What follows belongs to an exercise in optimizing a design on an open flow for a short achievable clock period and few clock cycles; a production flow would make more cautious choices.
RTL that was checked went through simulation tests only; none was proved equivalent to the original.
Not every run is shown, and edits may drop behaviour that the tests do not exercise.
For runs 2, 3 and 5 to 7, only the layout was checked, not whether the RTL still works.

==> run_1/sizing.png <==
Scale: 4 px per um.
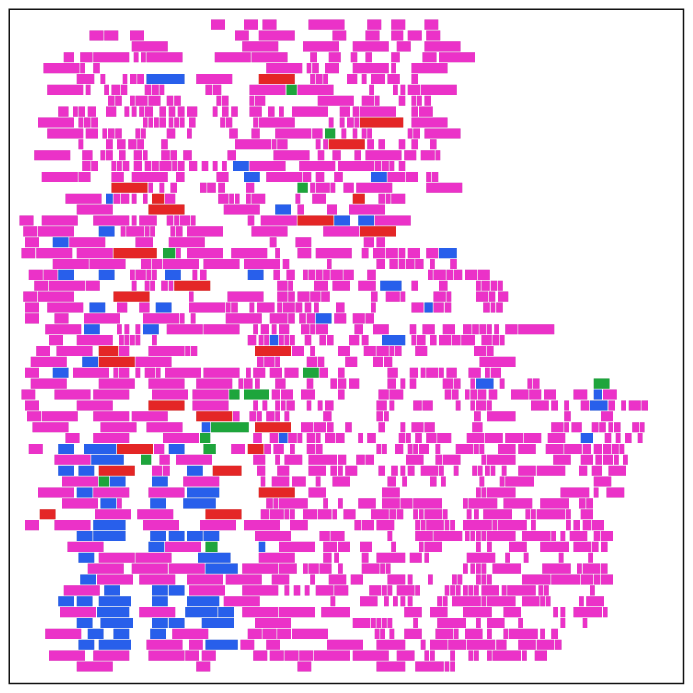
==> run_1/pinout.png <==
Scale: 2 px per um. Pins as bars across the die edge, other pins in grey.
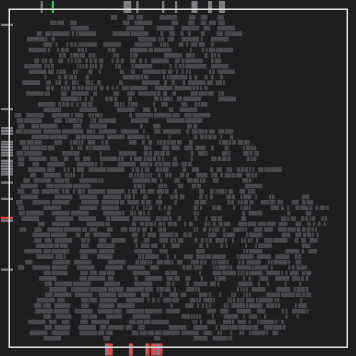
==> run_1/layers.png <==
Scale: 3 px per um.
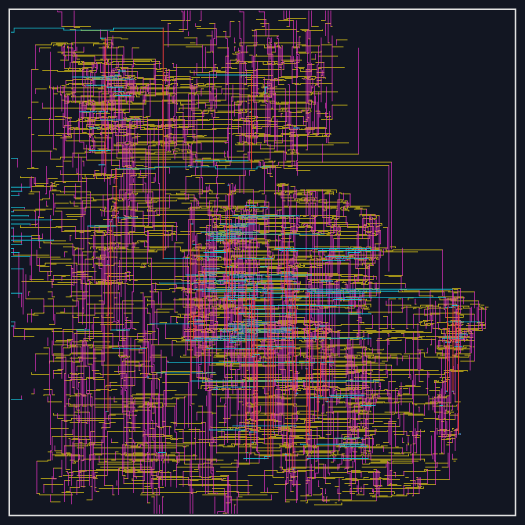
==> run_1/top_view.png <==
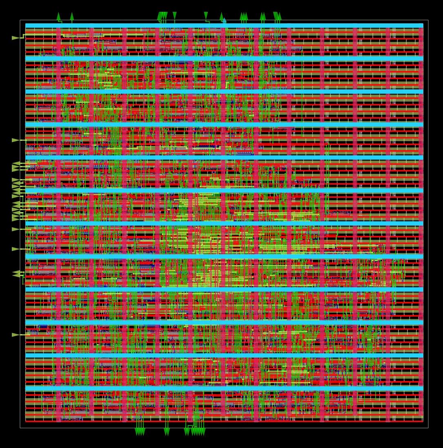
**flow/design.v**
```verilog
`timescale 1ns / 1ps
module io_reg (
    input clk, input rst,
    input wr_en, input logic [7:0] data_in,
    output logic [7:0] io_data
);
    logic wr_en_q;
    logic [7:0] io_data_d;
    logic [7:0] io_data_q;
    always_ff @(posedge clk or posedge rst) begin
        if (rst) begin
            io_data_q <= 8'b0;
            wr_en_q <= 0;
        end else begin
            io_data_q <= io_data_d;  
            wr_en_q <= wr_en;
        end
    end
    always_comb begin
        io_data = io_data_q;  
        if (wr_en_q) begin
            io_data_d = data_in;
        end else begin
            io_data_d = io_data_q;  
        end
    end
endmodule
`timescale 1ns / 1ps
module program_counter (
    input clk, input rst,
    input inc_en, input jmp_en,  
    input call_en, input ret_en,
    input logic [7:0] ld_count,  
    output logic [7:0] count
);
    logic [7:0] count_q; logic [7:0] return_reg_q;
    logic [7:0] count_d; logic [7:0] return_reg_d;
    always_ff @(posedge clk or posedge rst) begin
        if (rst) begin
            count_q <= 8'b0; return_reg_q <= 8'b0;
        end else begin
            count_q <= count_d;
            return_reg_q <= return_reg_d;
        end
    end
    always_comb begin
        count = count_q;
        if (inc_en) begin
            count_d = count_q + 1;
            return_reg_d = return_reg_q;
        end else if (jmp_en) begin
            count_d = ld_count;
            return_reg_d = return_reg_q;
        end else if (call_en) begin
            return_reg_d = count_q + 1;
            count_d = ld_count;
        end else if (ret_en) begin
            count_d = return_reg_q;
            return_reg_d = return_reg_q; 
        end else begin
            count_d = count_q;
            return_reg_d = return_reg_q;
        end
    end
endmodule
`timescale 1ns / 1ps
module register_file (
    input clk, input rst,
    input wr_en, input logic [1:0] wr_addr,
    input logic [1:0] rd_addr, input logic [1:0] rr_addr,
    input logic [7:0] wr_data,
    output logic [7:0] rd_data,
    output logic [7:0] rr_data
);
    logic [7:0] reg_data_q [0:3];
    logic [7:0] reg_data_d [0:3];
    logic wr_en_q; logic [1:0] wr_addr_q;
    logic [1:0] rd_addr_q; logic [1:0] rr_addr_q;
    logic [7:0] wr_data_q;
    logic [1:0] rd_addr_d; logic [1:0] rr_addr_d;
    logic [7:0] wr_data_d; logic [1:0] wr_addr_d;
    always_ff @(posedge clk or posedge rst) begin
        if (rst) begin
            reg_data_q[0] <= 8'b0;
            reg_data_q[1] <= 8'b0;
            reg_data_q[2] <= 8'b0;
            reg_data_q[3] <= 8'b0;
            wr_en_q <= 0;
            wr_addr_q <= 2'b0; wr_data_q <= 8'b0;
            rd_addr_q <= 2'b0; rr_addr_q <= 2'b0;
        end else begin
            wr_en_q <= wr_en;
            reg_data_q[0] <= reg_data_d[0]; reg_data_q[1] <= reg_data_d[1];
            reg_data_q[2] <= reg_data_d[2]; reg_data_q[3] <= reg_data_d[3];
            wr_data_q <= wr_data_d; wr_addr_q <= wr_addr_d;
            rd_addr_q <= rd_addr_d; rr_addr_q <= rr_addr_d;
        end
    end
    always_comb begin
        rd_addr_d = rd_addr; rr_addr_d = rr_addr;
        wr_data_d = wr_data; wr_addr_d = wr_addr;
    end
    always_comb begin
        reg_data_d[0] = (wr_en_q && wr_addr_q == 2'b00) ? wr_data_q : reg_data_q[0];
        reg_data_d[1] = (wr_en_q && wr_addr_q == 2'b01) ? wr_data_q : reg_data_q[1];
        reg_data_d[2] = (wr_en_q && wr_addr_q == 2'b10) ? wr_data_q : reg_data_q[2];
        reg_data_d[3] = (wr_en_q && wr_addr_q == 2'b11) ? wr_data_q : reg_data_q[3];
    end
    always_comb begin
        rd_data = reg_data_q[rd_addr_q];
        rr_data = reg_data_q[rr_addr_q];
    end
endmodule
`timescale 1ns / 1ps
module alu(
    input clk,
    input rst,
    input ci,
    input logic [7:0] data_rd,
    input logic [7:0] data_rr,
    input logic [7:0] opcode,
    output logic [15:0] data_o,
    output logic co,
    output logic zo,
    output logic no 
 );
  logic [7:0] opcode_q;  
  logic [7:0] data_rd_q;  
  logic [7:0] data_rr_q;  
  logic ci_q;  
  logic [15:0] d_data_o;
  logic d_co;
  logic d_zo;
  logic d_no;
  always_ff @(posedge clk or posedge rst) begin
    if (rst) begin
        opcode_q <= 8'b0;
        data_rd_q <= 8'b0;
        data_rr_q <= 8'b0;
        ci_q <= 1'b0;
        data_o <= 16'b0;
        co <= 1'b0;
        zo <= 1'b0;
        no <= 1'b0;
    end else begin
        opcode_q <= opcode;
        data_rd_q <= data_rd;
        data_rr_q <= data_rr;
        ci_q <= ci;
        data_o <= d_data_o;
        co <= d_co;
        zo <= d_zo;
        no <= d_no;
    end
  end
  always_comb begin
    d_zo = zo;
    d_no = no;
    d_co = co;
    casez (opcode_q)
        8'b0000????: 
            begin
                d_data_o[7:0] = data_rd_q & data_rr_q; 
                d_no = d_data_o[7];
                d_zo = ~(d_data_o[7] | d_data_o[6] | d_data_o[5]| d_data_o[4]| d_data_o[3]| d_data_o[2]| d_data_o[1] | d_data_o[0]);  
                d_co = d_co + 0;
                d_data_o[15:8] = 8'b0;  
            end
        8'b0001????: 
            begin
                d_data_o[7:0] = data_rd_q | data_rr_q;
                d_no = d_data_o[7];
                d_zo = ~(d_data_o[7] | d_data_o[6] | d_data_o[5]| d_data_o[4]| d_data_o[3]| d_data_o[2]| d_data_o[1] | d_data_o[0]);  
                d_co = d_co;
                d_data_o[15:8] = 8'b0;  
            end
        8'b0010????:
            begin
                d_data_o[7:0] = data_rd_q ^ data_rr_q;
                d_no = d_data_o[7];
                d_zo = ~(d_data_o[7] | d_data_o[6] | d_data_o[5]| d_data_o[4]| d_data_o[3]| d_data_o[2]| d_data_o[1] | d_data_o[0]);  
                d_co = d_co;
                d_data_o[15:8] = 8'b0;  
            end
        8'b0011????:
            begin
                d_data_o = data_rd_q * data_rr_q;
                d_zo = ~(d_data_o[15] | d_data_o[14] | d_data_o[13]| d_data_o[12]| d_data_o[11]| d_data_o[10]| d_data_o[9] | d_data_o[8] |
                d_data_o[7] | d_data_o[6] | d_data_o[5] | d_data_o[4] | d_data_o[3] | d_data_o[2] | d_data_o[1] | d_data_o[0]);  
                d_co = d_data_o[15];
            end
        8'b0100????:
            begin
                d_data_o[7:0] = data_rd_q + data_rr_q;
                d_no = d_data_o[7];
                d_zo = ~(d_data_o[7] | d_data_o[6] | d_data_o[5]| d_data_o[4]| d_data_o[3]| d_data_o[2]| d_data_o[1] | d_data_o[0]);
                d_co = (data_rd_q[7] & ~d_data_o[7]) | (data_rr_q[7] & ~d_data_o[7]) | (data_rr_q[7] & data_rd_q[7]);
                d_data_o[15:8] = 8'b0;  
            end
        8'b0101????:
            begin
                d_data_o[7:0] = data_rd_q + data_rr_q + ci_q;
                d_no = d_data_o[7];
                d_zo = ~(d_data_o[7] | d_data_o[6] | d_data_o[5]| d_data_o[4]| d_data_o[3]| d_data_o[2]| d_data_o[1] | d_data_o[0]);
                d_co = (data_rd_q[7] & ~d_data_o[7]) | (data_rr_q[7] & ~d_data_o[7]) | (data_rr_q[7] & data_rd_q[7]);
                d_data_o[15:8] = 8'b0;  
            end
        8'b0110????:
            begin
                d_data_o[7:0] = data_rd_q - data_rr_q;
                d_no = d_data_o[7];
                d_zo = ~(d_data_o[7] | d_data_o[6] | d_data_o[5]| d_data_o[4]| d_data_o[3]| d_data_o[2]| d_data_o[1] | d_data_o[0]);
                if (data_rr_q > data_rd_q) begin
                    d_co = 1'b1;  
                end else begin
                    d_co = (~data_rd_q[7] & data_rr_q[7]) | (~data_rd_q[7] & d_data_o[7]) | (data_rr_q[7] & d_data_o[7]);  
                end
                 d_data_o[15:8] = 8'b0;  
            end
        8'b0111????:
            begin
                d_data_o[7:0] = data_rd_q - data_rr_q - ci_q;
                d_no = d_data_o[7];
                d_zo = ~(d_data_o[7] | d_data_o[6] | d_data_o[5]| d_data_o[4]| d_data_o[3]| d_data_o[2]| d_data_o[1] | d_data_o[0]);
                if ((data_rr_q == data_rd_q) & (ci_q == 1'b1)) begin
                    d_co = 1'b1;
                end else if (data_rr_q > data_rd_q) begin
                    d_co = 1'b1;
                end else begin
                    d_co = (~data_rd_q[7] & data_rr_q[7]) | (~data_rd_q[7] & d_data_o[7]) | (data_rr_q[7] & d_data_o[7]);
                end
                d_data_o[15:8] = 8'b0;  
            end
        8'b1000??00:
            begin
                d_co = data_rd_q[7];
                d_data_o[7:0] = data_rd_q << 1;
                d_zo = ~(d_data_o[7] | d_data_o[6] | d_data_o[5]| d_data_o[4]| d_data_o[3]| d_data_o[2]| d_data_o[1] | d_data_o[0]);
                d_no = d_data_o[7];
                d_data_o[15:8] = 8'b0;            
            end
        8'b1000??01:
            begin
                d_co = data_rd_q[0];
                d_data_o[7:0] = {data_rd_q[7], data_rd_q[7:1]};
                d_zo = ~(d_data_o[7] | d_data_o[6] | d_data_o[5]| d_data_o[4]| d_data_o[3]| d_data_o[2]| d_data_o[1] | d_data_o[0]);
                d_no = d_data_o[7];
                d_data_o[15:8] = 8'b0;
            end
        8'b1000??10:
            begin
                d_data_o[7:0] = {data_rd_q[6:0], ci_q};
                d_zo = ~(d_data_o[7] | d_data_o[6] | d_data_o[5]| d_data_o[4]| d_data_o[3]| d_data_o[2]| d_data_o[1] | d_data_o[0]);
                d_no = d_data_o[7];
                d_co = data_rd_q[7];
                d_data_o[15:8] = 8'b0;
            end
        8'b1000??11:
            begin
                d_data_o[7:0] = {ci_q, data_rd_q[7:1]};
                d_zo = ~(d_data_o[7] | d_data_o[6] | d_data_o[5]| d_data_o[4]| d_data_o[3]| d_data_o[2]| d_data_o[1] | d_data_o[0]);
                d_no = d_data_o[7];
                d_co = data_rd_q[0];
                d_data_o[15:8] = 8'b0;
            end
        8'b1001??00:
            begin
                d_data_o[7:0] = ~data_rd_q + 1;
                d_zo = ~(d_data_o[7] | d_data_o[6] | d_data_o[5]| d_data_o[4]| d_data_o[3]| d_data_o[2]| d_data_o[1] | d_data_o[0]);
                d_no = d_data_o[7];
                d_data_o[15:8] = 8'b0;
                d_co = ~d_data_o[7] & ~data_rd_q[7];
            end
        default: 
            begin 
                d_data_o = data_o;
                d_zo = zo;
                d_no = no;
                d_co = co;
            end
    endcase
  end
endmodule
`timescale 1ns / 1ps
module control_logic(
    input clk, input rst,
    input zo_flag, input co_flag,
    input no_flag, input logic [7:0] instruction,
    output logic [1:0] select,  
    output logic wr_en_regFile, output logic wr_en_dmem, output logic wr_en_io,
    output logic inc_en, output logic jmp_en, output logic call_en, output logic ret_en,  
    output logic use_strd_addr,  
    output logic [1:0] wr_addr,  
    output logic [7:0] opcode,  
    output logic halted  
);
    logic no_q; logic no_d;
    logic co_q; logic co_d;
    logic zo_q; logic zo_d;
    logic alu_op_q; logic alu_op_d;  
    logic [1:0] c_flow_reg_q; logic [1:0] c_flow_reg_d;  
    logic wr_en_rf_q; logic wr_en_rf_d; 
    logic wr_en_dmem_q; logic wr_en_dmem_d;
    logic wr_en_io_q; logic wr_en_io_d;
    logic inc_en_q; logic inc_en_d;
    logic jmp_en_q; logic jmp_en_d;
    logic call_en_q; logic call_en_d;
    logic ret_en_q; logic ret_en_d;
    logic [1:0] wr_addr_d; logic [1:0] wr_addr_q;
    logic use_strd_addr_d; logic use_strd_addr_q;
    logic [7:0] opcode_reg_q; logic [7:0] opcode_reg_d;
    logic [2:0] state_reg_q; logic [2:0] state_reg_d;
    logic [1:0] select_q; logic [1:0] select_d;
    logic [1:0] down_count_q; logic [1:0] down_count_d;
    enum {clear, reset, decode, wait_state, setup1, setup2, write_back, write, writeIO, control_flow}curr_state, next_state;
    always_ff @(posedge clk or posedge rst) begin
        if (rst) begin
            no_q <= 0; zo_q <= 0; co_q <= 0; alu_op_q <=0;
            select_q <= 2'b0;
            c_flow_reg_q <= 0;
            state_reg_q <= 3'b0; down_count_q <=2'b0;
            opcode_reg_q <= 8'b0; wr_addr_q <= 0;
            use_strd_addr_q <= 0;
            wr_en_rf_q <= 0; wr_en_io_q <= 0;
            wr_en_dmem_q <= 0;
            inc_en_q <= 0; jmp_en_q <= 0;
            call_en_q <= 0; ret_en_q <= 0;
            curr_state <= reset;  
        end else begin
            no_q <= no_d; zo_q <= zo_d; co_q <= co_d; alu_op_q <= alu_op_d;
            select_q <= select_d;
            c_flow_reg_q <= c_flow_reg_d;
            state_reg_q <= state_reg_d; down_count_q <= down_count_d;
            opcode_reg_q <= opcode_reg_d; wr_addr_q <= wr_addr_d;
            use_strd_addr_q <= use_strd_addr_d;
            curr_state <= next_state; 
            wr_en_rf_q <= wr_en_rf_d; wr_en_io_q <= wr_en_io_d;
            wr_en_dmem_q <= wr_en_dmem_d;
            inc_en_q <= inc_en_d; jmp_en_q <= jmp_en_d;
            call_en_q <= call_en_d; ret_en_q <= ret_en_d;
        end
    end
    always_comb begin
        opcode = opcode_reg_q;
        wr_addr = wr_addr_q;
        use_strd_addr = use_strd_addr_q;
        select = select_q;
        opcode_reg_d = instruction;
        wr_en_regFile = wr_en_rf_q;
        wr_en_io = wr_en_io_q; wr_en_dmem = wr_en_dmem_q;
        inc_en = inc_en_q; jmp_en = jmp_en_q;
        call_en = call_en_q; ret_en = ret_en_q;
        halted = (curr_state == decode) && (opcode_reg_q == 8'hFF);
    end
    always_comb begin
        alu_op_d = alu_op_q;
        if (alu_op_q) begin
            no_d = no_flag; co_d = co_flag; zo_d = zo_flag;
        end else begin
            no_d = no_q; co_d = co_q; zo_d = zo_q; 
        end
        use_strd_addr_d = use_strd_addr_q; 
        wr_addr_d = wr_addr_q;
        down_count_d = down_count_q;
        state_reg_d = state_reg_q;
        c_flow_reg_d = c_flow_reg_q;
        select_d = select_q;
        wr_en_rf_d = wr_en_rf_q;
        wr_en_dmem_d = wr_en_dmem_q; wr_en_io_d = wr_en_io_q;
        inc_en_d = inc_en_q; jmp_en_d = jmp_en_q; call_en_d = call_en_q;
        ret_en_d = ret_en_q;
        next_state = curr_state;  
        case (curr_state)
            reset: 
                begin
                    next_state = wait_state;
                    state_reg_d = 3'b000;
                end
            clear:
                begin
                    wr_en_rf_d = 0; wr_en_dmem_d = 0;
                    wr_en_io_d = 0;  
                    c_flow_reg_d = 2'b0; alu_op_d = 0;
                    next_state = decode;
                end
            decode: 
                begin
                    casez (opcode_reg_q)
                        8'b1001??11: begin  
                            inc_en_d = 1;  
                            next_state = setup2;
                            select_d = 2'b10;  
                            wr_addr_d = opcode_reg_q[3:2];
                        end
                        8'b1010????: begin  
                            inc_en_d = 1;
                            wr_en_dmem_d = 1;  
                            next_state = write;
                        end
                        8'b1011????: begin  
                            inc_en_d = 1;  
                            next_state = setup2;
                            select_d = 2'b01;  
                        end
                        8'b11000000: begin  
                             inc_en_d = 1;
                             c_flow_reg_d = 2'b11; 
                             down_count_d = 2'b11;
                             state_reg_d = 3'b111; 
                             next_state = wait_state;
                        end
                        8'b11001???: begin  
                            if (zo_q & opcode_reg_q[1]) begin  
                                inc_en_d = 1;
                                c_flow_reg_d = 2'b11; 
                                down_count_d = 2'b11;
                                state_reg_d = 3'b111; 
                                next_state = wait_state;
                            end else if (co_q & opcode_reg_q[2]) begin  
                                inc_en_d = 1;
                                c_flow_reg_d = 2'b11; 
                                down_count_d = 2'b11;
                                state_reg_d = 3'b111; 
                                next_state = wait_state;
                            end else if (no_q & opcode_reg_q[0]) begin  
                                inc_en_d = 1;
                                c_flow_reg_d = 2'b11; 
                                down_count_d = 2'b11;
                                state_reg_d = 3'b111; 
                                next_state = wait_state;
                            end else begin
                                inc_en_d = 1;  
                                c_flow_reg_d = 2'b00; 
                                down_count_d = 2'b11;  
                                state_reg_d = 3'b111; 
                                next_state = wait_state;
                            end
                        end
                        8'b11010000: begin  
                             inc_en_d = 1;
                             c_flow_reg_d = 2'b01; 
                             down_count_d = 2'b11;
                             state_reg_d = 3'b111; 
                             next_state = wait_state;
                        end
                        8'b11011000: begin  
                            c_flow_reg_d = 2'b10;  
                            ret_en_d = 1; 
                            next_state = control_flow;
                        end
                        8'b111000??: begin  
                            inc_en_d = 1;
                            next_state = setup2;
                        end
                        8'b11110000: begin  
                            inc_en_d = 1;  
                            down_count_d = 2'b11;  
                            state_reg_d = 3'b000;  
                            next_state = wait_state;
                        end
                        8'b11111111: begin  
                            inc_en_d = 0;
                            next_state = curr_state;  
                        end
                        default: begin
                            inc_en_d = 1;  
                            next_state = setup1;  
                        end
                    endcase
                end
            wait_state: 
                begin
                    inc_en_d = 0;
                    if (down_count_q != 2'b0) begin
                        down_count_d = down_count_q - 1;
                        next_state = wait_state;
                    end else begin
                        case (state_reg_q)
                            3'b000: begin  
                                next_state = clear;  
                            end
                            3'b001: begin  
                                next_state = wait_state;
                            end
                            3'b010: begin
                                next_state = setup1;  
                            end
                            3'b011: begin  
                                next_state = setup2;
                            end
                            3'b100: begin
                                next_state = write_back;
                                wr_en_rf_d = 1;  
                            end
                            3'b101: begin
                                next_state = write;
                            end
                            3'b110: begin
                                wr_en_io_d = 1;  
                                next_state = writeIO;
                            end
                            3'b111: begin
                                case (c_flow_reg_q)
                                    2'b11: begin
                                        jmp_en_d = 1;
                                    end
                                    2'b01: begin
                                        call_en_d = 1;
                                    end
                                    2'b00: begin
                                        inc_en_d = 1;
                                    end
                                endcase
                                next_state = control_flow;
                            end
                            default: begin
                                next_state = clear;
                            end
                        endcase
                    end
                end
            setup1: 
                begin
                    inc_en_d = 0;
                    select_d = 2'b00;  
                    alu_op_d = 1'b1;
                    state_reg_d = 3'b100;  
                    next_state = wait_state;
                end
            setup2: 
                begin
                    inc_en_d = 0;
                    if (opcode_reg_q[7:2] == 6'b111000) begin  
                        next_state = wait_state;
                        state_reg_d = 3'b110;  
                    end else begin
                        case (select_q)
                            2'b01: begin  
                                next_state = wait_state;
                                state_reg_d = 3'b100;  
                            end
                            2'b10: begin  
                                state_reg_d = 3'b100;  
                                next_state = wait_state;
                                down_count_d = 2'b10;
                                use_strd_addr_d = 1; 
                            end
                            default: begin
                                down_count_d = 2'b11;
                                state_reg_d = 3'b000;  
                                next_state = wait_state;
                            end
                        endcase
                    end
                end
            write_back: 
                begin
                    wr_en_rf_d = 0;  
                    use_strd_addr_d = 0; 
                    state_reg_d = 3'b000;  
                    next_state = wait_state;
                    if (select_q == 2'b10) begin
                        inc_en_d = 1;
                        down_count_d = 2'b11;
                    end else begin
                    end
                end
            write: 
                begin
                    inc_en_d = 0;
                    wr_en_dmem_d = 0;
                    next_state = wait_state;
                    state_reg_d = 3'b000; 
                    down_count_d = 2'b01;
                end
            writeIO: 
                begin
                    wr_en_io_d = 0;
                    next_state = wait_state;
                    state_reg_d = 3'b000;
                end
            control_flow: 
                begin
                    next_state = wait_state;
                    down_count_d = 2'b10;  
                    state_reg_d = 3'b000;  
                    jmp_en_d = 0; call_en_d = 0; ret_en_d = 0; inc_en_d = 0;
                end
        endcase
    end
endmodule
`timescale 1ns / 1ps
module cpu_wrapper(
    clk, rst, carry_in,
    imem_addr, imem_data,
    dmem_addr, dmem_we, dmem_wdata, dmem_rdata,
    io_out, halted
    );
    input clk; input rst;
    input carry_in;  
    output wire [7:0] imem_addr;   
    input wire [7:0] imem_data;    
    output wire [7:0] dmem_addr;   
    output wire dmem_we;           
    output wire [7:0] dmem_wdata;  
    input wire [7:0] dmem_rdata;   
    output wire [7:0] io_out;      
    output wire halted;            
    wire [7:0] opcode;  
    wire inc_en; wire jmp_en; wire call_en; wire ret_en;
    wire [7:0] count;
    program_counter inst_pc(
        .clk(clk), .rst(rst), .inc_en(inc_en), .jmp_en(jmp_en),
        .call_en(call_en), .ret_en(ret_en), .ld_count(opcode),
        .count(count)
    );
    reg [7:0] instruction;
    assign imem_addr = count;
    always @(posedge clk or posedge rst) begin
        if (rst) instruction <= 8'b0;
        else instruction <= imem_data;
    end
    wire wr_en_rf; reg [1:0] wr_addr_rf;
    reg [7:0] wr_data; wire [7:0] rd_data; wire [7:0] rr_data;  
    register_file inst_regFile(
        .clk(clk), .rst(rst), .wr_en(wr_en_rf), .wr_data(wr_data),
        .rd_addr(opcode[3:2]), .rr_addr(opcode[1:0]), .wr_addr(wr_addr_rf),  
        .rd_data(rd_data), .rr_data(rr_data)
    );
    wire [15:0] alu_result;
    wire co; wire no; wire zo;
    alu inst_alu(
        .clk(clk), .rst(rst), .opcode(opcode),
        .data_rd(rd_data), .data_rr(rr_data), .ci(carry_in),
        .data_o(alu_result), .co(co), .no(no), .zo(zo)
    );
    wire wr_en_dmem; reg [7:0] dmem_data;
    assign dmem_we = wr_en_dmem;
    assign dmem_wdata = rd_data;
    assign dmem_addr = rr_data;
    always @(posedge clk or posedge rst) begin
        if (rst) dmem_data <= 8'b0;
        else dmem_data <= dmem_rdata;
    end
    wire wr_en_io; wire [7:0] io_data;
    io_reg inst_io_reg(
        .clk(clk), .rst(rst), .wr_en(wr_en_io), .data_in(dmem_data),
        .io_data(io_data)
    );
    assign io_out = io_data;
    wire [1:0] select; wire use_strd_addr; wire [1:0] wr_addr;
    control_logic inst_control(
        .clk(clk), .rst(rst), .zo_flag(zo), .no_flag(no),
        .co_flag(co), .instruction(instruction),
        .select(select), .wr_en_regFile(wr_en_rf), .wr_en_dmem(wr_en_dmem),
        .wr_en_io(wr_en_io), .jmp_en(jmp_en), .call_en(call_en), .inc_en(inc_en),
        .ret_en(ret_en), .use_strd_addr(use_strd_addr), .wr_addr(wr_addr),
        .opcode(opcode), .halted(halted)
    );
    always @(*) begin
        case (select)
            2'b00: begin  
                wr_data = alu_result[7:0];
            end
            2'b01: begin  
                wr_data = dmem_data;
            end
            2'b10: begin  
                wr_data = opcode;
            end
            default: begin  
                wr_data = opcode;
            end
        endcase
        if (use_strd_addr) begin
            wr_addr_rf = wr_addr;
        end else begin
            wr_addr_rf = opcode[3:2];
        end
    end
endmodule
```
**flow/run.sh**
```bash
#!/bin/bash
# synth_recipe.tcl (not shown) runs the flow's synth.tcl, then flattens the netlist and writes it again
# the make line also repeats each setting of config.mk as NAME=value (left out here)
make -C /OpenROAD-flow-scripts/flow DESIGN_CONFIG=/design/flow/config.mk WORK_HOME=/design/flow/orfs CLKGATE_MAP_FILE= SYNTH_SCRIPT=/design/flow/synth_recipe.tcl finish
```
**flow/config.mk**
```make
export PLATFORM = sky130hd
export DESIGN_NAME = cpu_wrapper
export DESIGN_NICKNAME = cpu_wrapper
export VERILOG_FILES = /design/flow/design.v
export SDC_FILE = /design/flow/constraint.sdc
export NUM_CORES = 4
export LEC_CHECK = 0
export CAP_MARGIN = 20
export CORE_MARGIN = 2
export CORE_UTILIZATION = 40
export SLEW_MARGIN = 20
```
**flow/constraint.sdc**
```tcl
create_clock -name core_clock -period 6.5 [get_ports {clk}]
set_input_delay 1.3000 -clock core_clock [delete_from_list [all_inputs] [get_ports {clk}]]
set_output_delay 1.3000 -clock core_clock [all_outputs]
set_load 0.01 [all_outputs]
```
==> flow_metrics.env, run 1 <==
export IMPL_crit_top_cell="fa_1"
export IMPL_diodes=0
export IMPL_synthCells=1119
export IMPL_worst_path_buf_inv=3
export IMPL_synthArstFlopShare=1.000
export IMPL_gp_congestion=0.9865
export IMPL_clock_sinks=155
export IMPL_synth_nets=1249
export IMPL_grt_pass1_wl_mm=47.84
export IMPL_ctsRootBufferMaster="clkbuf_16"
export IMPL_ctsHtreeMaxLevel=4
export IMPL_most_common_layout_cells="154 x dfrtp_1, 124 x nor2_1, 100 x nand2_1, 86 x inv_1, 72 x ha_1"
export IMPL_status="complete, no violations"
export IMPL_critPathKind="reg2reg"
export IMPL_synth_distinct_cells=80
export IMPL_ant_nets=0
export IMPL_cts_buffers=17
export IMPL_crit_arrival_ps=6060
export IMPL_cts_resized=0
export IMPL_nets=1281
export IMPL_clock_latency_ps=430
export IMPL_drive_gt1_frac=0.1032
export IMPL_grt_max_degree=114
export IMPL_setup_tns_ps=0
export IMPL_worst_path_max_fanout=10
export IMPL_synth_top_cell_area_share=0.3573
export IMPL_netlist_area_um2=10790
export IMPL_wire_per_inst_um=19.69
export IMPL_top_layer_used="met4"
export IMPL_drv_slew=0
export IMPL_fmax_mhz=175.4
export IMPL_die_area_um2=28300
export IMPL_path_cells="clkinv_1 > nor2_1 > fa_1 > inv_1 > fa_1 > fa_1 > fa_1 > inv_1 > ha_1 > a2111oi_0 > o21ai_0 > a31o_2 > a21o_1 > a21oi_1 > xnor2_1 > or4b_1 > nand4b_1"
export IMPL_hold_slack_ps=348.5
export IMPL_grt_antenna_before_repair=0
export IMPL_worst_setup_path_end_kind="register"
export IMPL_firstDrtPassIters=7
export IMPL_path_clk_slew_ps=60
export IMPL_avgSynthCellArea_um2=9.639
export IMPL_num_rows=60
export IMPL_m1WireLength_mm=13.21
export IMPL_finalCritPeriodShare=0.8772
export IMPL_post_cts_buffers=0
export IMPL_synth_top_cell_by_area="dfrtp_1"
export IMPL_synth_edf_count=0
export IMPL_wl_met3_mm=1.702
export IMPL_drt_total_wl_mm=29.61
export IMPL_core_region_area_um2=26730
export IMPL_clockBufferDepth=2
export IMPL_via_per_inst=5.748
export IMPL_cp_start_kind="register"
export IMPL_hpwl_mm=22.34
export IMPL_worst_pin_slew_ps=1037
export IMPL_rsz0062_at_grt="false"
export IMPL_critPathRequiredTime_ps=6860
export IMPL_overflow=0
export IMPL_start_util=0.4036
export IMPL_vias=8645
export IMPL_cap_viol_max_count=0
export IMPL_ys_warn_count=8
export IMPL_fin_skew_ps=14.14
export IMPL_final_common_cell="dfrtp_1"
export IMPL_met2RoutedLength_mm=13.48
export IMPL_cts_tree="yes"
export IMPL_period_needed_ps=5702
export IMPL_route_detailed_drc=0
export IMPL_critical_path_slowest_cell="a2111oi_0"
export IMPL_hold_class="reg2reg"
export IMPL_portBuffers=52
export IMPL_cp_slowest_stage_delay_ps=550
export IMPL_cts_hold_buf=0
export IMPL_setup_viol=0
export IMPL_cp_top_family="adder cells"
export IMPL_drt_iter0_drc=740
export IMPL_finish_utilization=0.4557
export IMPL_maxSlewHeadroom=0.3061
export IMPL_hold_viol_final=0
export IMPL_ys_flop_type="dfrtp_1"
export IMPL_grt_pass1_vias=8705
export IMPL_ys_seq_elements=155
export IMPL_seq_area_frac_synth=0.3597
export IMPL_gr_usage_all_layers=0.2160
export IMPL_io_pins=53
export IMPL_synthTopCellsByArea="dfrtp_1 36%, ha_1 8.4%, fa_1 7.2%, mux2_2 5.2%, nor2_1 4.3%"
Testbench counts for the RTL of run 1, summed over its fixed seeds: cycles 103,388.
-- sizing.png (at the start) --
legend:
  blue:
    size: x2
    cells: 81
    most_used: mux2_2
  red:
    size: x6 and larger
    cells: 25
    most_used: clkbuf_16
  green:
    size: x3 and x4
    cells: 14
    most_used: buf_4
  magenta:
    size: x1 and smaller
    cells: 1043
    most_used: dfrtp_1
Design Area, Final: 12180 um2
Non-clock buffers: 57
Layout area overhead: 12.90%
worst setup margin: 798.3 ps

-- pinout.png (at the start) --
legend:
  red:
    port: `dmem_wdata`
    pins: 8
    direction: output
    edge: 7 bottom, 1 left
  green:
    port: `halted`
    pins: 1
    direction: output
    edge: top

-- layers.png (at the start) --
legend:
  cyan:
    layer: M3
    wire_length: 1700 um
  red:
    layer: M4
    wire_length: 1220 um
  magenta:
    layer: M2
    wire_length: 13500 um
  yellow:
    layer: M1
    wire_length: 13200 um

-- top_view.png (at the start) --
Horiz. Die Dim: 168.2 um
Finished Layout Cells: 1504

-- run 1: synthesized netlist by cell type, drive strengths merged (4+ instances only) --
cell type,number
a2111oi,4
a211oi,6
a21o,4
a21oi,66
a221oi,7
a22oi,16
a31oi,18
and2,6
and3,9
buf,14
clkbuf,30
clkinv,5
dfrtp,154
fa,39
ha,72
inv,87
mux2,50
mux2i,15
mux4,16
nand2,101
nand2b,10
nand3,23
nand3b,4
nand4,7
nor2,125
nor2b,8
nor3,22
nor4,10
o2111ai,6
o211ai,11
o21a,6
o21ai,56
o22ai,9
or2,5
or3,6
or4,5
xnor2,26
xor2,14
-- run 1: stage by stage --
step / area [um2] / std cells / setup slack (ps)
final: 12180 / 1504 / 798.3
after global placement: 11590 / 1473 / 976.8
after detailed placement: 11590 / 1473 / 721.6
after global routing: 12180 / 1504 / 306.8
after floorplan: 10790 / 1119 / 1024
after CTS: 12170 / 1504 / 712.8
-- run 1: kinds of logic (layout without fill, tap and decap cells) --
logic type	after synthesis	in the layout	synth area share
compound gates	245	245	0.1481
xor+xnor	40	40	0.03318
fa+ha+maj	111	111	0.1559
buf+inv	136	180	0.04953
flops	155	155	0.3597
mux	81	81	0.09952
simple gates	351	351	0.1540
-- run 1: sequential cells by signal, summed over array words and instances (netlist names), 2 cells and up --
| signal | cells |
|---|---|
| inst_alu.opcode_q | 8 |
| inst_control.state_reg_q | 3 |
| inst_pc.count_q | 8 |
| inst_regFile.wr_addr_q | 2 |
| inst_control.c_flow_reg_q | 2 |
| inst_alu.data_rr_q | 8 |
| inst_control.select_q | 2 |
| inst_control.down_count_q | 2 |
| inst_control.curr_state | 4 |
| inst_alu.data_o | 8 |
| inst_regFile.wr_data_q | 8 |
| dmem_data | 8 |
| inst_regFile.reg_data_q | 32 |
| instruction | 8 |
| inst_alu.data_rd_q | 8 |
| inst_control.opcode_reg_q | 8 |
| inst_control.wr_addr_q | 2 |
| inst_pc.return_reg_q | 8 |
| inst_io_reg.io_data_q | 8 |
-- run 1: cell type report --
cell class / count / area [um2]
Tap cell: 341 / 426.7
Sequential cell: 155 / 3880
Inverter: 92 / 352.8
Multi-Input combinational cell: 828 / 6377
Clock buffer: 19 / 442.9
Timing Repair Buffer: 57 / 558.0
Fill cell: 2593 / 14550
Clock inverter: 12 / 140.1
-- run 1: metal layers --
metal,global-route usage,vias up
met4,0.09783,0
met3,0.04231,75
met5,0,-
met2,0.3423,303
met1,0.2878,4229
li1,-,4038
-- run 1: final timing paths --
check	from	endpoint	slack, ps	cells after the start
max reg2reg	inst_alu.data_rd_q[3]	inst_alu.zo	800	17
min in group asynchronous	rst	inst_regFile.reg_data_q[3][0]	1440	2
max	inst_alu.data_rd_q[3]	inst_alu.zo	800	17
min	instruction[0]	inst_control.opcode_reg_q[0]	350	0
min reg2reg	instruction[0]	inst_control.opcode_reg_q[0]	350	0
max in group asynchronous	rst	inst_control.select_q[1]	4010	3
-- run 1: worst register-to-register path: stages (launching register included) --
cell	delay [ps]
dfrtp_1	540
clkinv_1	370
nor2_1	240
fa_1	410
inv_1	80
fa_1	430
fa_1	510
fa_1	540
inv_1	40
ha_1	340
a2111oi_0	550
o21ai_0	260
a31o_2	250
a21o_1	170
a21oi_1	160
xnor2_1	150
or4b_1	480
nand4b_1	110
## Run 2: files that changed since run 1, shown whole
==> flow/design.v <==
`timescale 1ns / 1ps
module cpu_wrapper(
    clk, rst, carry_in,
    imem_addr, imem_data,
    dmem_addr, dmem_we, dmem_wdata, dmem_rdata,
    io_out, halted
    );
    input clk; input rst;
    input carry_in;
    output wire [7:0] imem_addr;
    input wire [7:0] imem_data;
    output wire [7:0] dmem_addr;
    output wire dmem_we;
    output wire [7:0] dmem_wdata;
    input wire [7:0] dmem_rdata;
    output wire [7:0] io_out;
    output wire halted;
    reg [7:0] fa_q;      
    reg       dv_q;      
    reg [7:0] ir_q;      
    reg       ir_v;      
    reg [7:0] r0, r1, r2, r3;
    reg       z_q, c_q, n_q;
    reg [7:0] ret_q;
    reg [7:0] io_q;
    reg       ld_pend;   
    reg [1:0] ld_dst;
    reg       io_pend;   
    reg       ci_q;      
    reg  [15:0] mul_s, mul_c;
    reg         mul_z;
    reg         mul_ph;    
    wire [1:0] fd = ir_q[3:2];
    wire [1:0] fr = ir_q[1:0];
    wire op_alu2  = ~ir_q[7];                                    
    wire op_shift = (ir_q[7:4] == 4'b1000);
    wire op_neg   = (ir_q[7:4] == 4'b1001) & (ir_q[1:0] == 2'b00);
    wire op_ld    = (ir_q[7:4] == 4'b1001) & (ir_q[1:0] == 2'b11);
    wire op_wr    = (ir_q[7:4] == 4'b1010);
    wire op_rd    = (ir_q[7:4] == 4'b1011);
    wire op_jmp   = (ir_q[7:3] == 5'b11000);
    wire op_jcc   = (ir_q[7:3] == 5'b11001);
    wire op_call  = (ir_q[7:3] == 5'b11010);
    wire op_wrio  = (ir_q[7:4] == 4'b1110);
    wire op_brk   = (ir_q == 8'hFF);
    wire op_two   = op_ld | op_jmp | op_jcc | op_call;
    wire is_mult  = op_alu2 & (ir_q[6:4] == 3'd3);
    reg [7:0] rd_val, rr_val;
    always @(*) begin
        case (fd)
            2'd0: rd_val = r0; 2'd1: rd_val = r1; 2'd2: rd_val = r2; default: rd_val = r3;
        endcase
        case (fr)
            2'd0: rr_val = r0; 2'd1: rr_val = r1; 2'd2: rr_val = r2; default: rr_val = r3;
        endcase
    end
    wire uses_rd = op_alu2 | op_shift | op_neg | op_wr;
    wire uses_rr = op_alu2 | op_wr | op_rd | op_wrio;
    wire hazard  = (ld_pend & ((uses_rd & (fd == ld_dst)) | (uses_rr & (fr == ld_dst)))) |
                   (is_mult & ~mul_ph);
    wire exec  = ir_v & ~hazard & ~op_brk;
    wire stall = ir_v & (hazard | op_brk);
    wire       is_sub  = ir_q[5];                 
    wire       use_ci  = ir_q[4] & ci_q;          
    wire [7:0] b_op    = is_sub ? ~rr_val : rr_val;
    wire       cin     = is_sub ^ use_ci;
    wire [8:0] sum     = {1'b0, rd_val} + {1'b0, b_op} + {8'b0, cin};
    wire       sum_z   = ((rd_val ^ b_op) == {rd_val[6:0] | b_op[6:0], cin});
    wire [15:0] pp0 = rr_val[0] ? {8'b0, rd_val}       : 16'd0;
    wire [15:0] pp1 = rr_val[1] ? {7'b0, rd_val, 1'b0} : 16'd0;
    wire [15:0] pp2 = rr_val[2] ? {6'b0, rd_val, 2'b0} : 16'd0;
    wire [15:0] pp3 = rr_val[3] ? {5'b0, rd_val, 3'b0} : 16'd0;
    wire [15:0] pp4 = rr_val[4] ? {4'b0, rd_val, 4'b0} : 16'd0;
    wire [15:0] pp5 = rr_val[5] ? {3'b0, rd_val, 5'b0} : 16'd0;
    wire [15:0] pp6 = rr_val[6] ? {2'b0, rd_val, 6'b0} : 16'd0;
    wire [15:0] pp7 = rr_val[7] ? {1'b0, rd_val, 7'b0} : 16'd0;
    wire [15:0] s1a = pp0 ^ pp1 ^ pp2, c1a = ((pp0 & pp1) | (pp0 & pp2) | (pp1 & pp2)) << 1;
    wire [15:0] s1b = pp3 ^ pp4 ^ pp5, c1b = ((pp3 & pp4) | (pp3 & pp5) | (pp4 & pp5)) << 1;
    wire [15:0] s2a = s1a ^ c1a ^ s1b, c2a = ((s1a & c1a) | (s1a & s1b) | (c1a & s1b)) << 1;
    wire [15:0] s2b = c1b ^ pp6 ^ pp7, c2b = ((c1b & pp6) | (c1b & pp7) | (pp6 & pp7)) << 1;
    wire [15:0] s3  = s2a ^ c2a ^ s2b, c3  = ((s2a & c2a) | (s2a & s2b) | (c2a & s2b)) << 1;
    wire [15:0] s4  = s3 ^ c3 ^ c2b,   c4  = ((s3 & c3) | (s3 & c2b) | (c3 & c2b)) << 1;
    wire [15:0] prod = mul_s + mul_c;
    reg [7:0] alu_y;
    reg       alu_c;
    reg       alu_z;
    always @(*) begin
        alu_c = c_q;
        alu_y = sum[7:0];
        alu_z = sum_z;
        if (op_alu2) begin
            case (ir_q[6:4])
                3'd0: begin alu_y = rd_val & rr_val; alu_z = ((rd_val & rr_val) == 8'd0); end
                3'd1: begin alu_y = rd_val | rr_val; alu_z = ((rd_val | rr_val) == 8'd0); end
                3'd2: begin alu_y = rd_val ^ rr_val; alu_z = (rd_val == rr_val); end
                3'd3: begin alu_y = prod[7:0]; alu_c = prod[15]; alu_z = mul_z; end
                default: begin alu_y = sum[7:0]; alu_c = sum[8] ^ is_sub; alu_z = sum_z; end
            endcase
        end else if (op_shift) begin
            case (ir_q[1:0])
                2'd0: begin alu_y = {rd_val[6:0], 1'b0};      alu_c = rd_val[7]; alu_z = (rd_val[6:0] == 7'd0); end
                2'd1: begin alu_y = {rd_val[7], rd_val[7:1]}; alu_c = rd_val[0]; alu_z = (rd_val[7:1] == 7'd0); end
                2'd2: begin alu_y = {rd_val[6:0], ci_q};      alu_c = rd_val[7]; alu_z = (rd_val[6:0] == 7'd0) & ~ci_q; end
                default: begin alu_y = {ci_q, rd_val[7:1]};   alu_c = rd_val[0]; alu_z = (rd_val[7:1] == 7'd0) & ~ci_q; end
            endcase
        end else begin
            alu_y = ~rd_val + 8'd1;
            alu_c = ~alu_y[7] & ~rd_val[7];
            alu_z = (rd_val == 8'd0);
        end
    end
    wire alu_n   = is_mult ? n_q : alu_y[7];
    wire alu_we  = exec & (op_alu2 | op_shift | op_neg);
    wire taken = exec & (op_jmp | op_call |
                 (op_jcc & ((z_q & ir_q[1]) | (c_q & ir_q[2]) | (n_q & ir_q[0]))));
    wire accept   = dv_q & ~stall & ~(exec & op_two);
    wire early_ret = accept & (imem_data == 8'hD8);
    wire [7:0] fa_seq = fa_q + 8'd1;
    assign imem_addr = taken     ? imem_data :
                       stall     ? fa_q      :
                       early_ret ? ret_q     : fa_seq;
    assign dmem_addr  = rr_val;
    assign dmem_wdata = rd_val;
    assign dmem_we    = exec & op_wr;
    assign io_out     = io_q;
    assign halted     = ir_v & op_brk & ~io_pend;
    wire       ld_we = exec & op_ld;
    wire [7:0] wb_val = ld_we ? imem_data : alu_y;
    wire       wb_en  = alu_we | ld_we;
    always @(posedge clk or posedge rst) begin
        if (rst) begin
            fa_q <= 8'hFF; dv_q <= 1'b0;
            ir_q <= 8'h00; ir_v <= 1'b0;
            r0 <= 8'h00; r1 <= 8'h00; r2 <= 8'h00; r3 <= 8'h00;
            z_q <= 1'b0; c_q <= 1'b0; n_q <= 1'b0;
            ret_q <= 8'h00; io_q <= 8'h00;
            ld_pend <= 1'b0; ld_dst <= 2'd0; io_pend <= 1'b0;
            ci_q <= 1'b0;
            mul_s <= 16'd0; mul_c <= 16'd0; mul_z <= 1'b0; mul_ph <= 1'b0;
        end else begin
            mul_s <= s4; mul_c <= c4; mul_z <= (rd_val == 8'd0) | (rr_val == 8'd0);
            mul_ph <= ir_v & is_mult & ~mul_ph & ~(ld_pend & ((fd == ld_dst) | (fr == ld_dst)));
            ci_q <= carry_in;
            fa_q <= imem_addr;
            dv_q <= stall ? dv_q : 1'b1;
            if (!stall) begin
                ir_q <= imem_data;
                ir_v <= accept;
            end
            if (exec & op_call) ret_q <= fa_seq;
            if (alu_we) begin
                z_q <= alu_z; n_q <= alu_n; c_q <= alu_c;
            end
            if (wb_en && fd == 2'd0) r0 <= wb_val; else if (ld_pend && ld_dst == 2'd0) r0 <= dmem_rdata;
            if (wb_en && fd == 2'd1) r1 <= wb_val; else if (ld_pend && ld_dst == 2'd1) r1 <= dmem_rdata;
            if (wb_en && fd == 2'd2) r2 <= wb_val; else if (ld_pend && ld_dst == 2'd2) r2 <= dmem_rdata;
            if (wb_en && fd == 2'd3) r3 <= wb_val; else if (ld_pend && ld_dst == 2'd3) r3 <= dmem_rdata;
            ld_pend <= exec & op_rd;
            ld_dst  <= fd;
            io_pend <= exec & op_wrio;
            if (io_pend) io_q <= dmem_rdata;
        end
    end
endmodule
==> flow/config.mk <==
export PLATFORM = sky130hd
export DESIGN_NAME = cpu_wrapper
export DESIGN_NICKNAME = cpu_wrapper
export VERILOG_FILES = /design/flow/design.v
export SDC_FILE = /design/flow/constraint.sdc
export NUM_CORES = 4
export LEC_CHECK = 0
export ABC_CLOCK_PERIOD_IN_PS = 4000
export CAP_MARGIN = 20
export CORE_MARGIN = 2
export CORE_UTILIZATION = 40
export SETUP_SLACK_MARGIN = 2.5
export SLEW_MARGIN = 20
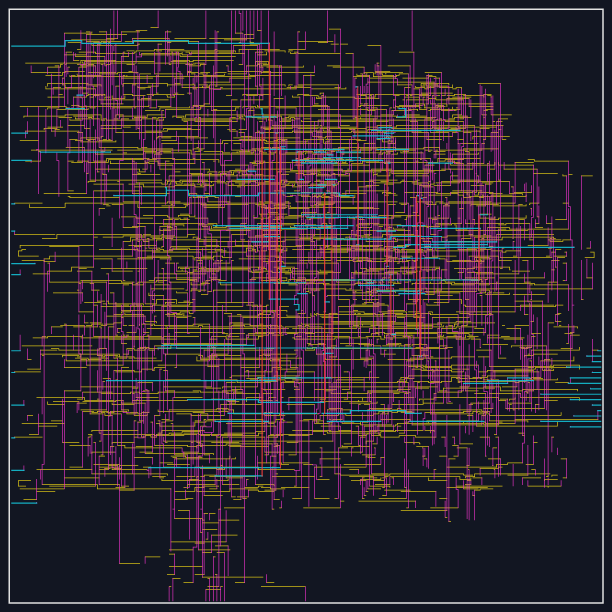
(run_2/layers.png)
Scale: 4 px per um.
legend:
  red:
    layer: M4
    wire_length: 571 um
  magenta:
    layer: M2
    wire_length: 11200 um
  cyan:
    layer: M3
    wire_length: 1150 um
  yellow:
    layer: M1
    wire_length: 10800 um

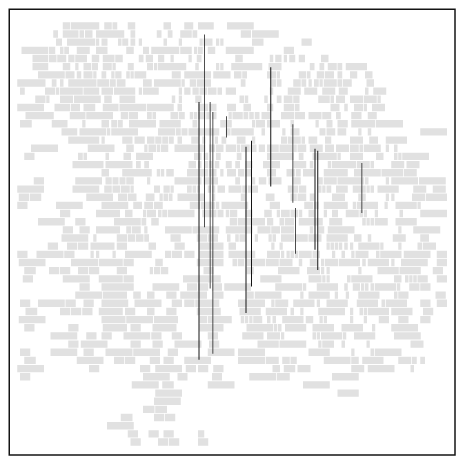
(run_2/m4.png)
Scale: 3 px per um.
wire length on this layer: 571 um
share of all routed wire: 2.4%
longest straight run: 85.7 um
via count: 6529
WL final: 23.73 mm

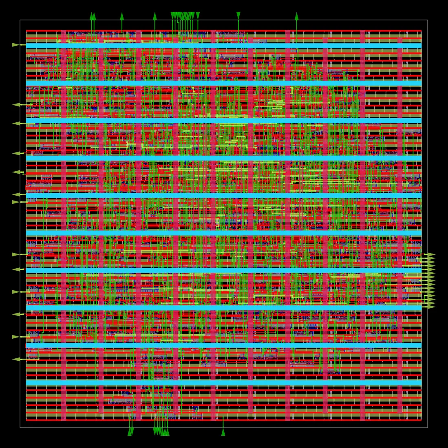
(run_2/top_view.png)
die area: 21930 um2
Layout Utilization: 0.4810
Die Ht: 148.1 um
num ports: 53
# rows: 52

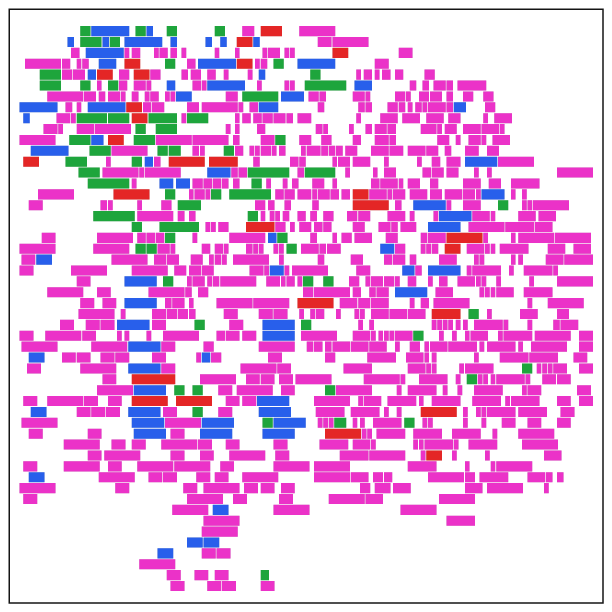
(run_2/sizing.png)
Scale: 4 px per um.
legend:
  red:
    size: x6 and larger
    cells: 27
    most_used: buf_6
  magenta:
    size: x1 and smaller
    cells: 720
  blue:
    size: x2
    cells: 68
    most_used: mux4_2
  green:
    size: x3 and x4
    cells: 66
    most_used: buf_4

==> run 2 against run 1 <==
Against the previous run:
- still clean on timing, DRC and antenna
- critical path depth decreased by 8
- synthesized cell count decreased by 27%
- final area decreased by 20%
- global-route usage increased by 0.61 points
- synthesized area decreased by 23%
- first-iteration DRC count decreased by 25%
- clock skew decreased by 1.9 ps
- register-to-register slack improved by 1800 ps
- die area decreased by 23%
==> flow_metrics.env, run 2 <==
export IMPL_status="complete, no violations"
export IMPL_netlist_area_um2=8304
export IMPL_synth_top_cell_by_area="dfrtp_1"
export IMPL_worst_slack_ps=2056
export IMPL_period_needed_ps=4444
export IMPL_crit_arrival_ps=3140
export IMPL_avgSynthCellArea_um2=10.13
export IMPL_rsz0062_at_grt="true"
export IMPL_most_common_layout_cells="88 x nand2_1, 88 x dfrtp_1, 74 x mux2i_1, 70 x inv_1, 58 x ha_1"
export IMPL_largest_register_ffs=15
export IMPL_via_per_inst=5.672
export IMPL_cap_viol_max_count=0
export IMPL_cp_top_family="multiplexers"
export IMPL_path_clk_slew_ps=80
export IMPL_maxSlewHeadroom=0.3044
export IMPL_start_util=0.4091
export IMPL_die_w_um=148.1
export IMPL_syn2layout_area_growth_pct=17.58
export IMPL_clock_sinks=102
export IMPL_critPathRequiredTime_ps=5200
export IMPL_grt_pass1_wl_mm=37.39
export IMPL_firstDrtPassIters=5
export IMPL_critPathKind="in2out"
export IMPL_synth_edf_count=0
export IMPL_worst_path_max_fanout=2
export IMPL_path_cells="buf_8 > nor4bb_4 > nand4_1 > a211oi_4 > buf_6 > mux2_4 > mux2_4 > mux2_4 > buf_6"
export IMPL_cp_start_kind="input port"
export IMPL_grt_antenna_before_repair=0
export IMPL_wl_met3_mm=1.151
export IMPL_drv_slew=0
export IMPL_gr_usage_all_layers=0.2221
export IMPL_pre_cts_ws_ps=994.8
export IMPL_regMostFlops="mul_s"
export IMPL_clockBufferDepth=2
export IMPL_fill_cells=1941
export IMPL_setup_tns_ps=0
export IMPL_cp_slowest_stage_delay_ps=290
export IMPL_nets=994
export IMPL_diodes=0
export IMPL_multi_input_area_um2=5338
export IMPL_overflow=0
export IMPL_synth_top_cell_area_share=0.2833
export IMPL_core_region_area_um2=20300
export IMPL_cts_tree="yes"
export IMPL_m1WireLength_mm=10.79
export IMPL_ctsHtreeMaxLevel=3
export IMPL_synthCells=820
export IMPL_worst_path_buf_inv=3
export IMPL_grt_pass1_vias=6583
export IMPL_synth_nets=938
export IMPL_synthArstFlopShare=1.000
export IMPL_fmax_mhz=225.0
export IMPL_hold_slack_ps=460.9
export IMPL_wire_per_inst_um=20.61
export IMPL_crit_top_cell="mux2_4"
export IMPL_hold_class="reg2reg"
export IMPL_critical_path_slowest_cell="mux2_4"
export IMPL_hold_viol_final=0
export IMPL_grt_max_degree=58
export IMPL_hold_path_depth=1
export IMPL_synthTopCellsByArea="dfrtp_1 28%, fa_1 9.9%, mux2i_1 9.0%, ha_1 8.7%, mux4_2 6.0%"
export IMPL_finalCritPeriodShare=0.6837
export IMPL_ys_seq_elements=102
export IMPL_rrSetupSlack_ps=2620
export IMPL_path_depth=9
export IMPL_drt_iter0_drc=555
export IMPL_cts_buffers=9
export IMPL_ctsRootBufferMaster="clkbuf_16"
export IMPL_fin_skew_ps=12.28
export IMPL_seq_area_frac_synth=0.3086
export IMPL_r2r_cells=11
export IMPL_worst_setup_path_end_kind="primary output"
export IMPL_gp_congestion=0.8801
export IMPL_reg2reg_from="ir_q[2]"
export IMPL_ys_warn_count=1
export IMPL_portBuffers=52
export IMPL_drive_gt1_frac=0.1827
export IMPL_largestRegisters="mul_s: 15 flops, mul_c: 11 flops"
export IMPL_hpwl_mm=16.84
export IMPL_yosysMostFrequentCell="dfrtp_1"
export IMPL_ys_flop_type="dfrtp_1"
export IMPL_worst_pin_slew_ps=1041
export IMPL_synth_distinct_cells=73
export IMPL_rr_endpoint="r2[6]"
export IMPL_setup_viol=0
export IMPL_seqCellArea_um2=2582
export IMPL_top_layer_used="met4"
export IMPL_setup_worst_path_start="imem_data[5]"
export IMPL_critPathCapture="imem_addr[1]"
export IMPL_route_detailed_drc=0
==> run 2: how the worst min path moves through the flow <==
stage                 to    start
3_5_place_dp      mul_ph   mul_ph
6_report          mul_ph   mul_ph
5_1_grt           mul_ph   mul_ph
2_1_floorplan  ld_dst[0]  ir_q[2]
3_3_place_gp      mul_ph   mul_ph
4_1_cts           mul_ph   mul_ph
==> run 2: timing repair <==
action | CTS | global route
setup endpoints to repair | 65 | 29
hold buffers | 0 | 0
pin swaps | 8 | 13
buffers inserted | 22 | 14
cloned | 0 | 0
resized for setup | 77 | 27
==> run 2: layout make-up <==
type | count | area share
multi-input combinational | 589 | 0.5466
tap | 270 | 0.03460
timing repair buffer | 99 | 0.09188
inverter | 75 | 0.03024
clock buffer | 9 | 0.02307
clock inverter | 7 | 0.009098
sequential | 102 | 0.2645
==> run 2: stage by stage <==
stage	cells	instance area (um2)	utilization
final	1151	9764	0.4810
after global routing	1151	9764	0.4810
after CTS	1137	9588	0.4723
after detailed placement	1099	9032	0.4450
after global placement	1099	9032	0.4450
after floorplan	820	8339	-
==> run 2: cell families after synthesis <==
kind of cell,Yosys count,share of synthesized area
multiplexers,117,0.1804
flip-flops,102,0.3086
AO/OA/AOI/OAI,114,0.09704
adder cells (fa/ha/maj),99,0.1862
AND/OR/NAND/NOR,228,0.1315
buffers and inverters,129,0.06358
XOR/XNOR,31,0.03270
==> run 2: worst register-to-register path: stages, from the launching register on <==
cell and delay, ps:
dfrtp_4 430, buf_4 270, mux4_2 770, fa_2 460, inv_1 100, fa_1 230, nor2b_2 60, o2111a_1 250
or3_1 320, a311o_1 410, a31oi_4 290, mux2i_1 120
==> run 2: routing by layer <==
metal  vias up  GRT usage
li1       2973          -
met1      3349     0.3087
met2       178     0.3546
met3        29    0.04356
met4         0    0.06524
met5         -          0
==> run 3, diff against run 2 <==
--- a/flow/config.mk
+++ b/flow/config.mk
@@ -7,3 +7,3 @@
 export LEC_CHECK = 0
-export ABC_CLOCK_PERIOD_IN_PS = 4000
+export ABC_CLOCK_PERIOD_IN_PS = 3000
 export CAP_MARGIN = 20
@@ -11,3 +11,3 @@
 export CORE_UTILIZATION = 40
-export SETUP_SLACK_MARGIN = 2.5
+export SETUP_SLACK_MARGIN = 3.5
 export SLEW_MARGIN = 20
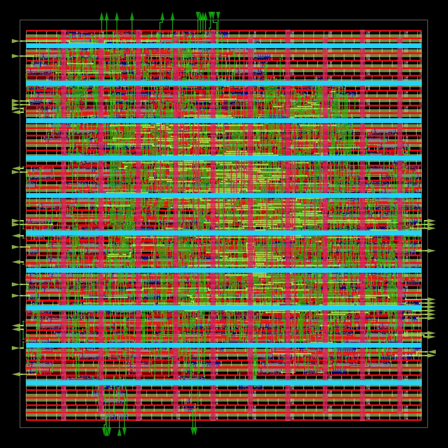
(run_3/top_view.png)
Design Area, Final: 11690 um2
WL final: 28.45 mm
Horiz. Die Dim: 148.1 um

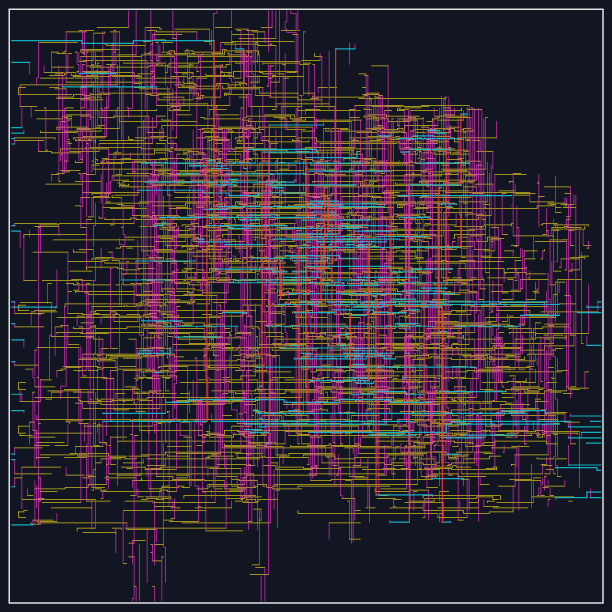
(run_3/layers.png)
Scale: 4 px per um.
legend:
  red:
    layer: M4
    wire_length: 1090 um
  yellow:
    layer: M1
    wire_length: 12000 um
  cyan:
    layer: M3
    wire_length: 2290 um
  magenta:
    layer: M2
    wire_length: 13100 um
post-DR wirelength/cell: 22.71 um
GR Util All Layers: 0.2595
via count: 7304

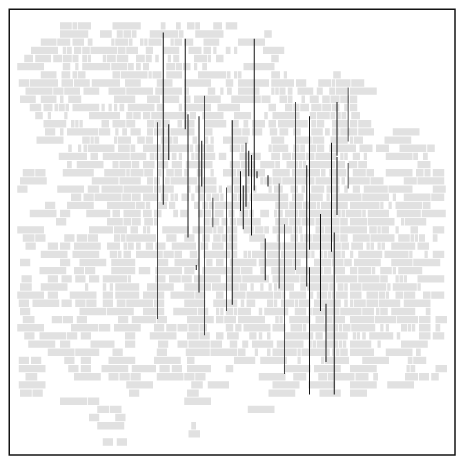
(run_3/m4.png)
Scale: 3 px per um.
main direction: vertical
longest straight run: 79.6 um
nets with wire on the layer: 32
share of all routed wire: 3.8%
wire length on this layer: 1090 um

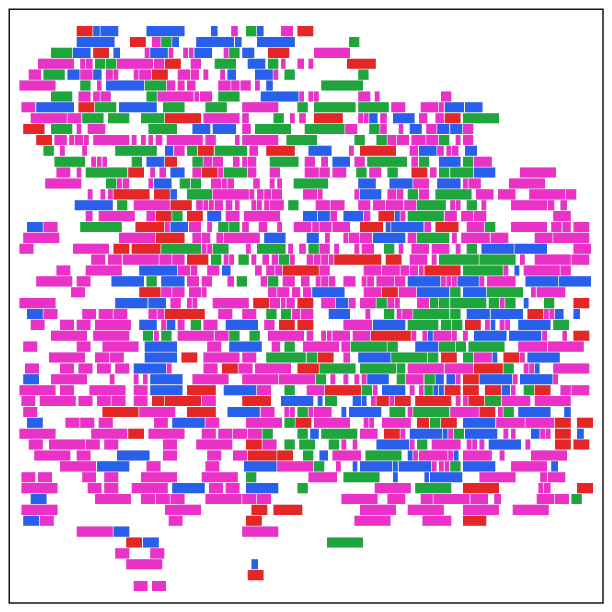
(run_3/sizing.png)
Scale: 4 px per um.
legend:
  blue:
    size: x2
    cells: 159
    most_used: fa_2
  green:
    size: x3 and x4
    cells: 159
    most_used: buf_4
  red:
    size: x6 and larger
    cells: 95
    most_used: buf_6
  magenta:
    size: x1 and smaller
    cells: 570
    most_used: dfrtp_1
Layout area overhead: 40.73%
worst setup margin: 1936 ps
Non-clock buffers: 200

==> run 3 against run 2 <==
Against the previous run:
- first-iteration DRC count grew 23%
- fmax shrank 2.6%
- largest cell class unchanged
==> flow_metrics.env, run 3 <==
export IMPL_ys_warn_count=1
export IMPL_die_area_um2=21930
export IMPL_worst_setup_path_end_kind="primary output"
export IMPL_clock_sinks=102
export IMPL_period_needed_ps=4564
export IMPL_clockBufferDepth=2
export IMPL_largestRegisters="mul_s: 15 flops, mul_c: 11 flops"
export IMPL_cts_tree="yes"
export IMPL_ctsHtreeMaxLevel=3
export IMPL_drive_gt1_frac=0.4201
export IMPL_start_util=0.4091
export IMPL_path_clk_slew_ps=80
export IMPL_rsz0062_at_grt="true"
export IMPL_via_per_inst=5.829
export IMPL_critical_path_slowest_cell="dlygate4sd2_1"
export IMPL_worst_pin_slew_ps=680.6
export IMPL_status="complete, no violations"
export IMPL_diodes=0
export IMPL_fmax_mhz=219.1
export IMPL_synthCells=820
export IMPL_grt_antenna_before_repair=0
export IMPL_cp_start_kind="input port"
export IMPL_hold_viol_final=0
export IMPL_hold_class="reg2reg"
export IMPL_drt_iter0_drc=683
export IMPL_grt_pass1_wl_mm=42.98
export IMPL_fill_cells=1693
export IMPL_hold_slack_ps=490.7
export IMPL_worst_path_buf_inv=3
export IMPL_pre_cts_ws_ps=958.7
export IMPL_cts_buffers=9
export IMPL_most_common_layout_cells="87 x dfrtp_1, 86 x buf_4, 78 x nand2_1, 71 x mux2i_1, 56 x buf_6"
export IMPL_regMostFlops="mul_s"
export IMPL_crit_arrival_ps=3260
export IMPL_yosysMostFrequentCell="dfrtp_1"
export IMPL_finalCritPeriodShare=0.7022
export IMPL_synth_distinct_cells=73
export IMPL_overflow=0
export IMPL_synth_nets=938
export IMPL_setup_tns_ps=0
export IMPL_synth_top_cell_by_area="dfrtp_1"
export IMPL_cap_viol_max_count=0
export IMPL_nets=1096
export IMPL_top_usage_layer="met2"
export IMPL_gr_usage_met2=0.3993
export IMPL_fin_skew_ps=12.73
export IMPL_maxSlewHeadroom=0.5449
export IMPL_synthArstFlopShare=1.000
export IMPL_netlist_area_um2=8304
export IMPL_gr_usage_met3=0.05982
export IMPL_hpwl_mm=16.98
export IMPL_gp_congestion=0.8824
export IMPL_core_region_area_um2=20300
export IMPL_firstDrtPassIters=6
export IMPL_grt_max_degree=47
export IMPL_largest_register_ffs=15
export IMPL_rrSetupSlack_ps=2650
export IMPL_use_met1=0.3582
export IMPL_num_rows=52
export IMPL_synth_top_cell_area_share=0.2833
export IMPL_ctsRootBufferMaster="clkbuf_16"
export IMPL_io_pins=53
export IMPL_critPathKind="in2out"
export IMPL_worst_path_max_fanout=3
export IMPL_portBuffers=52
export IMPL_cp_slowest_stage_delay_ps=290
export IMPL_seq_area_frac_synth=0.3086
export IMPL_critPathRequiredTime_ps=5200
export IMPL_ys_top_cells_by_count="94 x dfrtp_1, 88 x nand2_1, 75 x mux2i_1, 74 x inv_1, 58 x ha_1"
export IMPL_cts_hold_buf=0
export IMPL_synth_edf_count=0
export IMPL_grt_pass1_vias=7258
export IMPL_path_cells="dlygate4sd2_1 > nor2_1 > nand4_1 > a211oi_4 > buf_4 > mux2_4 > mux2_4 > mux2_4 > buf_6"
export IMPL_setup_viol=0
export IMPL_drv_slew=0
export IMPL_synthTopCellsByArea="dfrtp_1 28%, fa_1 9.9%, mux2i_1 9.0%, ha_1 8.7%, mux4_2 6.0%"
export IMPL_crit_top_cell="mux2_4"
export IMPL_route_detailed_drc=0
-- run 3: routing by layer --
metal | part of all wire | up-vias
met4 | 0.038 | 0
li1 | - | 3198
met1 | 0.42 | 3681
met5 | 0 | -
met2 | 0.46 | 351
met3 | 0.080 | 74
-- run 3: cells by family (layout without fill, tap and decap cells) --
group                    Yosys count  count (layout)  share of synthesized area
AO/OA/AOI/OAI                    114             114                    0.09704
XOR/XNOR                          31              31                    0.03270
adder cells (fa/ha/maj)           99              99                     0.1862
buffers and inverters            129             291                    0.06358
flip-flops                       102             102                     0.3086
multiplexers                     117             118                     0.1804
AND/OR/NAND/NOR                  228             228                     0.1315
-- run 3: path summary, 6_finish.rpt --
check,depth (start not counted),startpoint,to
max in group asynchronous,3,rst,ir_q[1]
min reg2reg,1,mul_ph,mul_ph
min,1,mul_ph,mul_ph
min in group asynchronous,2,rst,mul_s[5]
max reg2reg,15,ir_q[0],mul_s[5]
max,9,imem_data[2],imem_addr[1]
-- run 3: final cells by class --
type	count	area, um2	area share
clock buffer	10	229.0	0.01959
clock inverter	6	67.56	0.005782
inverter	75	331.6	0.02837
multi-input combinational	590	6128	0.5244
sequential	102	2584	0.2211
tap	270	337.8	0.02891
timing repair buffer	200	2008	0.1718
-- run 3: per-stage QoR --
stage               cell area, um2  std cells    util
global route                 11690       1253  0.5757
global placement              9225       1099  0.4545
finish                       11690       1253  0.5757
floorplan                     8655        820       -
CTS                          11160       1228  0.5499
detailed placement            9225       1099  0.4545
-- run 3: timing repair --
item,CTS,global route
endpoints found under the setup margin,98,90
buffers inserted,108,25
gates cloned,5,0
gates resized for setup,277,101
pin swaps,60,59
==> run 4: a larger rewrite; changed files in full <==
==> flow/design.v <==
`timescale 1ns / 1ps
module cpu_wrapper(
    clk, rst, carry_in,
    imem_addr, imem_data,
    dmem_addr, dmem_we, dmem_wdata, dmem_rdata,
    io_out, halted
    );
    input clk; input rst;
    input carry_in;
    output wire [7:0] imem_addr;
    input wire [7:0] imem_data;
    output wire [7:0] dmem_addr;
    output wire dmem_we;
    output wire [7:0] dmem_wdata;
    input wire [7:0] dmem_rdata;
    output wire [7:0] io_out;
    output wire halted;
    reg [7:0] fa_q;      
    reg       dv_q;      
    reg [7:0] ir_q;      
    reg       ir_v;      
    reg [7:0] r0, r1, r2, r3;
    reg       z_q, c_q, n_q;
    reg [7:0] ret_q;
    reg [7:0] io_q;
    reg       ld_pend;   
    reg [1:0] ld_dst;
    reg       io_pend;   
    reg       ci_q;      
    wire [1:0] fd = ir_q[3:2];
    wire [1:0] fr = ir_q[1:0];
    wire op_alu2  = ~ir_q[7];                                    
    wire op_shift = (ir_q[7:4] == 4'b1000);
    wire op_neg   = (ir_q[7:4] == 4'b1001) & (ir_q[1:0] == 2'b00);
    wire op_ld    = (ir_q[7:4] == 4'b1001) & (ir_q[1:0] == 2'b11);
    wire op_wr    = (ir_q[7:4] == 4'b1010);
    wire op_rd    = (ir_q[7:4] == 4'b1011);
    wire op_jmp   = (ir_q[7:3] == 5'b11000);
    wire op_jcc   = (ir_q[7:3] == 5'b11001);
    wire op_call  = (ir_q[7:3] == 5'b11010);
    wire op_wrio  = (ir_q[7:4] == 4'b1110);
    wire op_brk   = (ir_q == 8'hFF);
    wire op_two   = op_ld | op_jmp | op_jcc | op_call;
    reg [7:0] rd_val, rr_val;
    always @(*) begin
        case (fd)
            2'd0: rd_val = r0; 2'd1: rd_val = r1; 2'd2: rd_val = r2; default: rd_val = r3;
        endcase
        case (fr)
            2'd0: rr_val = r0; 2'd1: rr_val = r1; 2'd2: rr_val = r2; default: rr_val = r3;
        endcase
    end
    wire uses_rd = op_alu2 | op_shift | op_neg | op_wr;
    wire uses_rr = op_alu2 | op_wr | op_rd | op_wrio;
    wire hazard  = ld_pend & ((uses_rd & (fd == ld_dst)) | (uses_rr & (fr == ld_dst)));
    wire exec  = ir_v & ~hazard & ~op_brk;
    wire stall = ir_v & (hazard | op_brk);
    wire       is_sub = ir_q[5];                  
    wire       use_ci = ir_q[4] & ci_q;           
    wire [7:0] b_op   = is_sub ? ~rr_val : rr_val;
    wire [8:0] sum    = {1'b0, rd_val} + {1'b0, b_op} + {8'b0, is_sub ^ use_ci};
    wire [15:0] prod  = rd_val * rr_val;
    wire [7:0] negv   = ~rd_val + 8'd1;
    reg [7:0] alu_y;
    reg       alu_c;
    always @(*) begin
        alu_c = c_q;
        alu_y = sum[7:0];
        if (op_alu2) begin
            case (ir_q[6:4])
                3'd0: alu_y = rd_val & rr_val;
                3'd1: alu_y = rd_val | rr_val;
                3'd2: alu_y = rd_val ^ rr_val;
                3'd3: begin alu_y = prod[7:0]; alu_c = prod[15]; end
                default: begin alu_y = sum[7:0]; alu_c = sum[8] ^ is_sub; end
            endcase
        end else if (op_shift) begin
            case (ir_q[1:0])
                2'd0: begin alu_y = {rd_val[6:0], 1'b0};   alu_c = rd_val[7]; end
                2'd1: begin alu_y = {rd_val[7], rd_val[7:1]}; alu_c = rd_val[0]; end
                2'd2: begin alu_y = {rd_val[6:0], ci_q};   alu_c = rd_val[7]; end
                default: begin alu_y = {ci_q, rd_val[7:1]}; alu_c = rd_val[0]; end
            endcase
        end else begin
            alu_y = negv;
            alu_c = ~negv[7] & ~rd_val[7];
        end
    end
    wire is_mult = op_alu2 & (ir_q[6:4] == 3'd3);
    wire alu_z   = is_mult ? ((rd_val == 8'd0) | (rr_val == 8'd0)) : (alu_y == 8'd0);
    wire alu_n   = is_mult ? n_q : alu_y[7];
    wire alu_we  = exec & (op_alu2 | op_shift | op_neg);
    wire taken = exec & (op_jmp | op_call |
                 (op_jcc & ((z_q & ir_q[1]) | (c_q & ir_q[2]) | (n_q & ir_q[0]))));
    wire accept   = dv_q & ~stall & ~(exec & op_two);
    wire early_ret = accept & (imem_data == 8'hD8);
    wire [7:0] fa_seq = fa_q + 8'd1;
    assign imem_addr = taken     ? imem_data :
                       stall     ? fa_q      :
                       early_ret ? ret_q     : fa_seq;
    assign dmem_addr  = rr_val;
    assign dmem_wdata = rd_val;
    assign dmem_we    = exec & op_wr;
    assign io_out     = io_q;
    assign halted     = ir_v & op_brk & ~io_pend;
    wire       ld_we = exec & op_ld;
    wire [7:0] wb_val = ld_we ? imem_data : alu_y;
    wire       wb_en  = alu_we | ld_we;
    always @(posedge clk or posedge rst) begin
        if (rst) begin
            fa_q <= 8'hFF; dv_q <= 1'b0;
            ir_q <= 8'h00; ir_v <= 1'b0;
            r0 <= 8'h00; r1 <= 8'h00; r2 <= 8'h00; r3 <= 8'h00;
            z_q <= 1'b0; c_q <= 1'b0; n_q <= 1'b0;
            ret_q <= 8'h00; io_q <= 8'h00;
            ld_pend <= 1'b0; ld_dst <= 2'd0; io_pend <= 1'b0;
            ci_q <= 1'b0;
        end else begin
            ci_q <= carry_in;
            fa_q <= imem_addr;
            dv_q <= stall ? dv_q : 1'b1;
            if (!stall) begin
                ir_q <= imem_data;
                ir_v <= accept;
            end
            if (exec & op_call) ret_q <= fa_seq;
            if (alu_we) begin
                z_q <= alu_z; n_q <= alu_n; c_q <= alu_c;
            end
            if (wb_en && fd == 2'd0) r0 <= wb_val; else if (ld_pend && ld_dst == 2'd0) r0 <= dmem_rdata;
            if (wb_en && fd == 2'd1) r1 <= wb_val; else if (ld_pend && ld_dst == 2'd1) r1 <= dmem_rdata;
            if (wb_en && fd == 2'd2) r2 <= wb_val; else if (ld_pend && ld_dst == 2'd2) r2 <= dmem_rdata;
            if (wb_en && fd == 2'd3) r3 <= wb_val; else if (ld_pend && ld_dst == 2'd3) r3 <= dmem_rdata;
            ld_pend <= exec & op_rd;
            ld_dst  <= fd;
            io_pend <= exec & op_wrio;
            if (io_pend) io_q <= dmem_rdata;
        end
    end
endmodule
==> flow/config.mk <==
export PLATFORM = sky130hd
export DESIGN_NAME = cpu_wrapper
export DESIGN_NICKNAME = cpu_wrapper
export VERILOG_FILES = /design/flow/design.v
export SDC_FILE = /design/flow/constraint.sdc
export NUM_CORES = 4
export LEC_CHECK = 0
export CAP_MARGIN = 20
export CORE_MARGIN = 2
export CORE_UTILIZATION = 40
export SLEW_MARGIN = 20
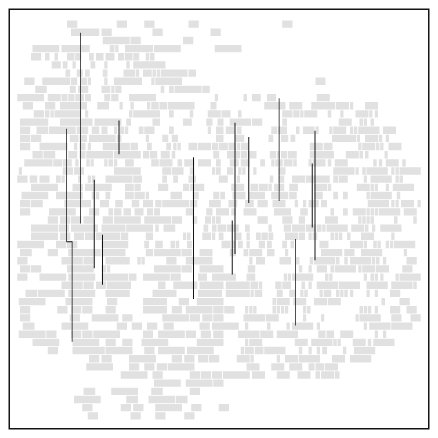
(run_4/m4.png)
Scale: 3 px per um.
wire length on this layer: 449 um
longest straight run: 63.2 um
via count: 5823
WL final: 20.23 mm

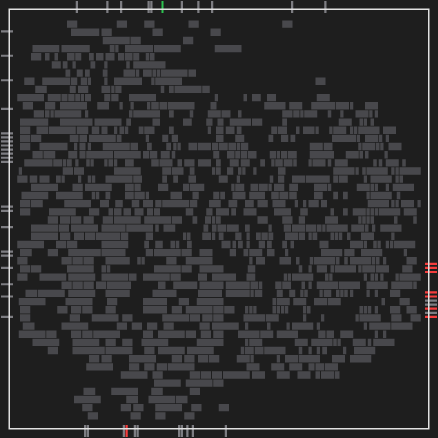
(run_4/pinout.png)
Scale: 3 px per um. Pins as bars across the die edge, other pins in grey.
legend:
  green:
    port: `halted`
    pins: 1
    direction: output
    edge: top
  red:
    port: `dmem_wdata`
    pins: 8
    direction: output
    edge: 7 right, 1 bottom
Horiz. Die Dim: 139.4 um
Die Ht: 139.4 um
IO buf count: 52

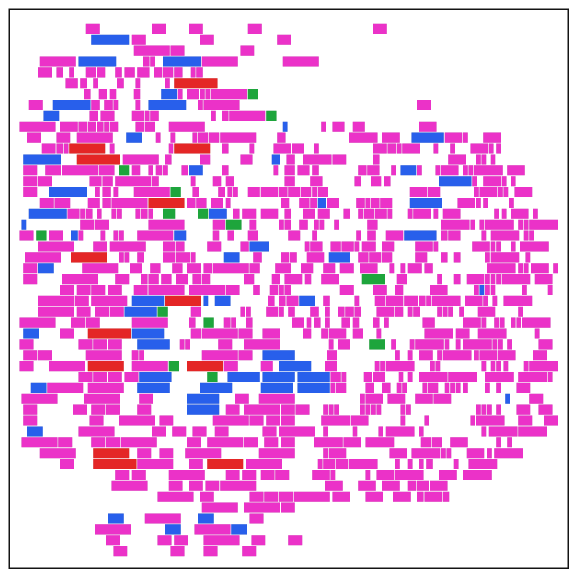
(run_4/sizing.png)
Scale: 4 px per um.
legend:
  red:
    size: x6 and larger
    cells: 13
    most_used: clkbuf_16
  magenta:
    size: x1 and smaller
    cells: 715
    most_used: inv_1
  green:
    size: x3 and x4
    cells: 14
    most_used: buf_4
  blue:
    size: x2
    cells: 56
    most_used: mux4_2
Design Area, Final: 8392 um2
Layout area overhead: 14.51%
Non-clock buffers: 61

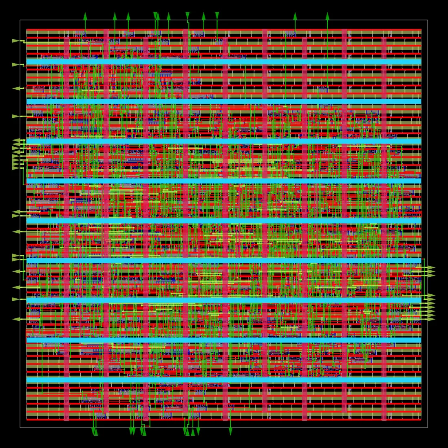
(run_4/top_view.png)
die area: 19420 um2
# rows: 49
Layout Utilization: 0.4672

==> run 4 against run 3 <==
Against the previous run:
- die area is 11% lower
- synthesized area decreased by 12%
- cell count decreased by 18%
- sequential share of layout area is 0.077 points higher
- setup slack got worse by 1300 ps
- register-to-register slack worse by 2000 ps
- non-clock buffer count is 139 lower
- highest routed layer unchanged
==> flow_metrics.env, run 4 <==
export IMPL_worst_pin_slew_ps=932.1
export IMPL_synth_compound_area_frac=0.09851
export IMPL_finalCritPeriodShare=0.9023
export IMPL_fin_skew_ps=6.407
export IMPL_synth_top_cell_by_area="dfrtp_1"
export IMPL_hold_viol_final=0
export IMPL_ys_warn_count=1
export IMPL_ys_top_cells_by_count="84 x inv_1, 77 x mux2i_1, 74 x nand2_1, 66 x dfrtp_1, 62 x ha_1"
export IMPL_fmax_mhz=170.5
export IMPL_synth_top_family_by_area="adder cells"
export IMPL_cts_hold_buf=0
export IMPL_worst_setup_path_end_kind="register"
export IMPL_status="complete, no violations"
export IMPL_synth_nets=880
export IMPL_drt_iter0_drc=378
export IMPL_synthCells=761
export IMPL_io_pins=53
export IMPL_grt_pass1_vias=5822
export IMPL_synthArstFlopShare=1.000
export IMPL_ctsRootBufferMaster="clkbuf_16"
export IMPL_setup_viol=0
export IMPL_route_detailed_drc=0
export IMPL_core_region_area_um2=17960
export IMPL_yosys_area_share_adder=0.2097
export IMPL_synthMuxAreaShare=0.1962
export IMPL_synth_edf_count=0
export IMPL_cp_start_kind="register"
export IMPL_setup_tns_ps=0
export IMPL_grt_pass1_wl_mm=32.42
export IMPL_critPathRequiredTime_ps=6750
export IMPL_critPathKind="reg2reg"
export IMPL_gp_congestion=0.9308
export IMPL_period_needed_ps=5865
export IMPL_path_clk_slew_ps=60
export IMPL_firstDrtPassIters=5
export IMPL_netlist_area_um2=7328
export IMPL_worst_path_max_fanout=19
export IMPL_maxSlewHeadroom=0.3786
export IMPL_seq_area_frac_synth=0.2541
export IMPL_rsz0062_at_grt="false"
export IMPL_cts_tree="yes"
export IMPL_start_util=0.4080
export IMPL_synthTopCellsByArea="dfrtp_1 23%, ha_1 11%, mux2i_1 11%, fa_1 10%, mux4_2 6.1%"
export IMPL_cts_buffers=9
export IMPL_clock_sinks=74
export IMPL_cts_resized=0
export IMPL_ys_seq_elements=74
export IMPL_drive_gt1_frac=0.1040
export IMPL_overflow=0
export IMPL_via_per_inst=5.670
export IMPL_diodes=0
export IMPL_clockBufferDepth=2
export IMPL_post_cts_buffers=0
export IMPL_reg2reg_from="ir_q[3]"
export IMPL_yosysMostFrequentCell="inv_1"
export IMPL_gr_usage_all_layers=0.2130
export IMPL_most_common_layout_cells="83 x inv_1, 77 x mux2i_1, 74 x nand2_1, 66 x dfrtp_1, 62 x ha_1"
export IMPL_synth_xor_area_frac=0.03227
export IMPL_synthSimpleGateAreaFrac=0.1386
export IMPL_crit_arrival_ps=6120
export IMPL_setup_worst_path_start="ir_q[3]"
export IMPL_hold_class="reg2reg"
export IMPL_nets=912
export IMPL_wire_per_inst_um=19.70
export IMPL_grt_max_degree=75
export IMPL_synth_distinct_cells=75
export IMPL_hpwl_mm=15.19
Testbench counts for the RTL of run 4, summed over its fixed seeds: cycles 19,247.
## run 4: cell families (layout without fill, tap and decap cells)
kind of cell | count (synthesis) | after routing
flip-flops | 74 | 74
AO/OA/AOI/OAI | 105 | 105
multiplexers | 116 | 116
AND/OR/NAND/NOR | 210 | 210
adder cells (fa/ha/maj) | 100 | 100
buffers and inverters | 129 | 166
XOR/XNOR | 27 | 27
## run 4: cell type report
class                           count  area, um2
Clock buffer                        9      225.2
Clock inverter                      7      141.4
Fill cell                        1753       9572
Inverter                           89      334.1
Multi-Input combinational cell    558       4955
Sequential cell                    74       1862
Tap cell                          229      286.5
Timing Repair Buffer               61      588.1
## run 4: final timing paths
path / to / depth (start not counted) / slack (ps)
setup / recovery: c_q / 15 / 630
hold / removal: ret_q[7] / 1 / 490
setup reg to reg: c_q / 15 / 630
hold reg to reg: ret_q[7] / 1 / 490
max in group asynchronous: r1[5] / 3 / 4320
min in group asynchronous: io_q[6] / 3 / 1590
## run 4: metrics by stage
step	hold WS, ps	utilization	instances	cell area, um2	setup slack [ps]
6_report	493.6	0.4672	1027	8392	634.8
4_1_cts	493.9	0.4672	1027	8392	574.9
2_1_floorplan	348.7	-	761	7328	1459
3_3_place_gp	474.0	0.4468	1011	8025	684.5
5_1_grt	515.5	0.4672	1027	8392	254.0
3_5_place_dp	480.7	0.4468	1011	8025	640.7
## run 4: critical path, stage by stage, from the launching register on
cell and delay [ps]:
dfrtp_1 830, mux4_2 560, clkinv_1 360, nor2_1 210, fa_1 470, fa_1 520, fa_1 540, inv_1 80
fa_1 530, inv_1 40, ha_1 210, a2111oi_0 540, o211ai_1 240, xnor2_1 300, o221ai_1 180, o21ai_0 180
## run 4: layer usage
layer | up-vias | wire [um] | global-route usage
li1 | 2720 | - | -
met1 | 2878 | 9195 | 0.2981
met2 | 195 | 9491 | 0.3395
met3 | 30 | 1092 | 0.03269
met4 | 0 | 448 | 0.07071
met5 | - | 0 | 0
==> run 5: a larger rewrite; changed files in full <==
==> flow/design.v <==
`timescale 1ns / 1ps
module cpu_wrapper(
    clk, rst, carry_in,
    imem_addr, imem_data,
    dmem_addr, dmem_we, dmem_wdata, dmem_rdata,
    io_out, halted
    );
    input clk; input rst;
    input carry_in;
    output wire [7:0] imem_addr;
    input wire [7:0] imem_data;
    output wire [7:0] dmem_addr;
    output wire dmem_we;
    output wire [7:0] dmem_wdata;
    input wire [7:0] dmem_rdata;
    output wire [7:0] io_out;
    output wire halted;
    reg [7:0] fa_q;      
    reg [7:0] fa1_q;     
    reg [7:0] alt_q;     
    reg       dv_q;      
    reg [7:0] ir_q;      
    reg       ir_v;      
    reg [7:0] opa, opb;  
    reg [7:0] r0, r1, r2, r3;
    reg       z_q, c_q, n_q;
    reg [7:0] ret_q;
    reg [7:0] io_q;
    reg       hz_q;      
    reg       pend_v;    
    reg       pend_mul;  
    reg [1:0] pend_dst;
    reg       io_pend;   
    reg       ci_q;      
    reg [15:0] mul_s, mul_c;
    reg        mul_z;
    reg k_alu;     
    reg k_cwe;     
    reg k_mult, k_ld, k_wr, k_rd, k_jmp, k_jcc, k_call, k_ret, k_wrio, k_brk, k_two;
    reg k_and, k_or, k_xor, k_sum, k_shl, k_shr, k_neg;
    reg k_sub, k_usec, k_fillc;
    wire [7:0] b = imem_data;
    wire b_alu2  = ~b[7];
    wire b_mult  = (b[7:4] == 4'b0011);
    wire b_shift = (b[7:4] == 4'b1000);
    wire b_neg   = (b[7:4] == 4'b1001) & (b[1:0] == 2'b00);
    wire b_ld    = (b[7:4] == 4'b1001) & (b[1:0] == 2'b11);
    wire b_wr    = (b[7:4] == 4'b1010);
    wire b_rd    = (b[7:4] == 4'b1011);
    wire b_jmp   = (b[7:3] == 5'b11000);
    wire b_jcc   = (b[7:3] == 5'b11001);
    wire b_call  = (b[7:3] == 5'b11010);
    wire b_ret   = (b[7:3] == 5'b11011);
    wire b_wrio  = (b[7:4] == 4'b1110);
    wire b_brk   = (b == 8'hFF);
    wire b_rdrd  = b_alu2 | b_shift | b_neg | b_wr;         
    wire b_rdrr  = b_alu2 | b_wr | b_rd | b_wrio;           
    wire [1:0] fd = ir_q[3:2];
    wire exec  = ir_v & ~hz_q & ~k_brk;
    wire stall = ir_v & (hz_q | k_brk);
    wire       cin   = k_sub ^ (k_usec & ci_q);
    wire [7:0] b_op  = k_sub ? ~opb : opb;
    wire [8:0] sum   = {1'b0, opa} + {1'b0, b_op} + {8'b0, cin};
    wire       sum_z = ((opa ^ b_op) == {opa[6:0] | b_op[6:0], cin});
    wire [7:0] negv  = ~opa + 8'd1;
    wire       fill  = k_fillc ? ci_q : 1'b0;                  
    wire       fillr = k_fillc ? ci_q : opa[7];                
    wire [7:0] shl   = {opa[6:0], fill};
    wire [7:0] shr   = {fillr, opa[7:1]};
    wire [7:0] alu_y = ({8{k_and}} & (opa & opb)) |
                       ({8{k_or }} & (opa | opb)) |
                       ({8{k_xor}} & (opa ^ opb)) |
                       ({8{k_sum}} & sum[7:0]) |
                       ({8{k_shl}} & shl) |
                       ({8{k_shr}} & shr) |
                       ({8{k_neg}} & negv);
    wire alu_z = (k_and & ((opa & opb) == 8'd0)) |
                 (k_or  & ((opa | opb) == 8'd0)) |
                 (k_xor & (opa == opb)) |
                 (k_sum & sum_z) |
                 (k_shl & (shl == 8'd0)) |
                 (k_shr & (shr == 8'd0)) |
                 (k_neg & (opa == 8'd0));
    wire alu_c = (k_sum & (sum[8] ^ k_sub)) |
                 (k_shl & opa[7]) |
                 (k_shr & opa[0]) |
                 (k_neg & ~negv[7] & ~opa[7]);
    wire alu_we = exec & k_alu;
    wire [15:0] pp0 = opb[0] ? {8'b0, opa}       : 16'd0;
    wire [15:0] pp1 = opb[1] ? {7'b0, opa, 1'b0} : 16'd0;
    wire [15:0] pp2 = opb[2] ? {6'b0, opa, 2'b0} : 16'd0;
    wire [15:0] pp3 = opb[3] ? {5'b0, opa, 3'b0} : 16'd0;
    wire [15:0] pp4 = opb[4] ? {4'b0, opa, 4'b0} : 16'd0;
    wire [15:0] pp5 = opb[5] ? {3'b0, opa, 5'b0} : 16'd0;
    wire [15:0] pp6 = opb[6] ? {2'b0, opa, 6'b0} : 16'd0;
    wire [15:0] pp7 = opb[7] ? {1'b0, opa, 7'b0} : 16'd0;
    wire [15:0] s1a = pp0 ^ pp1 ^ pp2, c1a = ((pp0 & pp1) | (pp0 & pp2) | (pp1 & pp2)) << 1;
    wire [15:0] s1b = pp3 ^ pp4 ^ pp5, c1b = ((pp3 & pp4) | (pp3 & pp5) | (pp4 & pp5)) << 1;
    wire [15:0] s2a = s1a ^ c1a ^ s1b, c2a = ((s1a & c1a) | (s1a & s1b) | (c1a & s1b)) << 1;
    wire [15:0] s2b = c1b ^ pp6 ^ pp7, c2b = ((c1b & pp6) | (c1b & pp7) | (pp6 & pp7)) << 1;
    wire [15:0] s3  = s2a ^ c2a ^ s2b, c3  = ((s2a & c2a) | (s2a & s2b) | (c2a & s2b)) << 1;
    wire [15:0] s4  = s3 ^ c3 ^ c2b,   c4  = ((s3 & c3) | (s3 & c2b) | (c3 & c2b)) << 1;
    wire [15:0] prod = mul_s + mul_c;
    wire taken = exec & (k_jmp | k_call |
                 (k_jcc & ((z_q & ir_q[1]) | (c_q & ir_q[2]) | (n_q & ir_q[0]))));
    wire late_ret = exec & k_ret;
    wire accept = dv_q & ~stall & ~(exec & k_two) & ~late_ret;
    assign imem_addr = taken ? imem_data : alt_q;
    assign dmem_addr  = opb;
    assign dmem_wdata = opa;
    assign dmem_we    = exec & k_wr;
    assign io_out     = io_q;
    assign halted     = ir_v & k_brk & ~io_pend;
    wire       ld_we    = exec & k_ld;
    wire [7:0] wb_val   = ld_we ? imem_data : alu_y;
    wire       wb_en    = alu_we | ld_we;
    wire [7:0] pend_val = pend_mul ? prod[7:0] : dmem_rdata;
    wire [7:0] r0_n = (wb_en && fd == 2'd0) ? wb_val : (pend_v && pend_dst == 2'd0) ? pend_val : r0;
    wire [7:0] r1_n = (wb_en && fd == 2'd1) ? wb_val : (pend_v && pend_dst == 2'd1) ? pend_val : r1;
    wire [7:0] r2_n = (wb_en && fd == 2'd2) ? wb_val : (pend_v && pend_dst == 2'd2) ? pend_val : r2;
    wire [7:0] r3_n = (wb_en && fd == 2'd3) ? wb_val : (pend_v && pend_dst == 2'd3) ? pend_val : r3;
    wire [7:0] nir = stall ? ir_q : imem_data;
    reg  [7:0] opa_n, opb_n;
    always @(*) begin
        case (nir[3:2])
            2'd0: opa_n = r0_n; 2'd1: opa_n = r1_n; 2'd2: opa_n = r2_n; default: opa_n = r3_n;
        endcase
        case (nir[1:0])
            2'd0: opb_n = r0_n; 2'd1: opb_n = r1_n; 2'd2: opb_n = r2_n; default: opb_n = r3_n;
        endcase
    end
    wire       pend_v_n = exec & (k_rd | k_mult);
    wire       hz_n  = ~stall & accept & pend_v_n &
                       ((b_rdrd & (b[3:2] == fd)) | (b_rdrr & (b[1:0] == fd)) | (k_mult & b_jcc));
    wire       ir_v_n  = stall ? ir_v : accept;
    wire       brk_n   = stall ? k_brk : b_brk;
    wire       ret_n   = stall ? k_ret : b_ret;
    wire       stall_n = ir_v_n & (hz_n | brk_n);
    wire       lret_n  = ir_v_n & ~hz_n & ~brk_n & ret_n;
    wire [7:0] ret_nq  = (exec & k_call) ? fa1_q : ret_q;
    wire [7:0] fa1_n   = imem_addr + 8'd1;
    wire [7:0] alt_n   = stall_n ? imem_addr : lret_n ? ret_nq : fa1_n;
    always @(posedge clk or posedge rst) begin
        if (rst) begin
            fa_q <= 8'hFF; fa1_q <= 8'h00; alt_q <= 8'h00; dv_q <= 1'b0;
            ir_q <= 8'h00; ir_v <= 1'b0; opa <= 8'h00; opb <= 8'h00;
            r0 <= 8'h00; r1 <= 8'h00; r2 <= 8'h00; r3 <= 8'h00;
            z_q <= 1'b0; c_q <= 1'b0; n_q <= 1'b0;
            ret_q <= 8'h00; io_q <= 8'h00; hz_q <= 1'b0;
            pend_v <= 1'b0; pend_mul <= 1'b0; pend_dst <= 2'd0; io_pend <= 1'b0;
            ci_q <= 1'b0;
            mul_s <= 16'd0; mul_c <= 16'd0; mul_z <= 1'b0;
            k_alu <= 1'b0; k_cwe <= 1'b0; k_mult <= 1'b0; k_ld <= 1'b0; k_wr <= 1'b0;
            k_rd <= 1'b0; k_jmp <= 1'b0; k_jcc <= 1'b0; k_call <= 1'b0; k_ret <= 1'b0;
            k_wrio <= 1'b0; k_brk <= 1'b0; k_two <= 1'b0;
            k_and <= 1'b0; k_or <= 1'b0; k_xor <= 1'b0; k_sum <= 1'b0; k_shl <= 1'b0;
            k_shr <= 1'b0; k_neg <= 1'b0; k_sub <= 1'b0; k_usec <= 1'b0; k_fillc <= 1'b0;
        end else begin
            ci_q  <= carry_in;
            fa_q  <= imem_addr;
            fa1_q <= fa1_n;
            alt_q <= alt_n;
            dv_q  <= stall ? dv_q : 1'b1;
            ir_v  <= ir_v_n;
            hz_q  <= hz_n;
            opa   <= opa_n;
            opb   <= opb_n;
            if (!stall) begin
                ir_q    <= imem_data;
                k_alu   <= (b_alu2 & ~b_mult) | b_shift | b_neg;
                k_cwe   <= (b_alu2 & (b[6:4] >= 3'd4)) | b_shift | b_neg;
                k_mult  <= b_mult;
                k_ld    <= b_ld;
                k_wr    <= b_wr;
                k_rd    <= b_rd;
                k_jmp   <= b_jmp;
                k_jcc   <= b_jcc;
                k_call  <= b_call;
                k_ret   <= b_ret;
                k_wrio  <= b_wrio;
                k_brk   <= b_brk;
                k_two   <= b_ld | b_jmp | b_jcc | b_call;
                k_and   <= b_alu2 & (b[6:4] == 3'd0);
                k_or    <= b_alu2 & (b[6:4] == 3'd1);
                k_xor   <= b_alu2 & (b[6:4] == 3'd2);
                k_sum   <= b_alu2 & (b[6:4] >= 3'd4);
                k_shl   <= b_shift & ~b[0];
                k_shr   <= b_shift & b[0];
                k_neg   <= b_neg;
                k_sub   <= b[5];
                k_usec  <= b[4];
                k_fillc <= b[1];
            end
            if (exec & k_call) ret_q <= fa1_q;
            if (alu_we) begin z_q <= alu_z; n_q <= alu_y[7]; end
            else if (pend_v & pend_mul) z_q <= mul_z;
            if (alu_we & k_cwe) c_q <= alu_c;
            else if (pend_v & pend_mul) c_q <= prod[15];
            r0 <= r0_n; r1 <= r1_n; r2 <= r2_n; r3 <= r3_n;
            pend_v   <= pend_v_n;
            pend_mul <= k_mult;
            pend_dst <= fd;
            io_pend  <= exec & k_wrio;
            if (io_pend) io_q <= dmem_rdata;
            mul_s <= s4; mul_c <= c4; mul_z <= (opa == 8'd0) | (opb == 8'd0);
        end
    end
endmodule
==> flow/config.mk <==
export PLATFORM = sky130hd
export DESIGN_NAME = cpu_wrapper
export DESIGN_NICKNAME = cpu_wrapper
export VERILOG_FILES = /design/flow/design.v
export SDC_FILE = /design/flow/constraint.sdc
export NUM_CORES = 4
export LEC_CHECK = 0
export ABC_CLOCK_PERIOD_IN_PS = 2500
export CAP_MARGIN = 20
export CORE_MARGIN = 2
export CORE_UTILIZATION = 40
export SETUP_SLACK_MARGIN = 4.0
export SLEW_MARGIN = 20
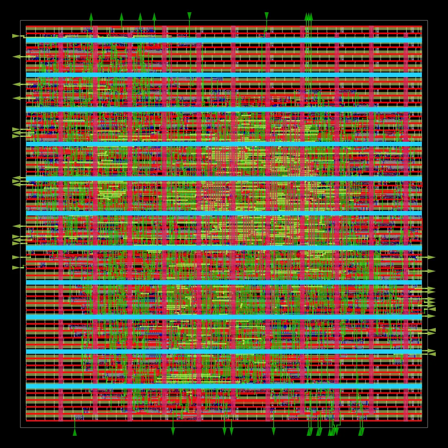
(run_5/top_view.png)
die area: 25640 um2
Die Ht: 160.1 um
Finished Layout Cells: 1556

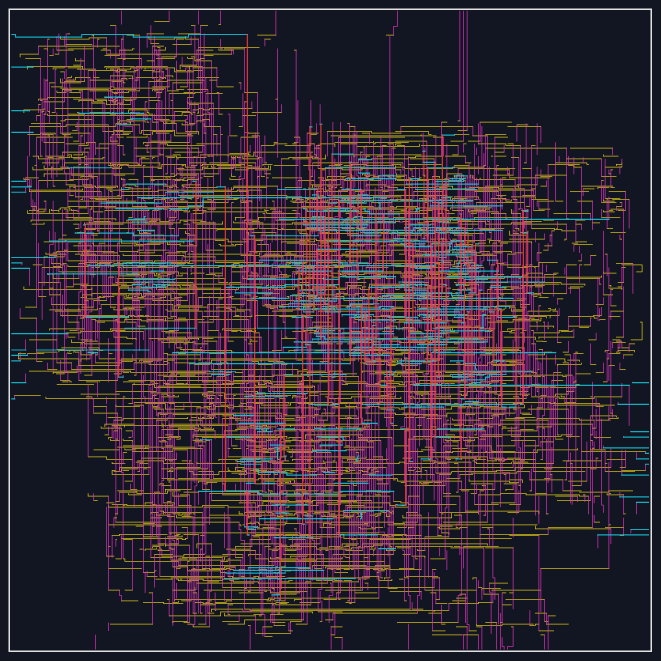
(run_5/layers.png)
Scale: 4 px per um.
legend:
  magenta:
    layer: M2
    wire_length: 16200 um
  cyan:
    layer: M3
    wire_length: 2770 um
  yellow:
    layer: M1
    wire_length: 14000 um
  red:
    layer: M4
    wire_length: 1850 um
via count: 9209
WL final: 34.76 mm
post-DR wirelength/cell: 22.34 um

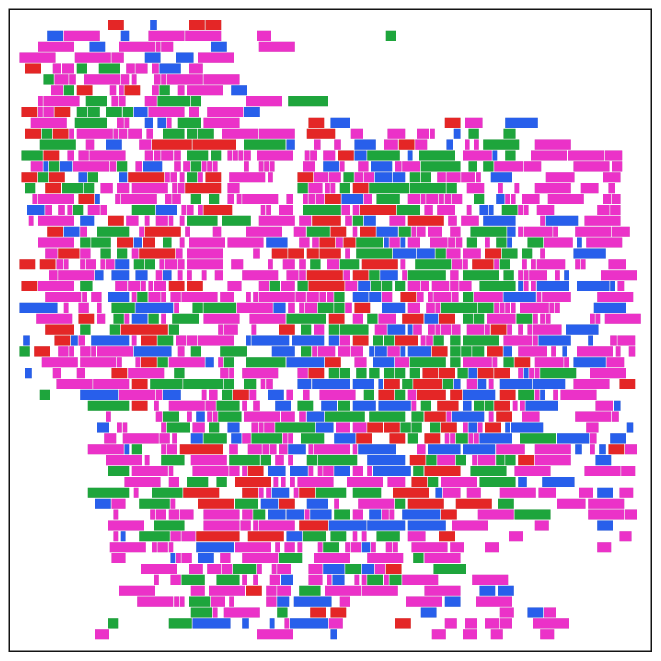
(run_5/sizing.png)
Scale: 4 px per um.
legend:
  magenta:
    size: x1 and smaller
    cells: 673
    most_used: dfrtp_1
  green:
    size: x3 and x4
    cells: 234
    most_used: buf_4
  red:
    size: x6 and larger
    cells: 131
    most_used: buf_6
  blue:
    size: x2
    cells: 194
    most_used: inv_2

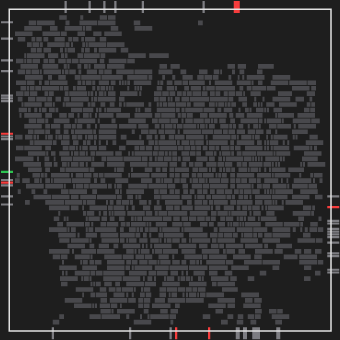
(run_5/pinout.png)
Scale: 2 px per um. Pins as bars across the die edge, other pins in grey.
legend:
  red:
    port: `dmem_wdata`
    pins: 8
    direction: output
    edge: 3 top, 2 bottom, 2 left, 1 right
  green:
    port: `halted`
    pins: 1
    direction: output
    edge: left
all pins by edge: 16 left, 15 bottom, 13 right, 9 top

==> run 5 against run 4 <==
Against the previous run:
- sequential share of layout area rose by 3.4 points
- core utilization grew 13 points
- largest cell class unchanged
- still clean
- count of clock-buffer cells in the layout increased by 8
- setup slack improved by 2300 ps
==> flow_metrics.env, run 5 <==
export IMPL_status="complete, no violations"
export IMPL_gp_congestion=0.8692
export IMPL_drive_gt1_frac=0.4537
export IMPL_synthCells=1009
export IMPL_ctsRootBufferMaster="clkbuf_16"
export IMPL_grt_max_degree=65
export IMPL_grt_pass1_wl_mm=51.20
export IMPL_rrSetupSlack_ps=3160
export IMPL_portBuffers=52
export IMPL_firstDrtPassIters=7
export IMPL_core_region_area_um2=24110
export IMPL_critical_path_slowest_cell="dfrtp_2"
export IMPL_nets=1335
export IMPL_via_per_inst=5.918
export IMPL_ant_nets=0
export IMPL_hold_viol_final=0
export IMPL_critPathRequiredTime_ps=5200
export IMPL_diodes=0
export IMPL_route_detailed_drc=0
export IMPL_finalCritPeriodShare=0.5521
export IMPL_cp_start_kind="register"
export IMPL_worst_pin_slew_ps=897.3
export IMPL_dp_cells=1344
export IMPL_worst_path_max_fanout=5
export IMPL_fin_skew_ps=11.64
export IMPL_maxSlewHeadroom=0.4005
export IMPL_syn2layout_area_growth_pct=47.77
export IMPL_path_clk_slew_ps=60
export IMPL_ys_top_cells_by_count="146 x dfrtp_1, 111 x nor2_1, 91 x nand2_1, 86 x inv_1, 56 x ha_1"
export IMPL_period_needed_ps=3589
export IMPL_netlist_area_um2=9752
export IMPL_clockBufferDepth=2
export IMPL_ys_seq_elements=146
export IMPL_cp_slowest_stage_delay_ps=430
export IMPL_setup_tns_ps=0
export IMPL_setup_worst_path_start="ir_q[2]"
export IMPL_crit_top_cell="buf_6"
export IMPL_reg2reg_from="ir_q[2]"
export IMPL_overflow=0
export IMPL_synth_top_cell_by_area="dfrtp_1"
export IMPL_worst_path_buf_inv=4
export IMPL_hpwl_mm=19.83
export IMPL_start_util=0.4045
export IMPL_critPathKind="reg2out"
export IMPL_seq_area_frac_synth=0.3746
export IMPL_num_rows=57
export IMPL_synth_edf_count=0
export IMPL_path_depth=8
export IMPL_cp_top_family="compound AO/OA/AOI/OAI gates"
export IMPL_cts_tree="yes"
export IMPL_path_cells="a222oi_1 > nor2b_1 > o31ai_4 > buf_6 > buf_16 > buf_6 > mux2_4 > buf_6"
export IMPL_synthArstFlopShare=1.000
export IMPL_clock_sinks=146
export IMPL_grt_pass1_vias=8951
export IMPL_synthTopCellsByArea="dfrtp_1 37%, fa_1 8.4%, ha_1 7.2%, nor2_1 4.3%, mux2_2 4.0%"
export IMPL_rr_endpoint="alt_q[6]"
export IMPL_critPathCapture="imem_addr[2]"
export IMPL_gr_usage_all_layers=0.2573
export IMPL_yosysMostFrequentCell="dfrtp_1"
export IMPL_synth_distinct_cells=80
export IMPL_synth_nets=1125
## run 5: changes by cell type in the layout (fill, tap and decap cells not counted), sizes merged, moves of 22 or more
cell and change:
clkdlybuf4s50 -42, mux2i -41, dfrtp +80, a21oi +22, buf +210, nor2 +56
## run 5: cell families after synthesis
logic type,after synthesis,share of synthesized area
buf+inv,147,0.06056
compound gates,201,0.1463
mux,72,0.07916
flops,146,0.3746
fa+ha+maj,97,0.1560
simple gates,309,0.1501
xor+xnor,37,0.03323
## run 5: how the worst min path moves through the flow
| stage | start | endpoint | slack (ps) | depth (start not counted) |
|---|---|---|---|---|
| floorplan | ir_q[2] | pend_dst[0] | 370 | 0 |
| global placement | k_jcc | k_jcc | 440 | 2 |
| detailed placement | k_jcc | k_jcc | 450 | 2 |
| CTS | k_jcc | k_jcc | 460 | 2 |
| global route | k_jcc | k_jcc | 480 | 2 |
| finish | k_jcc | k_jcc | 460 | 2 |
## run 5: metal layers
metal | vias to the layer above | GRT usage | routed length, um
li1 | 3928 | - | -
met4 | 0 | 0.09337 | 1848
met2 | 538 | 0.4160 | 16180
met1 | 4581 | 0.3412 | 13960
met5 | - | 0 | 0
met3 | 162 | 0.05662 | 2766
## run 5: cell type report
class                           instances  area, um2
Tap cell                              324      405.4
Clock inverter                         15      197.7
Inverter                               94      424.2
Sequential cell                       146       3689
Fill cell                            1933       9696
Timing Repair Buffer                  244       2347
Clock buffer                           17      425.4
Multi-Input combinational cell        716       6922
## run 5: worst min-delay path: stages, from the launching register on
cell	delay (ps)
dfrtp_1	340
nand2_1	50
nand2_1	50
## run 5: repair_timing
| item | CTS | global route |
|---|---|---|
| gates cloned | 2 | 0 |
| hold buffers | 0 | 0 |
| pin swaps | 100 | 67 |
| endpoints found under the setup margin | 126 | 229 |
| resized for setup | 437 | 128 |
| setup buffers | 145 | 33 |
## run 5: metrics by stage
step | hold WS [ps] | setup slack (ps) | util | cell area [um2]
after floorplan | 374.5 | 3308 | - | 10050
after global placement | 442.4 | 2163 | 0.4454 | 10740
after detailed placement | 450.1 | 2132 | 0.4454 | 10740
after CTS | 464.1 | 2885 | 0.5652 | 13620
after global routing | 481.5 | 2820 | 0.5978 | 14410
final | 458.7 | 2911 | 0.5978 | 14410
==> run 6, diff against run 5 <==
--- a/flow/config.mk
+++ b/flow/config.mk
@@ -7,3 +7,3 @@
 export LEC_CHECK = 0
-export ABC_CLOCK_PERIOD_IN_PS = 2500
+export ABC_CLOCK_PERIOD_IN_PS = 3000
 export CAP_MARGIN = 20
@@ -11,3 +11,3 @@
 export CORE_UTILIZATION = 40
-export SETUP_SLACK_MARGIN = 4.0
+export SETUP_SLACK_MARGIN = 3.5
 export SLEW_MARGIN = 20
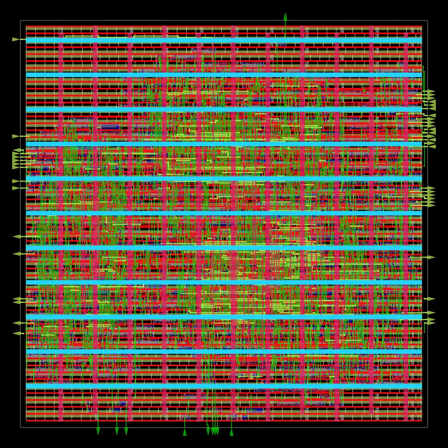
(run_6/top_view.png)
Finished Layout Cells: 1487
Layout Utilization: 0.5361
# rows: 57
WL final: 30.24 mm

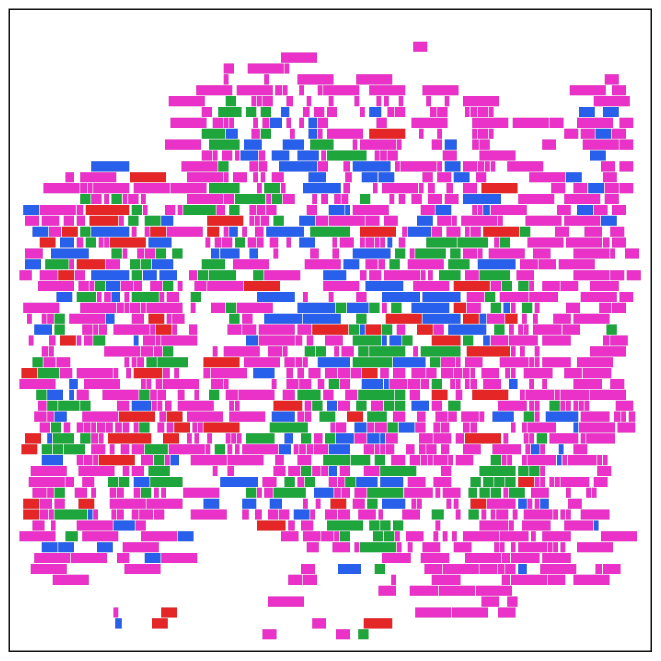
(run_6/sizing.png)
Scale: 4 px per um.
legend:
  blue:
    size: x2
    cells: 139
    most_used: mux2_2
  green:
    size: x3 and x4
    cells: 167
    most_used: buf_4
  red:
    size: x6 and larger
    cells: 57
    most_used: buf_6
  magenta:
    size: x1 and smaller
    cells: 800
    most_used: dfrtp_1

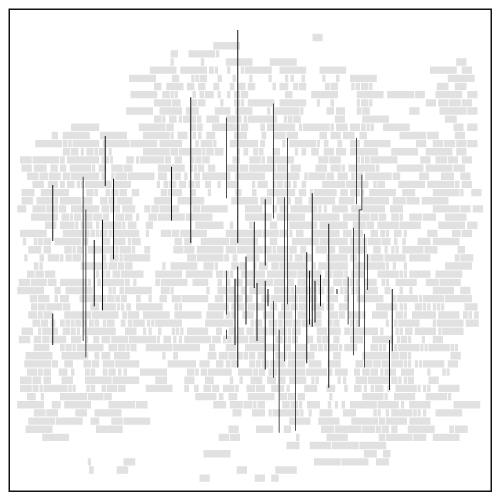
(run_6/m4.png)
Scale: 3 px per um.
wire length on this layer: 1240 um
nets with wire on the layer: 37

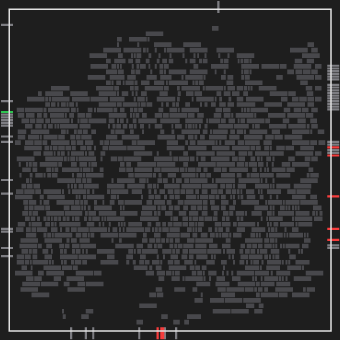
(run_6/pinout.png)
Scale: 2 px per um. Pins as bars across the die edge, other pins in grey.
legend:
  green:
    port: `halted`
    pins: 1
    direction: output
    edge: left
  red:
    port: `dmem_wdata`
    pins: 8
    direction: output
    edge: 5 right, 3 bottom
all pins by edge: 27 right, 16 left, 9 bottom, 1 top

==> run 6 against run 5 <==
Against the previous run:
- synthesized area unchanged
- wire length is 13% lower
- cell count down 4.4%
- sequential cell count unchanged
- first-iteration DRC count down 31%
==> flow_metrics.env, run 6 <==
export IMPL_status="complete, no violations"
export IMPL_worst_setup_path_end_kind="primary output"
export IMPL_core_region_area_um2=24110
export IMPL_nets=1267
export IMPL_hold_class="reg2reg"
export IMPL_cap_viol_max_count=0
export IMPL_worst_path_max_fanout=10
export IMPL_yosysMostFrequentCell="dfrtp_1"
export IMPL_hpwl_mm=19.53
export IMPL_finalCritPeriodShare=0.5528
export IMPL_syn2layout_area_growth_pct=32.52
export IMPL_largest_register_ffs=15
export IMPL_via_per_inst=5.707
export IMPL_grt_pass1_vias=8632
export IMPL_ant_nets=0
export IMPL_gr_usage_all_layers=0.2399
export IMPL_synth_top_cell_area_share=0.3746
export IMPL_cts_buffers=17
export IMPL_synth_distinct_cells=80
export IMPL_synth_edf_count=0
export IMPL_ys_seq_elements=146
export IMPL_chipHeight_um=160.1
export IMPL_ctsRootBufferMaster="clkbuf_16"
export IMPL_synth_top_cell_by_area="dfrtp_1"
export IMPL_drt_iter0_drc=670
export IMPL_synth_nets=1125
export IMPL_ys_warn_count=1
export IMPL_crit_arrival_ps=2290
export IMPL_maxSlewHeadroom=0.3832
export IMPL_largestRegisters="mul_s: 15 flops, mul_c: 11 flops"
export IMPL_synth_compound_area_frac=0.1463
export IMPL_firstDrtPassIters=6
export IMPL_drv_slew=0
export IMPL_synthSimpleGateAreaFrac=0.1501
export IMPL_cp_start_kind="input port"
export IMPL_synthCells=1009
export IMPL_synthTopCellsByArea="dfrtp_1 37%, fa_1 8.4%, ha_1 7.2%, nor2_1 4.3%, mux2_2 4.0%"
export IMPL_rsz0062_at_grt="true"
export IMPL_most_common_layout_cells="124 x dfrtp_1, 98 x buf_4, 96 x nor2_1, 89 x nand2_1, 65 x inv_1"
export IMPL_synthMuxAreaShare=0.07916
export IMPL_synth_xor_area_frac=0.03323
export IMPL_drive_gt1_frac=0.3121
export IMPL_clock_latency_ps=430
export IMPL_fin_skew_ps=12.02
export IMPL_fmax_mhz=278.3
export IMPL_vias=8486
export IMPL_overflow=0
export IMPL_cts_tree="yes"
export IMPL_setup_tns_ps=0
export IMPL_worst_pin_slew_ps=925.2
export IMPL_setup_viol=0
export IMPL_regMostFlops="mul_s"
export IMPL_yosys_area_share_adder=0.1560
export IMPL_netlist_area_um2=9752
export IMPL_cts_hold_buf=0
export IMPL_grt_antenna_before_repair=0
export IMPL_grt_max_degree=147
export IMPL_avgSynthCellArea_um2=9.665
export IMPL_die_area_um2=25640
export IMPL_io_pins=53
export IMPL_ys_top_cells_by_count="146 x dfrtp_1, 111 x nor2_1, 91 x nand2_1, 86 x inv_1, 56 x ha_1"
export IMPL_gp_congestion=0.9221
export IMPL_wire_per_inst_um=20.34
export IMPL_diodes=0
export IMPL_start_util=0.4045
export IMPL_final_common_cell="dfrtp_1"
export IMPL_grt_pass1_wl_mm=47.80
export IMPL_clock_sinks=146
export IMPL_portBuffers=52
export IMPL_critPathKind="in2out"
export IMPL_die_w_um=160.1
export IMPL_synthArstFlopShare=1.000
export IMPL_period_needed_ps=3593
export IMPL_critPathRequiredTime_ps=5200
export IMPL_clockBufferDepth=2
export IMPL_seq_area_frac_synth=0.3746
export IMPL_path_clk_slew_ps=60
export IMPL_ctsHtreeMaxLevel=4
export IMPL_hold_viol_final=0
export IMPL_synth_top_family_by_area="adder cells"
export IMPL_ys_flop_type="dfrtp_1"
export IMPL_route_detailed_drc=0
## run 6: cell types whose count changed in the layout (fill, tap and decap cells not counted), moves of 13 or more
cell / change
fa_1: +21
inv_1: +13
nor2_1: +14
buf_6: -60
clkdlybuf4s50_1: +24
fa_2: -21
## run 6: metrics by stage
stage          hold slack, ps  area (um2)  worst slack (ps)  instances
3_5_place_dp            436.2       10580              2161       1342
4_1_cts                 469.3       12330              2928       1458
5_1_grt                 489.6       12920              2864       1487
3_3_place_gp            433.5       10580              2194       1342
6_report                465.9       12920              2907       1487
2_1_floorplan           374.5        9871              3305       1009
## run 6: layer usage
metal | global-route usage | up-vias | share of wire
met4 | 0.1106 | 0 | 0.041
met2 | 0.3898 | 376 | 0.47
met1 | 0.3128 | 4207 | 0.42
li1 | - | 3804 | -
met3 | 0.04364 | 99 | 0.068
met5 | 0 | - | 0
## run 6: worst max-delay path, stage by stage
cell and delay (ps):
clkdlybuf4s15_1 450, mux2_4 420, buf_6 120
## run 6: cells by family after synthesis
| family | Yosys count |
|---|---|
| AO/OA/AOI/OAI | 201 |
| flip-flops | 146 |
| adder cells (fa/ha/maj) | 97 |
| AND/OR/NAND/NOR | 309 |
| multiplexers | 72 |
| buffers and inverters | 147 |
| XOR/XNOR | 37 |
## run 6: path summary, 6_finish.rpt
path                              startpoint  depth (start not counted)           end  slack, ps
worst max-delay path            imem_data[3]                          3  imem_addr[3]       2910
worst min-delay path                   k_jcc                          2         k_jcc        470
worst max register to register         k_sub                         11        opa[4]       3350
worst min register to register         k_jcc                          2         k_jcc        470
max in group asynchronous                rst                          3        opa[2]       4320
min in group asynchronous                rst                          3          ci_q       1320
## run 6: cell type report
| cell class | instances | area (um2) |
|---|---|---|
| Clock buffer | 19 | 432.9 |
| Sequential cell | 146 | 3681 |
| Tap cell | 324 | 405.4 |
| Fill cell | 2151 | 11180 |
| Inverter | 94 | 402.9 |
| Timing Repair Buffer | 176 | 1624 |
| Clock inverter | 12 | 158.9 |
| Multi-Input combinational cell | 716 | 6218 |
## run 6: repair_timing
action / in CTS / in global routing
setup buffers: 85 / 29
setup endpoints to repair: 77 / 40
pin swaps: 24 / 50
resized for setup: 181 / 76
==> run 7, diff against run 6 <==
--- a/flow/design.v
+++ b/flow/design.v
@@ -20,2 +20,4 @@
     reg [7:0] alt_q;     
+    reg       we_q;      
+    reg       halt_q;    
     reg       dv_q;      
@@ -107,26 +109,34 @@
     wire accept = dv_q & ~stall & ~(exec & k_two) & ~late_ret;
-    assign imem_addr = taken ? imem_data : alt_q;
+    assign imem_addr = alt_q;
     assign dmem_addr  = opb;
     assign dmem_wdata = opa;
-    assign dmem_we    = exec & k_wr;
+    assign dmem_we    = we_q;
     assign io_out     = io_q;
-    assign halted     = ir_v & k_brk & ~io_pend;
+    assign halted     = halt_q;
     wire       ld_we    = exec & k_ld;
-    wire [7:0] wb_val   = ld_we ? imem_data : alu_y;
-    wire       wb_en    = alu_we | ld_we;
     wire [7:0] pend_val = pend_mul ? prod[7:0] : dmem_rdata;
-    wire [7:0] r0_n = (wb_en && fd == 2'd0) ? wb_val : (pend_v && pend_dst == 2'd0) ? pend_val : r0;
-    wire [7:0] r1_n = (wb_en && fd == 2'd1) ? wb_val : (pend_v && pend_dst == 2'd1) ? pend_val : r1;
-    wire [7:0] r2_n = (wb_en && fd == 2'd2) ? wb_val : (pend_v && pend_dst == 2'd2) ? pend_val : r2;
-    wire [7:0] r3_n = (wb_en && fd == 2'd3) ? wb_val : (pend_v && pend_dst == 2'd3) ? pend_val : r3;
+    wire [3:0] wsel = {fd == 2'd3, fd == 2'd2, fd == 2'd1, fd == 2'd0};
+    wire [3:0] psel = {4{pend_v}} & {pend_dst == 2'd3, pend_dst == 2'd2, pend_dst == 2'd1, pend_dst == 2'd0};
+    wire [3:0] asel = {4{alu_we}} & wsel;
+    wire [3:0] lsel = {4{ld_we}} & wsel;
+    wire [7:0] r0_o = lsel[0] ? imem_data : psel[0] ? pend_val : r0;
+    wire [7:0] r1_o = lsel[1] ? imem_data : psel[1] ? pend_val : r1;
+    wire [7:0] r2_o = lsel[2] ? imem_data : psel[2] ? pend_val : r2;
+    wire [7:0] r3_o = lsel[3] ? imem_data : psel[3] ? pend_val : r3;
+    wire [7:0] r0_n = asel[0] ? alu_y : r0_o;
+    wire [7:0] r1_n = asel[1] ? alu_y : r1_o;
+    wire [7:0] r2_n = asel[2] ? alu_y : r2_o;
+    wire [7:0] r3_n = asel[3] ? alu_y : r3_o;
     wire [7:0] nir = stall ? ir_q : imem_data;
-    reg  [7:0] opa_n, opb_n;
+    reg  [7:0] opa_o, opb_o;
     always @(*) begin
         case (nir[3:2])
-            2'd0: opa_n = r0_n; 2'd1: opa_n = r1_n; 2'd2: opa_n = r2_n; default: opa_n = r3_n;
+            2'd0: opa_o = r0_o; 2'd1: opa_o = r1_o; 2'd2: opa_o = r2_o; default: opa_o = r3_o;
         endcase
         case (nir[1:0])
-            2'd0: opb_n = r0_n; 2'd1: opb_n = r1_n; 2'd2: opb_n = r2_n; default: opb_n = r3_n;
+            2'd0: opb_o = r0_o; 2'd1: opb_o = r1_o; 2'd2: opb_o = r2_o; default: opb_o = r3_o;
         endcase
     end
+    wire [7:0] opa_n = (alu_we & (fd == nir[3:2])) ? alu_y : opa_o;
+    wire [7:0] opb_n = (alu_we & (fd == nir[1:0])) ? alu_y : opb_o;
     wire       pend_v_n = exec & (k_rd | k_mult);
@@ -141,6 +151,8 @@
     wire [7:0] fa1_n   = imem_addr + 8'd1;
-    wire [7:0] alt_n   = stall_n ? imem_addr : lret_n ? ret_nq : fa1_n;
+    wire [7:0] alt_n   = taken ? imem_data : stall_n ? imem_addr : lret_n ? ret_nq : fa1_n;
+    wire       exec_n  = ir_v_n & ~hz_n & ~brk_n;
+    wire       wr_n    = stall ? k_wr : b_wr;
     always @(posedge clk or posedge rst) begin
         if (rst) begin
-            fa_q <= 8'hFF; fa1_q <= 8'h00; alt_q <= 8'h00; dv_q <= 1'b0;
+            fa_q <= 8'hFF; fa1_q <= 8'h00; alt_q <= 8'h00; dv_q <= 1'b0; we_q <= 1'b0; halt_q <= 1'b0;
             ir_q <= 8'h00; ir_v <= 1'b0; opa <= 8'h00; opb <= 8'h00;
@@ -162,3 +174,5 @@
             alt_q <= alt_n;
-            dv_q  <= stall ? dv_q : 1'b1;
+            dv_q  <= stall ? dv_q : ~taken;
+            we_q  <= exec_n & wr_n;
+            halt_q <= ir_v_n & brk_n & ~(exec & k_wrio);
             ir_v  <= ir_v_n;
--- a/flow/config.mk
+++ b/flow/config.mk
@@ -7,3 +7,3 @@
 export LEC_CHECK = 0
-export ABC_CLOCK_PERIOD_IN_PS = 3000
+export ABC_CLOCK_PERIOD_IN_PS = 2500
 export CAP_MARGIN = 20
@@ -11,3 +11,3 @@
 export CORE_UTILIZATION = 40
-export SETUP_SLACK_MARGIN = 3.5
+export SETUP_SLACK_MARGIN = 4.0
 export SLEW_MARGIN = 20
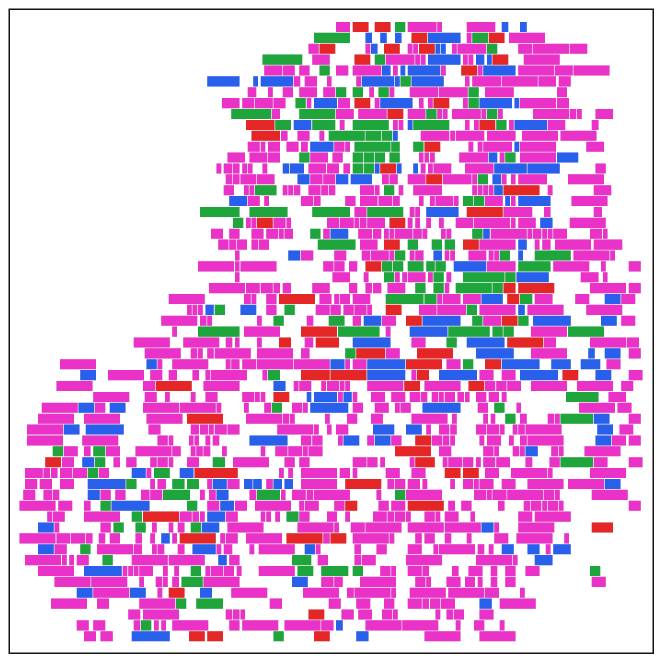
(run_7/sizing.png)
Scale: 4 px per um.
legend:
  magenta:
    size: x1 and smaller
    cells: 802
    most_used: dfrtp_1
  blue:
    size: x2
    cells: 140
    most_used: mux2_2
  red:
    size: x6 and larger
    cells: 70
    most_used: buf_6
  green:
    size: x3 and x4
    cells: 128
    most_used: buf_4
Layout area overhead: 28.54%
Non-clock buffers: 157
worst setup margin: 3592 ps

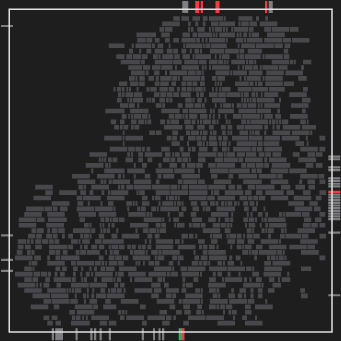
(run_7/pinout.png)
Scale: 2 px per um. Pins as bars across the die edge, other pins in grey.
legend:
  green:
    port: `halted`
    pins: 1
    direction: output
    edge: bottom
  red:
    port: `dmem_wdata`
    pins: 8
    direction: output
    edge: 6 top, 1 right, 1 bottom
all pins by edge: 21 right, 17 bottom, 11 top, 4 left

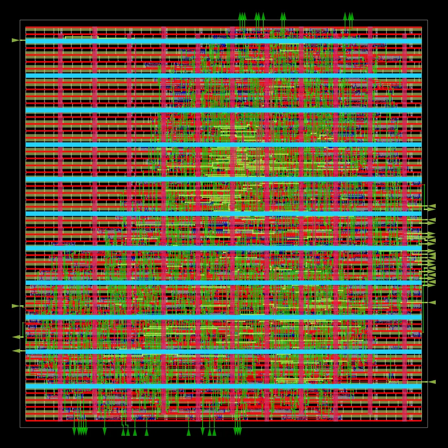
(run_7/top_view.png)
Design Area, Final: 12620 um2
die area: 25810 um2

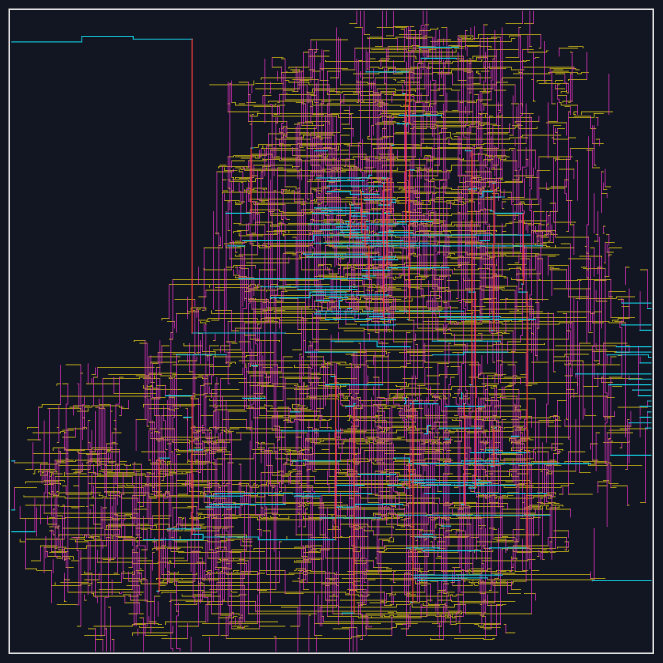
(run_7/layers.png)
Scale: 4 px per um.
legend:
  cyan:
    layer: M3
    wire_length: 1620 um
  red:
    layer: M4
    wire_length: 755 um
  magenta:
    layer: M2
    wire_length: 15200 um
  yellow:
    layer: M1
    wire_length: 12800 um

==> run 7 against run 6 <==
Against the previous run:
- still clean on timing, DRC and antenna
- fmax is 24% higher
- sequential cell count is 2 higher
- via count is 3.0% lower
- final area is 2.4% lower
- register-to-register slack better by 240 ps
- largest cell class unchanged
- highest routed layer unchanged
==> flow_metrics.env, run 7 <==
export IMPL_seq_area_frac_synth=0.3773
export IMPL_cap_viol_max_count=0
export IMPL_finish_utilization=0.5219
export IMPL_clock_sinks=148
export IMPL_period_needed_ps=2908
export IMPL_ys_warn_count=1
export IMPL_hold_class="reg2reg"
export IMPL_overflow=0
export IMPL_finalCritPeriodShare=0.4474
export IMPL_cp_top_family="compound AO/OA/AOI/OAI gates"
export IMPL_chipHeight_um=160.7
export IMPL_path_cells="xor2_4 > fa_2 > inv_2 > fa_2 > a21o_1 > a211oi_2 > nor2_1 > mux2_4 > a221oi_4 > buf_6 > o221ai_2"
export IMPL_grt_pass1_vias=8543
export IMPL_path_clk_slew_ps=60
export IMPL_avgSynthCellArea_um2=9.680
export IMPL_synth_top_cell_by_area="dfrtp_1"
export IMPL_grt_pass1_wl_mm=47.62
export IMPL_gp_congestion=0.9172
export IMPL_synth_nets=1130
export IMPL_post_dp_cell_area_um2=10600
export IMPL_setup_tns_ps=0
export IMPL_post_layout_nonfiller_instances=1464
export IMPL_ys_flop_type="dfrtp_1"
export IMPL_largestRegisters="mul_s: 15 flops, mul_c: 11 flops"
export IMPL_clockBufferDepth=2
export IMPL_hold_path_depth=2
export IMPL_ctsRootBufferMaster="clkbuf_16"
export IMPL_fmax_mhz=343.9
export IMPL_critPathKind="reg2reg"
export IMPL_worst_path_max_fanout=6
export IMPL_synth_edf_count=0
export IMPL_regMostFlops="mul_s"
export IMPL_num_rows=57
export IMPL_status="complete, no violations"
export IMPL_firstDrtPassIters=7
export IMPL_critPathRequiredTime_ps=6780
export IMPL_seqCellArea_um2=3742
export IMPL_final_common_cell="dfrtp_1"
export IMPL_wire_per_inst_um=20.73
export IMPL_cp_slowest_stage_delay_ps=580
export IMPL_netlist_area_um2=9816
export IMPL_core_region_area_um2=24180
export IMPL_ant_nets=0
export IMPL_portBuffers=52
export IMPL_dp_cells=1329
export IMPL_cts_buffers=17
export IMPL_largest_register_ffs=15
export IMPL_route_detailed_drc=0
export IMPL_cts_hold_buf=0
export IMPL_ys_seq_elements=148
export IMPL_hold_slack_ps=470.8
export IMPL_clock_latency_ps=430
export IMPL_drv_slew=0
export IMPL_cp_start_kind="register"
export IMPL_fin_skew_ps=14.20
export IMPL_maxSlewHeadroom=0.3830
export IMPL_worst_pin_slew_ps=925.5
export IMPL_worst_setup_path_end_kind="register"
export IMPL_die_w_um=160.7
export IMPL_cts_tree="yes"
export IMPL_multi_input_area_um2=6138
export IMPL_yosysMostFrequentCell="dfrtp_1"
export IMPL_vias=8231
export IMPL_via_per_inst=5.622
export IMPL_hpwl_mm=20.42
export IMPL_worst_path_buf_inv=2
export IMPL_synth_top_cell_area_share=0.3773
export IMPL_start_util=0.4060
export IMPL_synth_distinct_cells=68
export IMPL_rsz0062_at_grt="true"
export IMPL_most_common_layout_cells="125 x dfrtp_1, 111 x nand2_1, 83 x nor2_1, 71 x buf_4, 55 x inv_1"
export IMPL_grt_max_degree=64
export IMPL_path_depth=11
export IMPL_grt_antenna_before_repair=1
export IMPL_critical_path_slowest_cell="dfrtp_4"
export IMPL_drive_gt1_frac=0.2965
export IMPL_drt_total_wl_mm=30.35
export IMPL_ctsHtreeMaxLevel=4
export IMPL_io_pins=53
export IMPL_gr_usage_all_layers=0.2395
export IMPL_crit_arrival_ps=3190
export IMPL_diodes=0
export IMPL_synthArstFlopShare=1.000
export IMPL_synthCells=1014
export IMPL_fill_cells=2112
export IMPL_crit_top_cell="fa_2"
export IMPL_ys_top_cells_by_count="148 x dfrtp_1, 126 x nand2_1, 87 x nor2_1, 75 x inv_1, 59 x mux2i_1"
export IMPL_nets=1243
export IMPL_rrSetupSlack_ps=3590
export IMPL_synthTopCellsByArea="dfrtp_1 38%, fa_1 8.4%, ha_1 7.1%, mux2i_1 6.0%, nand2_1 4.8%"
export IMPL_setup_viol=0
export IMPL_hold_viol_final=0
export IMPL_r2r_cells=11
export IMPL_drt_iter0_drc=635
## run 7: cell types whose count changed in the layout (fill, tap and decap cells not counted), sizes merged, moves of 11 or more
cell           previous run  this run
a211oi                   23        34
nand2                    91       126
mux2i                    37        59
nor2                    111        87
dlygate4sd2               2        20
clkdlybuf4s50            34         9
mux2                     35        21
buf                     133       121
## run 7: what timing repair did
action                                  in CTS  in global routing
cloned                                       1                  0
endpoints found under the setup margin     243                152
pin swaps                                   52                 20
buffers inserted                            87                 15
resized for setup                          276                 47
## run 7: path summary, 6_finish.rpt
kind	end	start
worst max-delay path	opa[6]	k_sub
worst min-delay path	k_wrio	k_wrio
worst max register to register	opa[6]	k_sub
worst min register to register	k_wrio	k_wrio
max in group asynchronous	opa[3]	rst
min in group asynchronous	r3[2]	rst
## run 7: worst reg2reg max path: stages, from the launching register on
cell      delay (ps)
dfrtp_4          580
xor2_4           210
fa_2             230
inv_2             40
fa_2             340
a21o_1           220
a211oi_2         240
nor2_1           100
mux2_4           300
a221oi_4         220
buf_6            170
o221ai_2         110
## run 7: cells by family after synthesis
group / Yosys count / synth area share
flip-flops: 148 / 0.3773
XOR/XNOR: 38 / 0.03391
AND/OR/NAND/NOR: 294 / 0.1352
buffers and inverters: 143 / 0.05953
adder cells (fa/ha/maj): 97 / 0.1550
AO/OA/AOI/OAI: 214 / 0.1547
multiplexers: 80 / 0.08426
## run 7: stage by stage
stage | worst slack (ps)
finish | 3592
global placement | 2701
floorplan | 3339
global route | 3501
detailed placement | 2614
CTS | 3599
## run 7: final cells by class
type                    count  area share
clock buffers              19     0.03511
clock inverters            13     0.01111
inverters                  79     0.02559
multi-input cells         723      0.4865
flip-flops and latches    148      0.2966
well taps                 324     0.03213
repair buffers            157      0.1124
repair inverters            1   0.0005950
## run 7: per-layer routing
| layer | vias up | routed length [um] | global-route usage | share of wire |
|---|---|---|---|---|
| li1 | 3756 | - | - | - |
| met1 | 4130 | 12770 | 0.2986 | 0.42 |
| met2 | 290 | 15210 | 0.4173 | 0.50 |
| met3 | 55 | 1622 | 0.04442 | 0.053 |
| met4 | 0 | 754 | 0.08436 | 0.025 |
| met5 | - | 0 | 0 | 0 |

-- separate check: timing with driven ports --
The results above use ideal ports. As a check the final layouts listed here were re-extracted and re-timed, cells and wires unchanged.
Step 1 assumes that a clkbuf_16 drives the clock port and a buf_2 every other input.
Step 2, shift: input delay + t, output delay - t, t = (earliest + latest rising clock arrival at the registers) / 2. This alone moves slack from input paths to output paths.
Slacks: ideal / step 1 / step 2; pairs: ideal / step 1.
run	shift t [ns]	setup slack, ns	clock arrival spread, ns
run 1	0.465	0.798 / 0.798 / 0.798	0.015 / 0.015
run 2	0.405	2.056 / 2.017 / 2.017	0.013 / 0.013
run 3	0.419	1.936 / 1.912 / 1.912	0.013 / 0.013
run 4	0.377	0.635 / 0.635 / 0.635	0.006 / 0.006
run 5	0.471	2.911 / 2.864 / 3.027	0.011 / 0.012
run 6	0.472	2.907 / 2.870 / 2.884	0.014 / 0.014
run 7	0.468	3.592 / 3.592 / 3.259	0.015 / 0.015
After both steps every run listed still meets setup and hold. For run 7, which loses most, drivers alone change the setup slack by 0.000 ns; drivers and shift together by -0.333 ns.
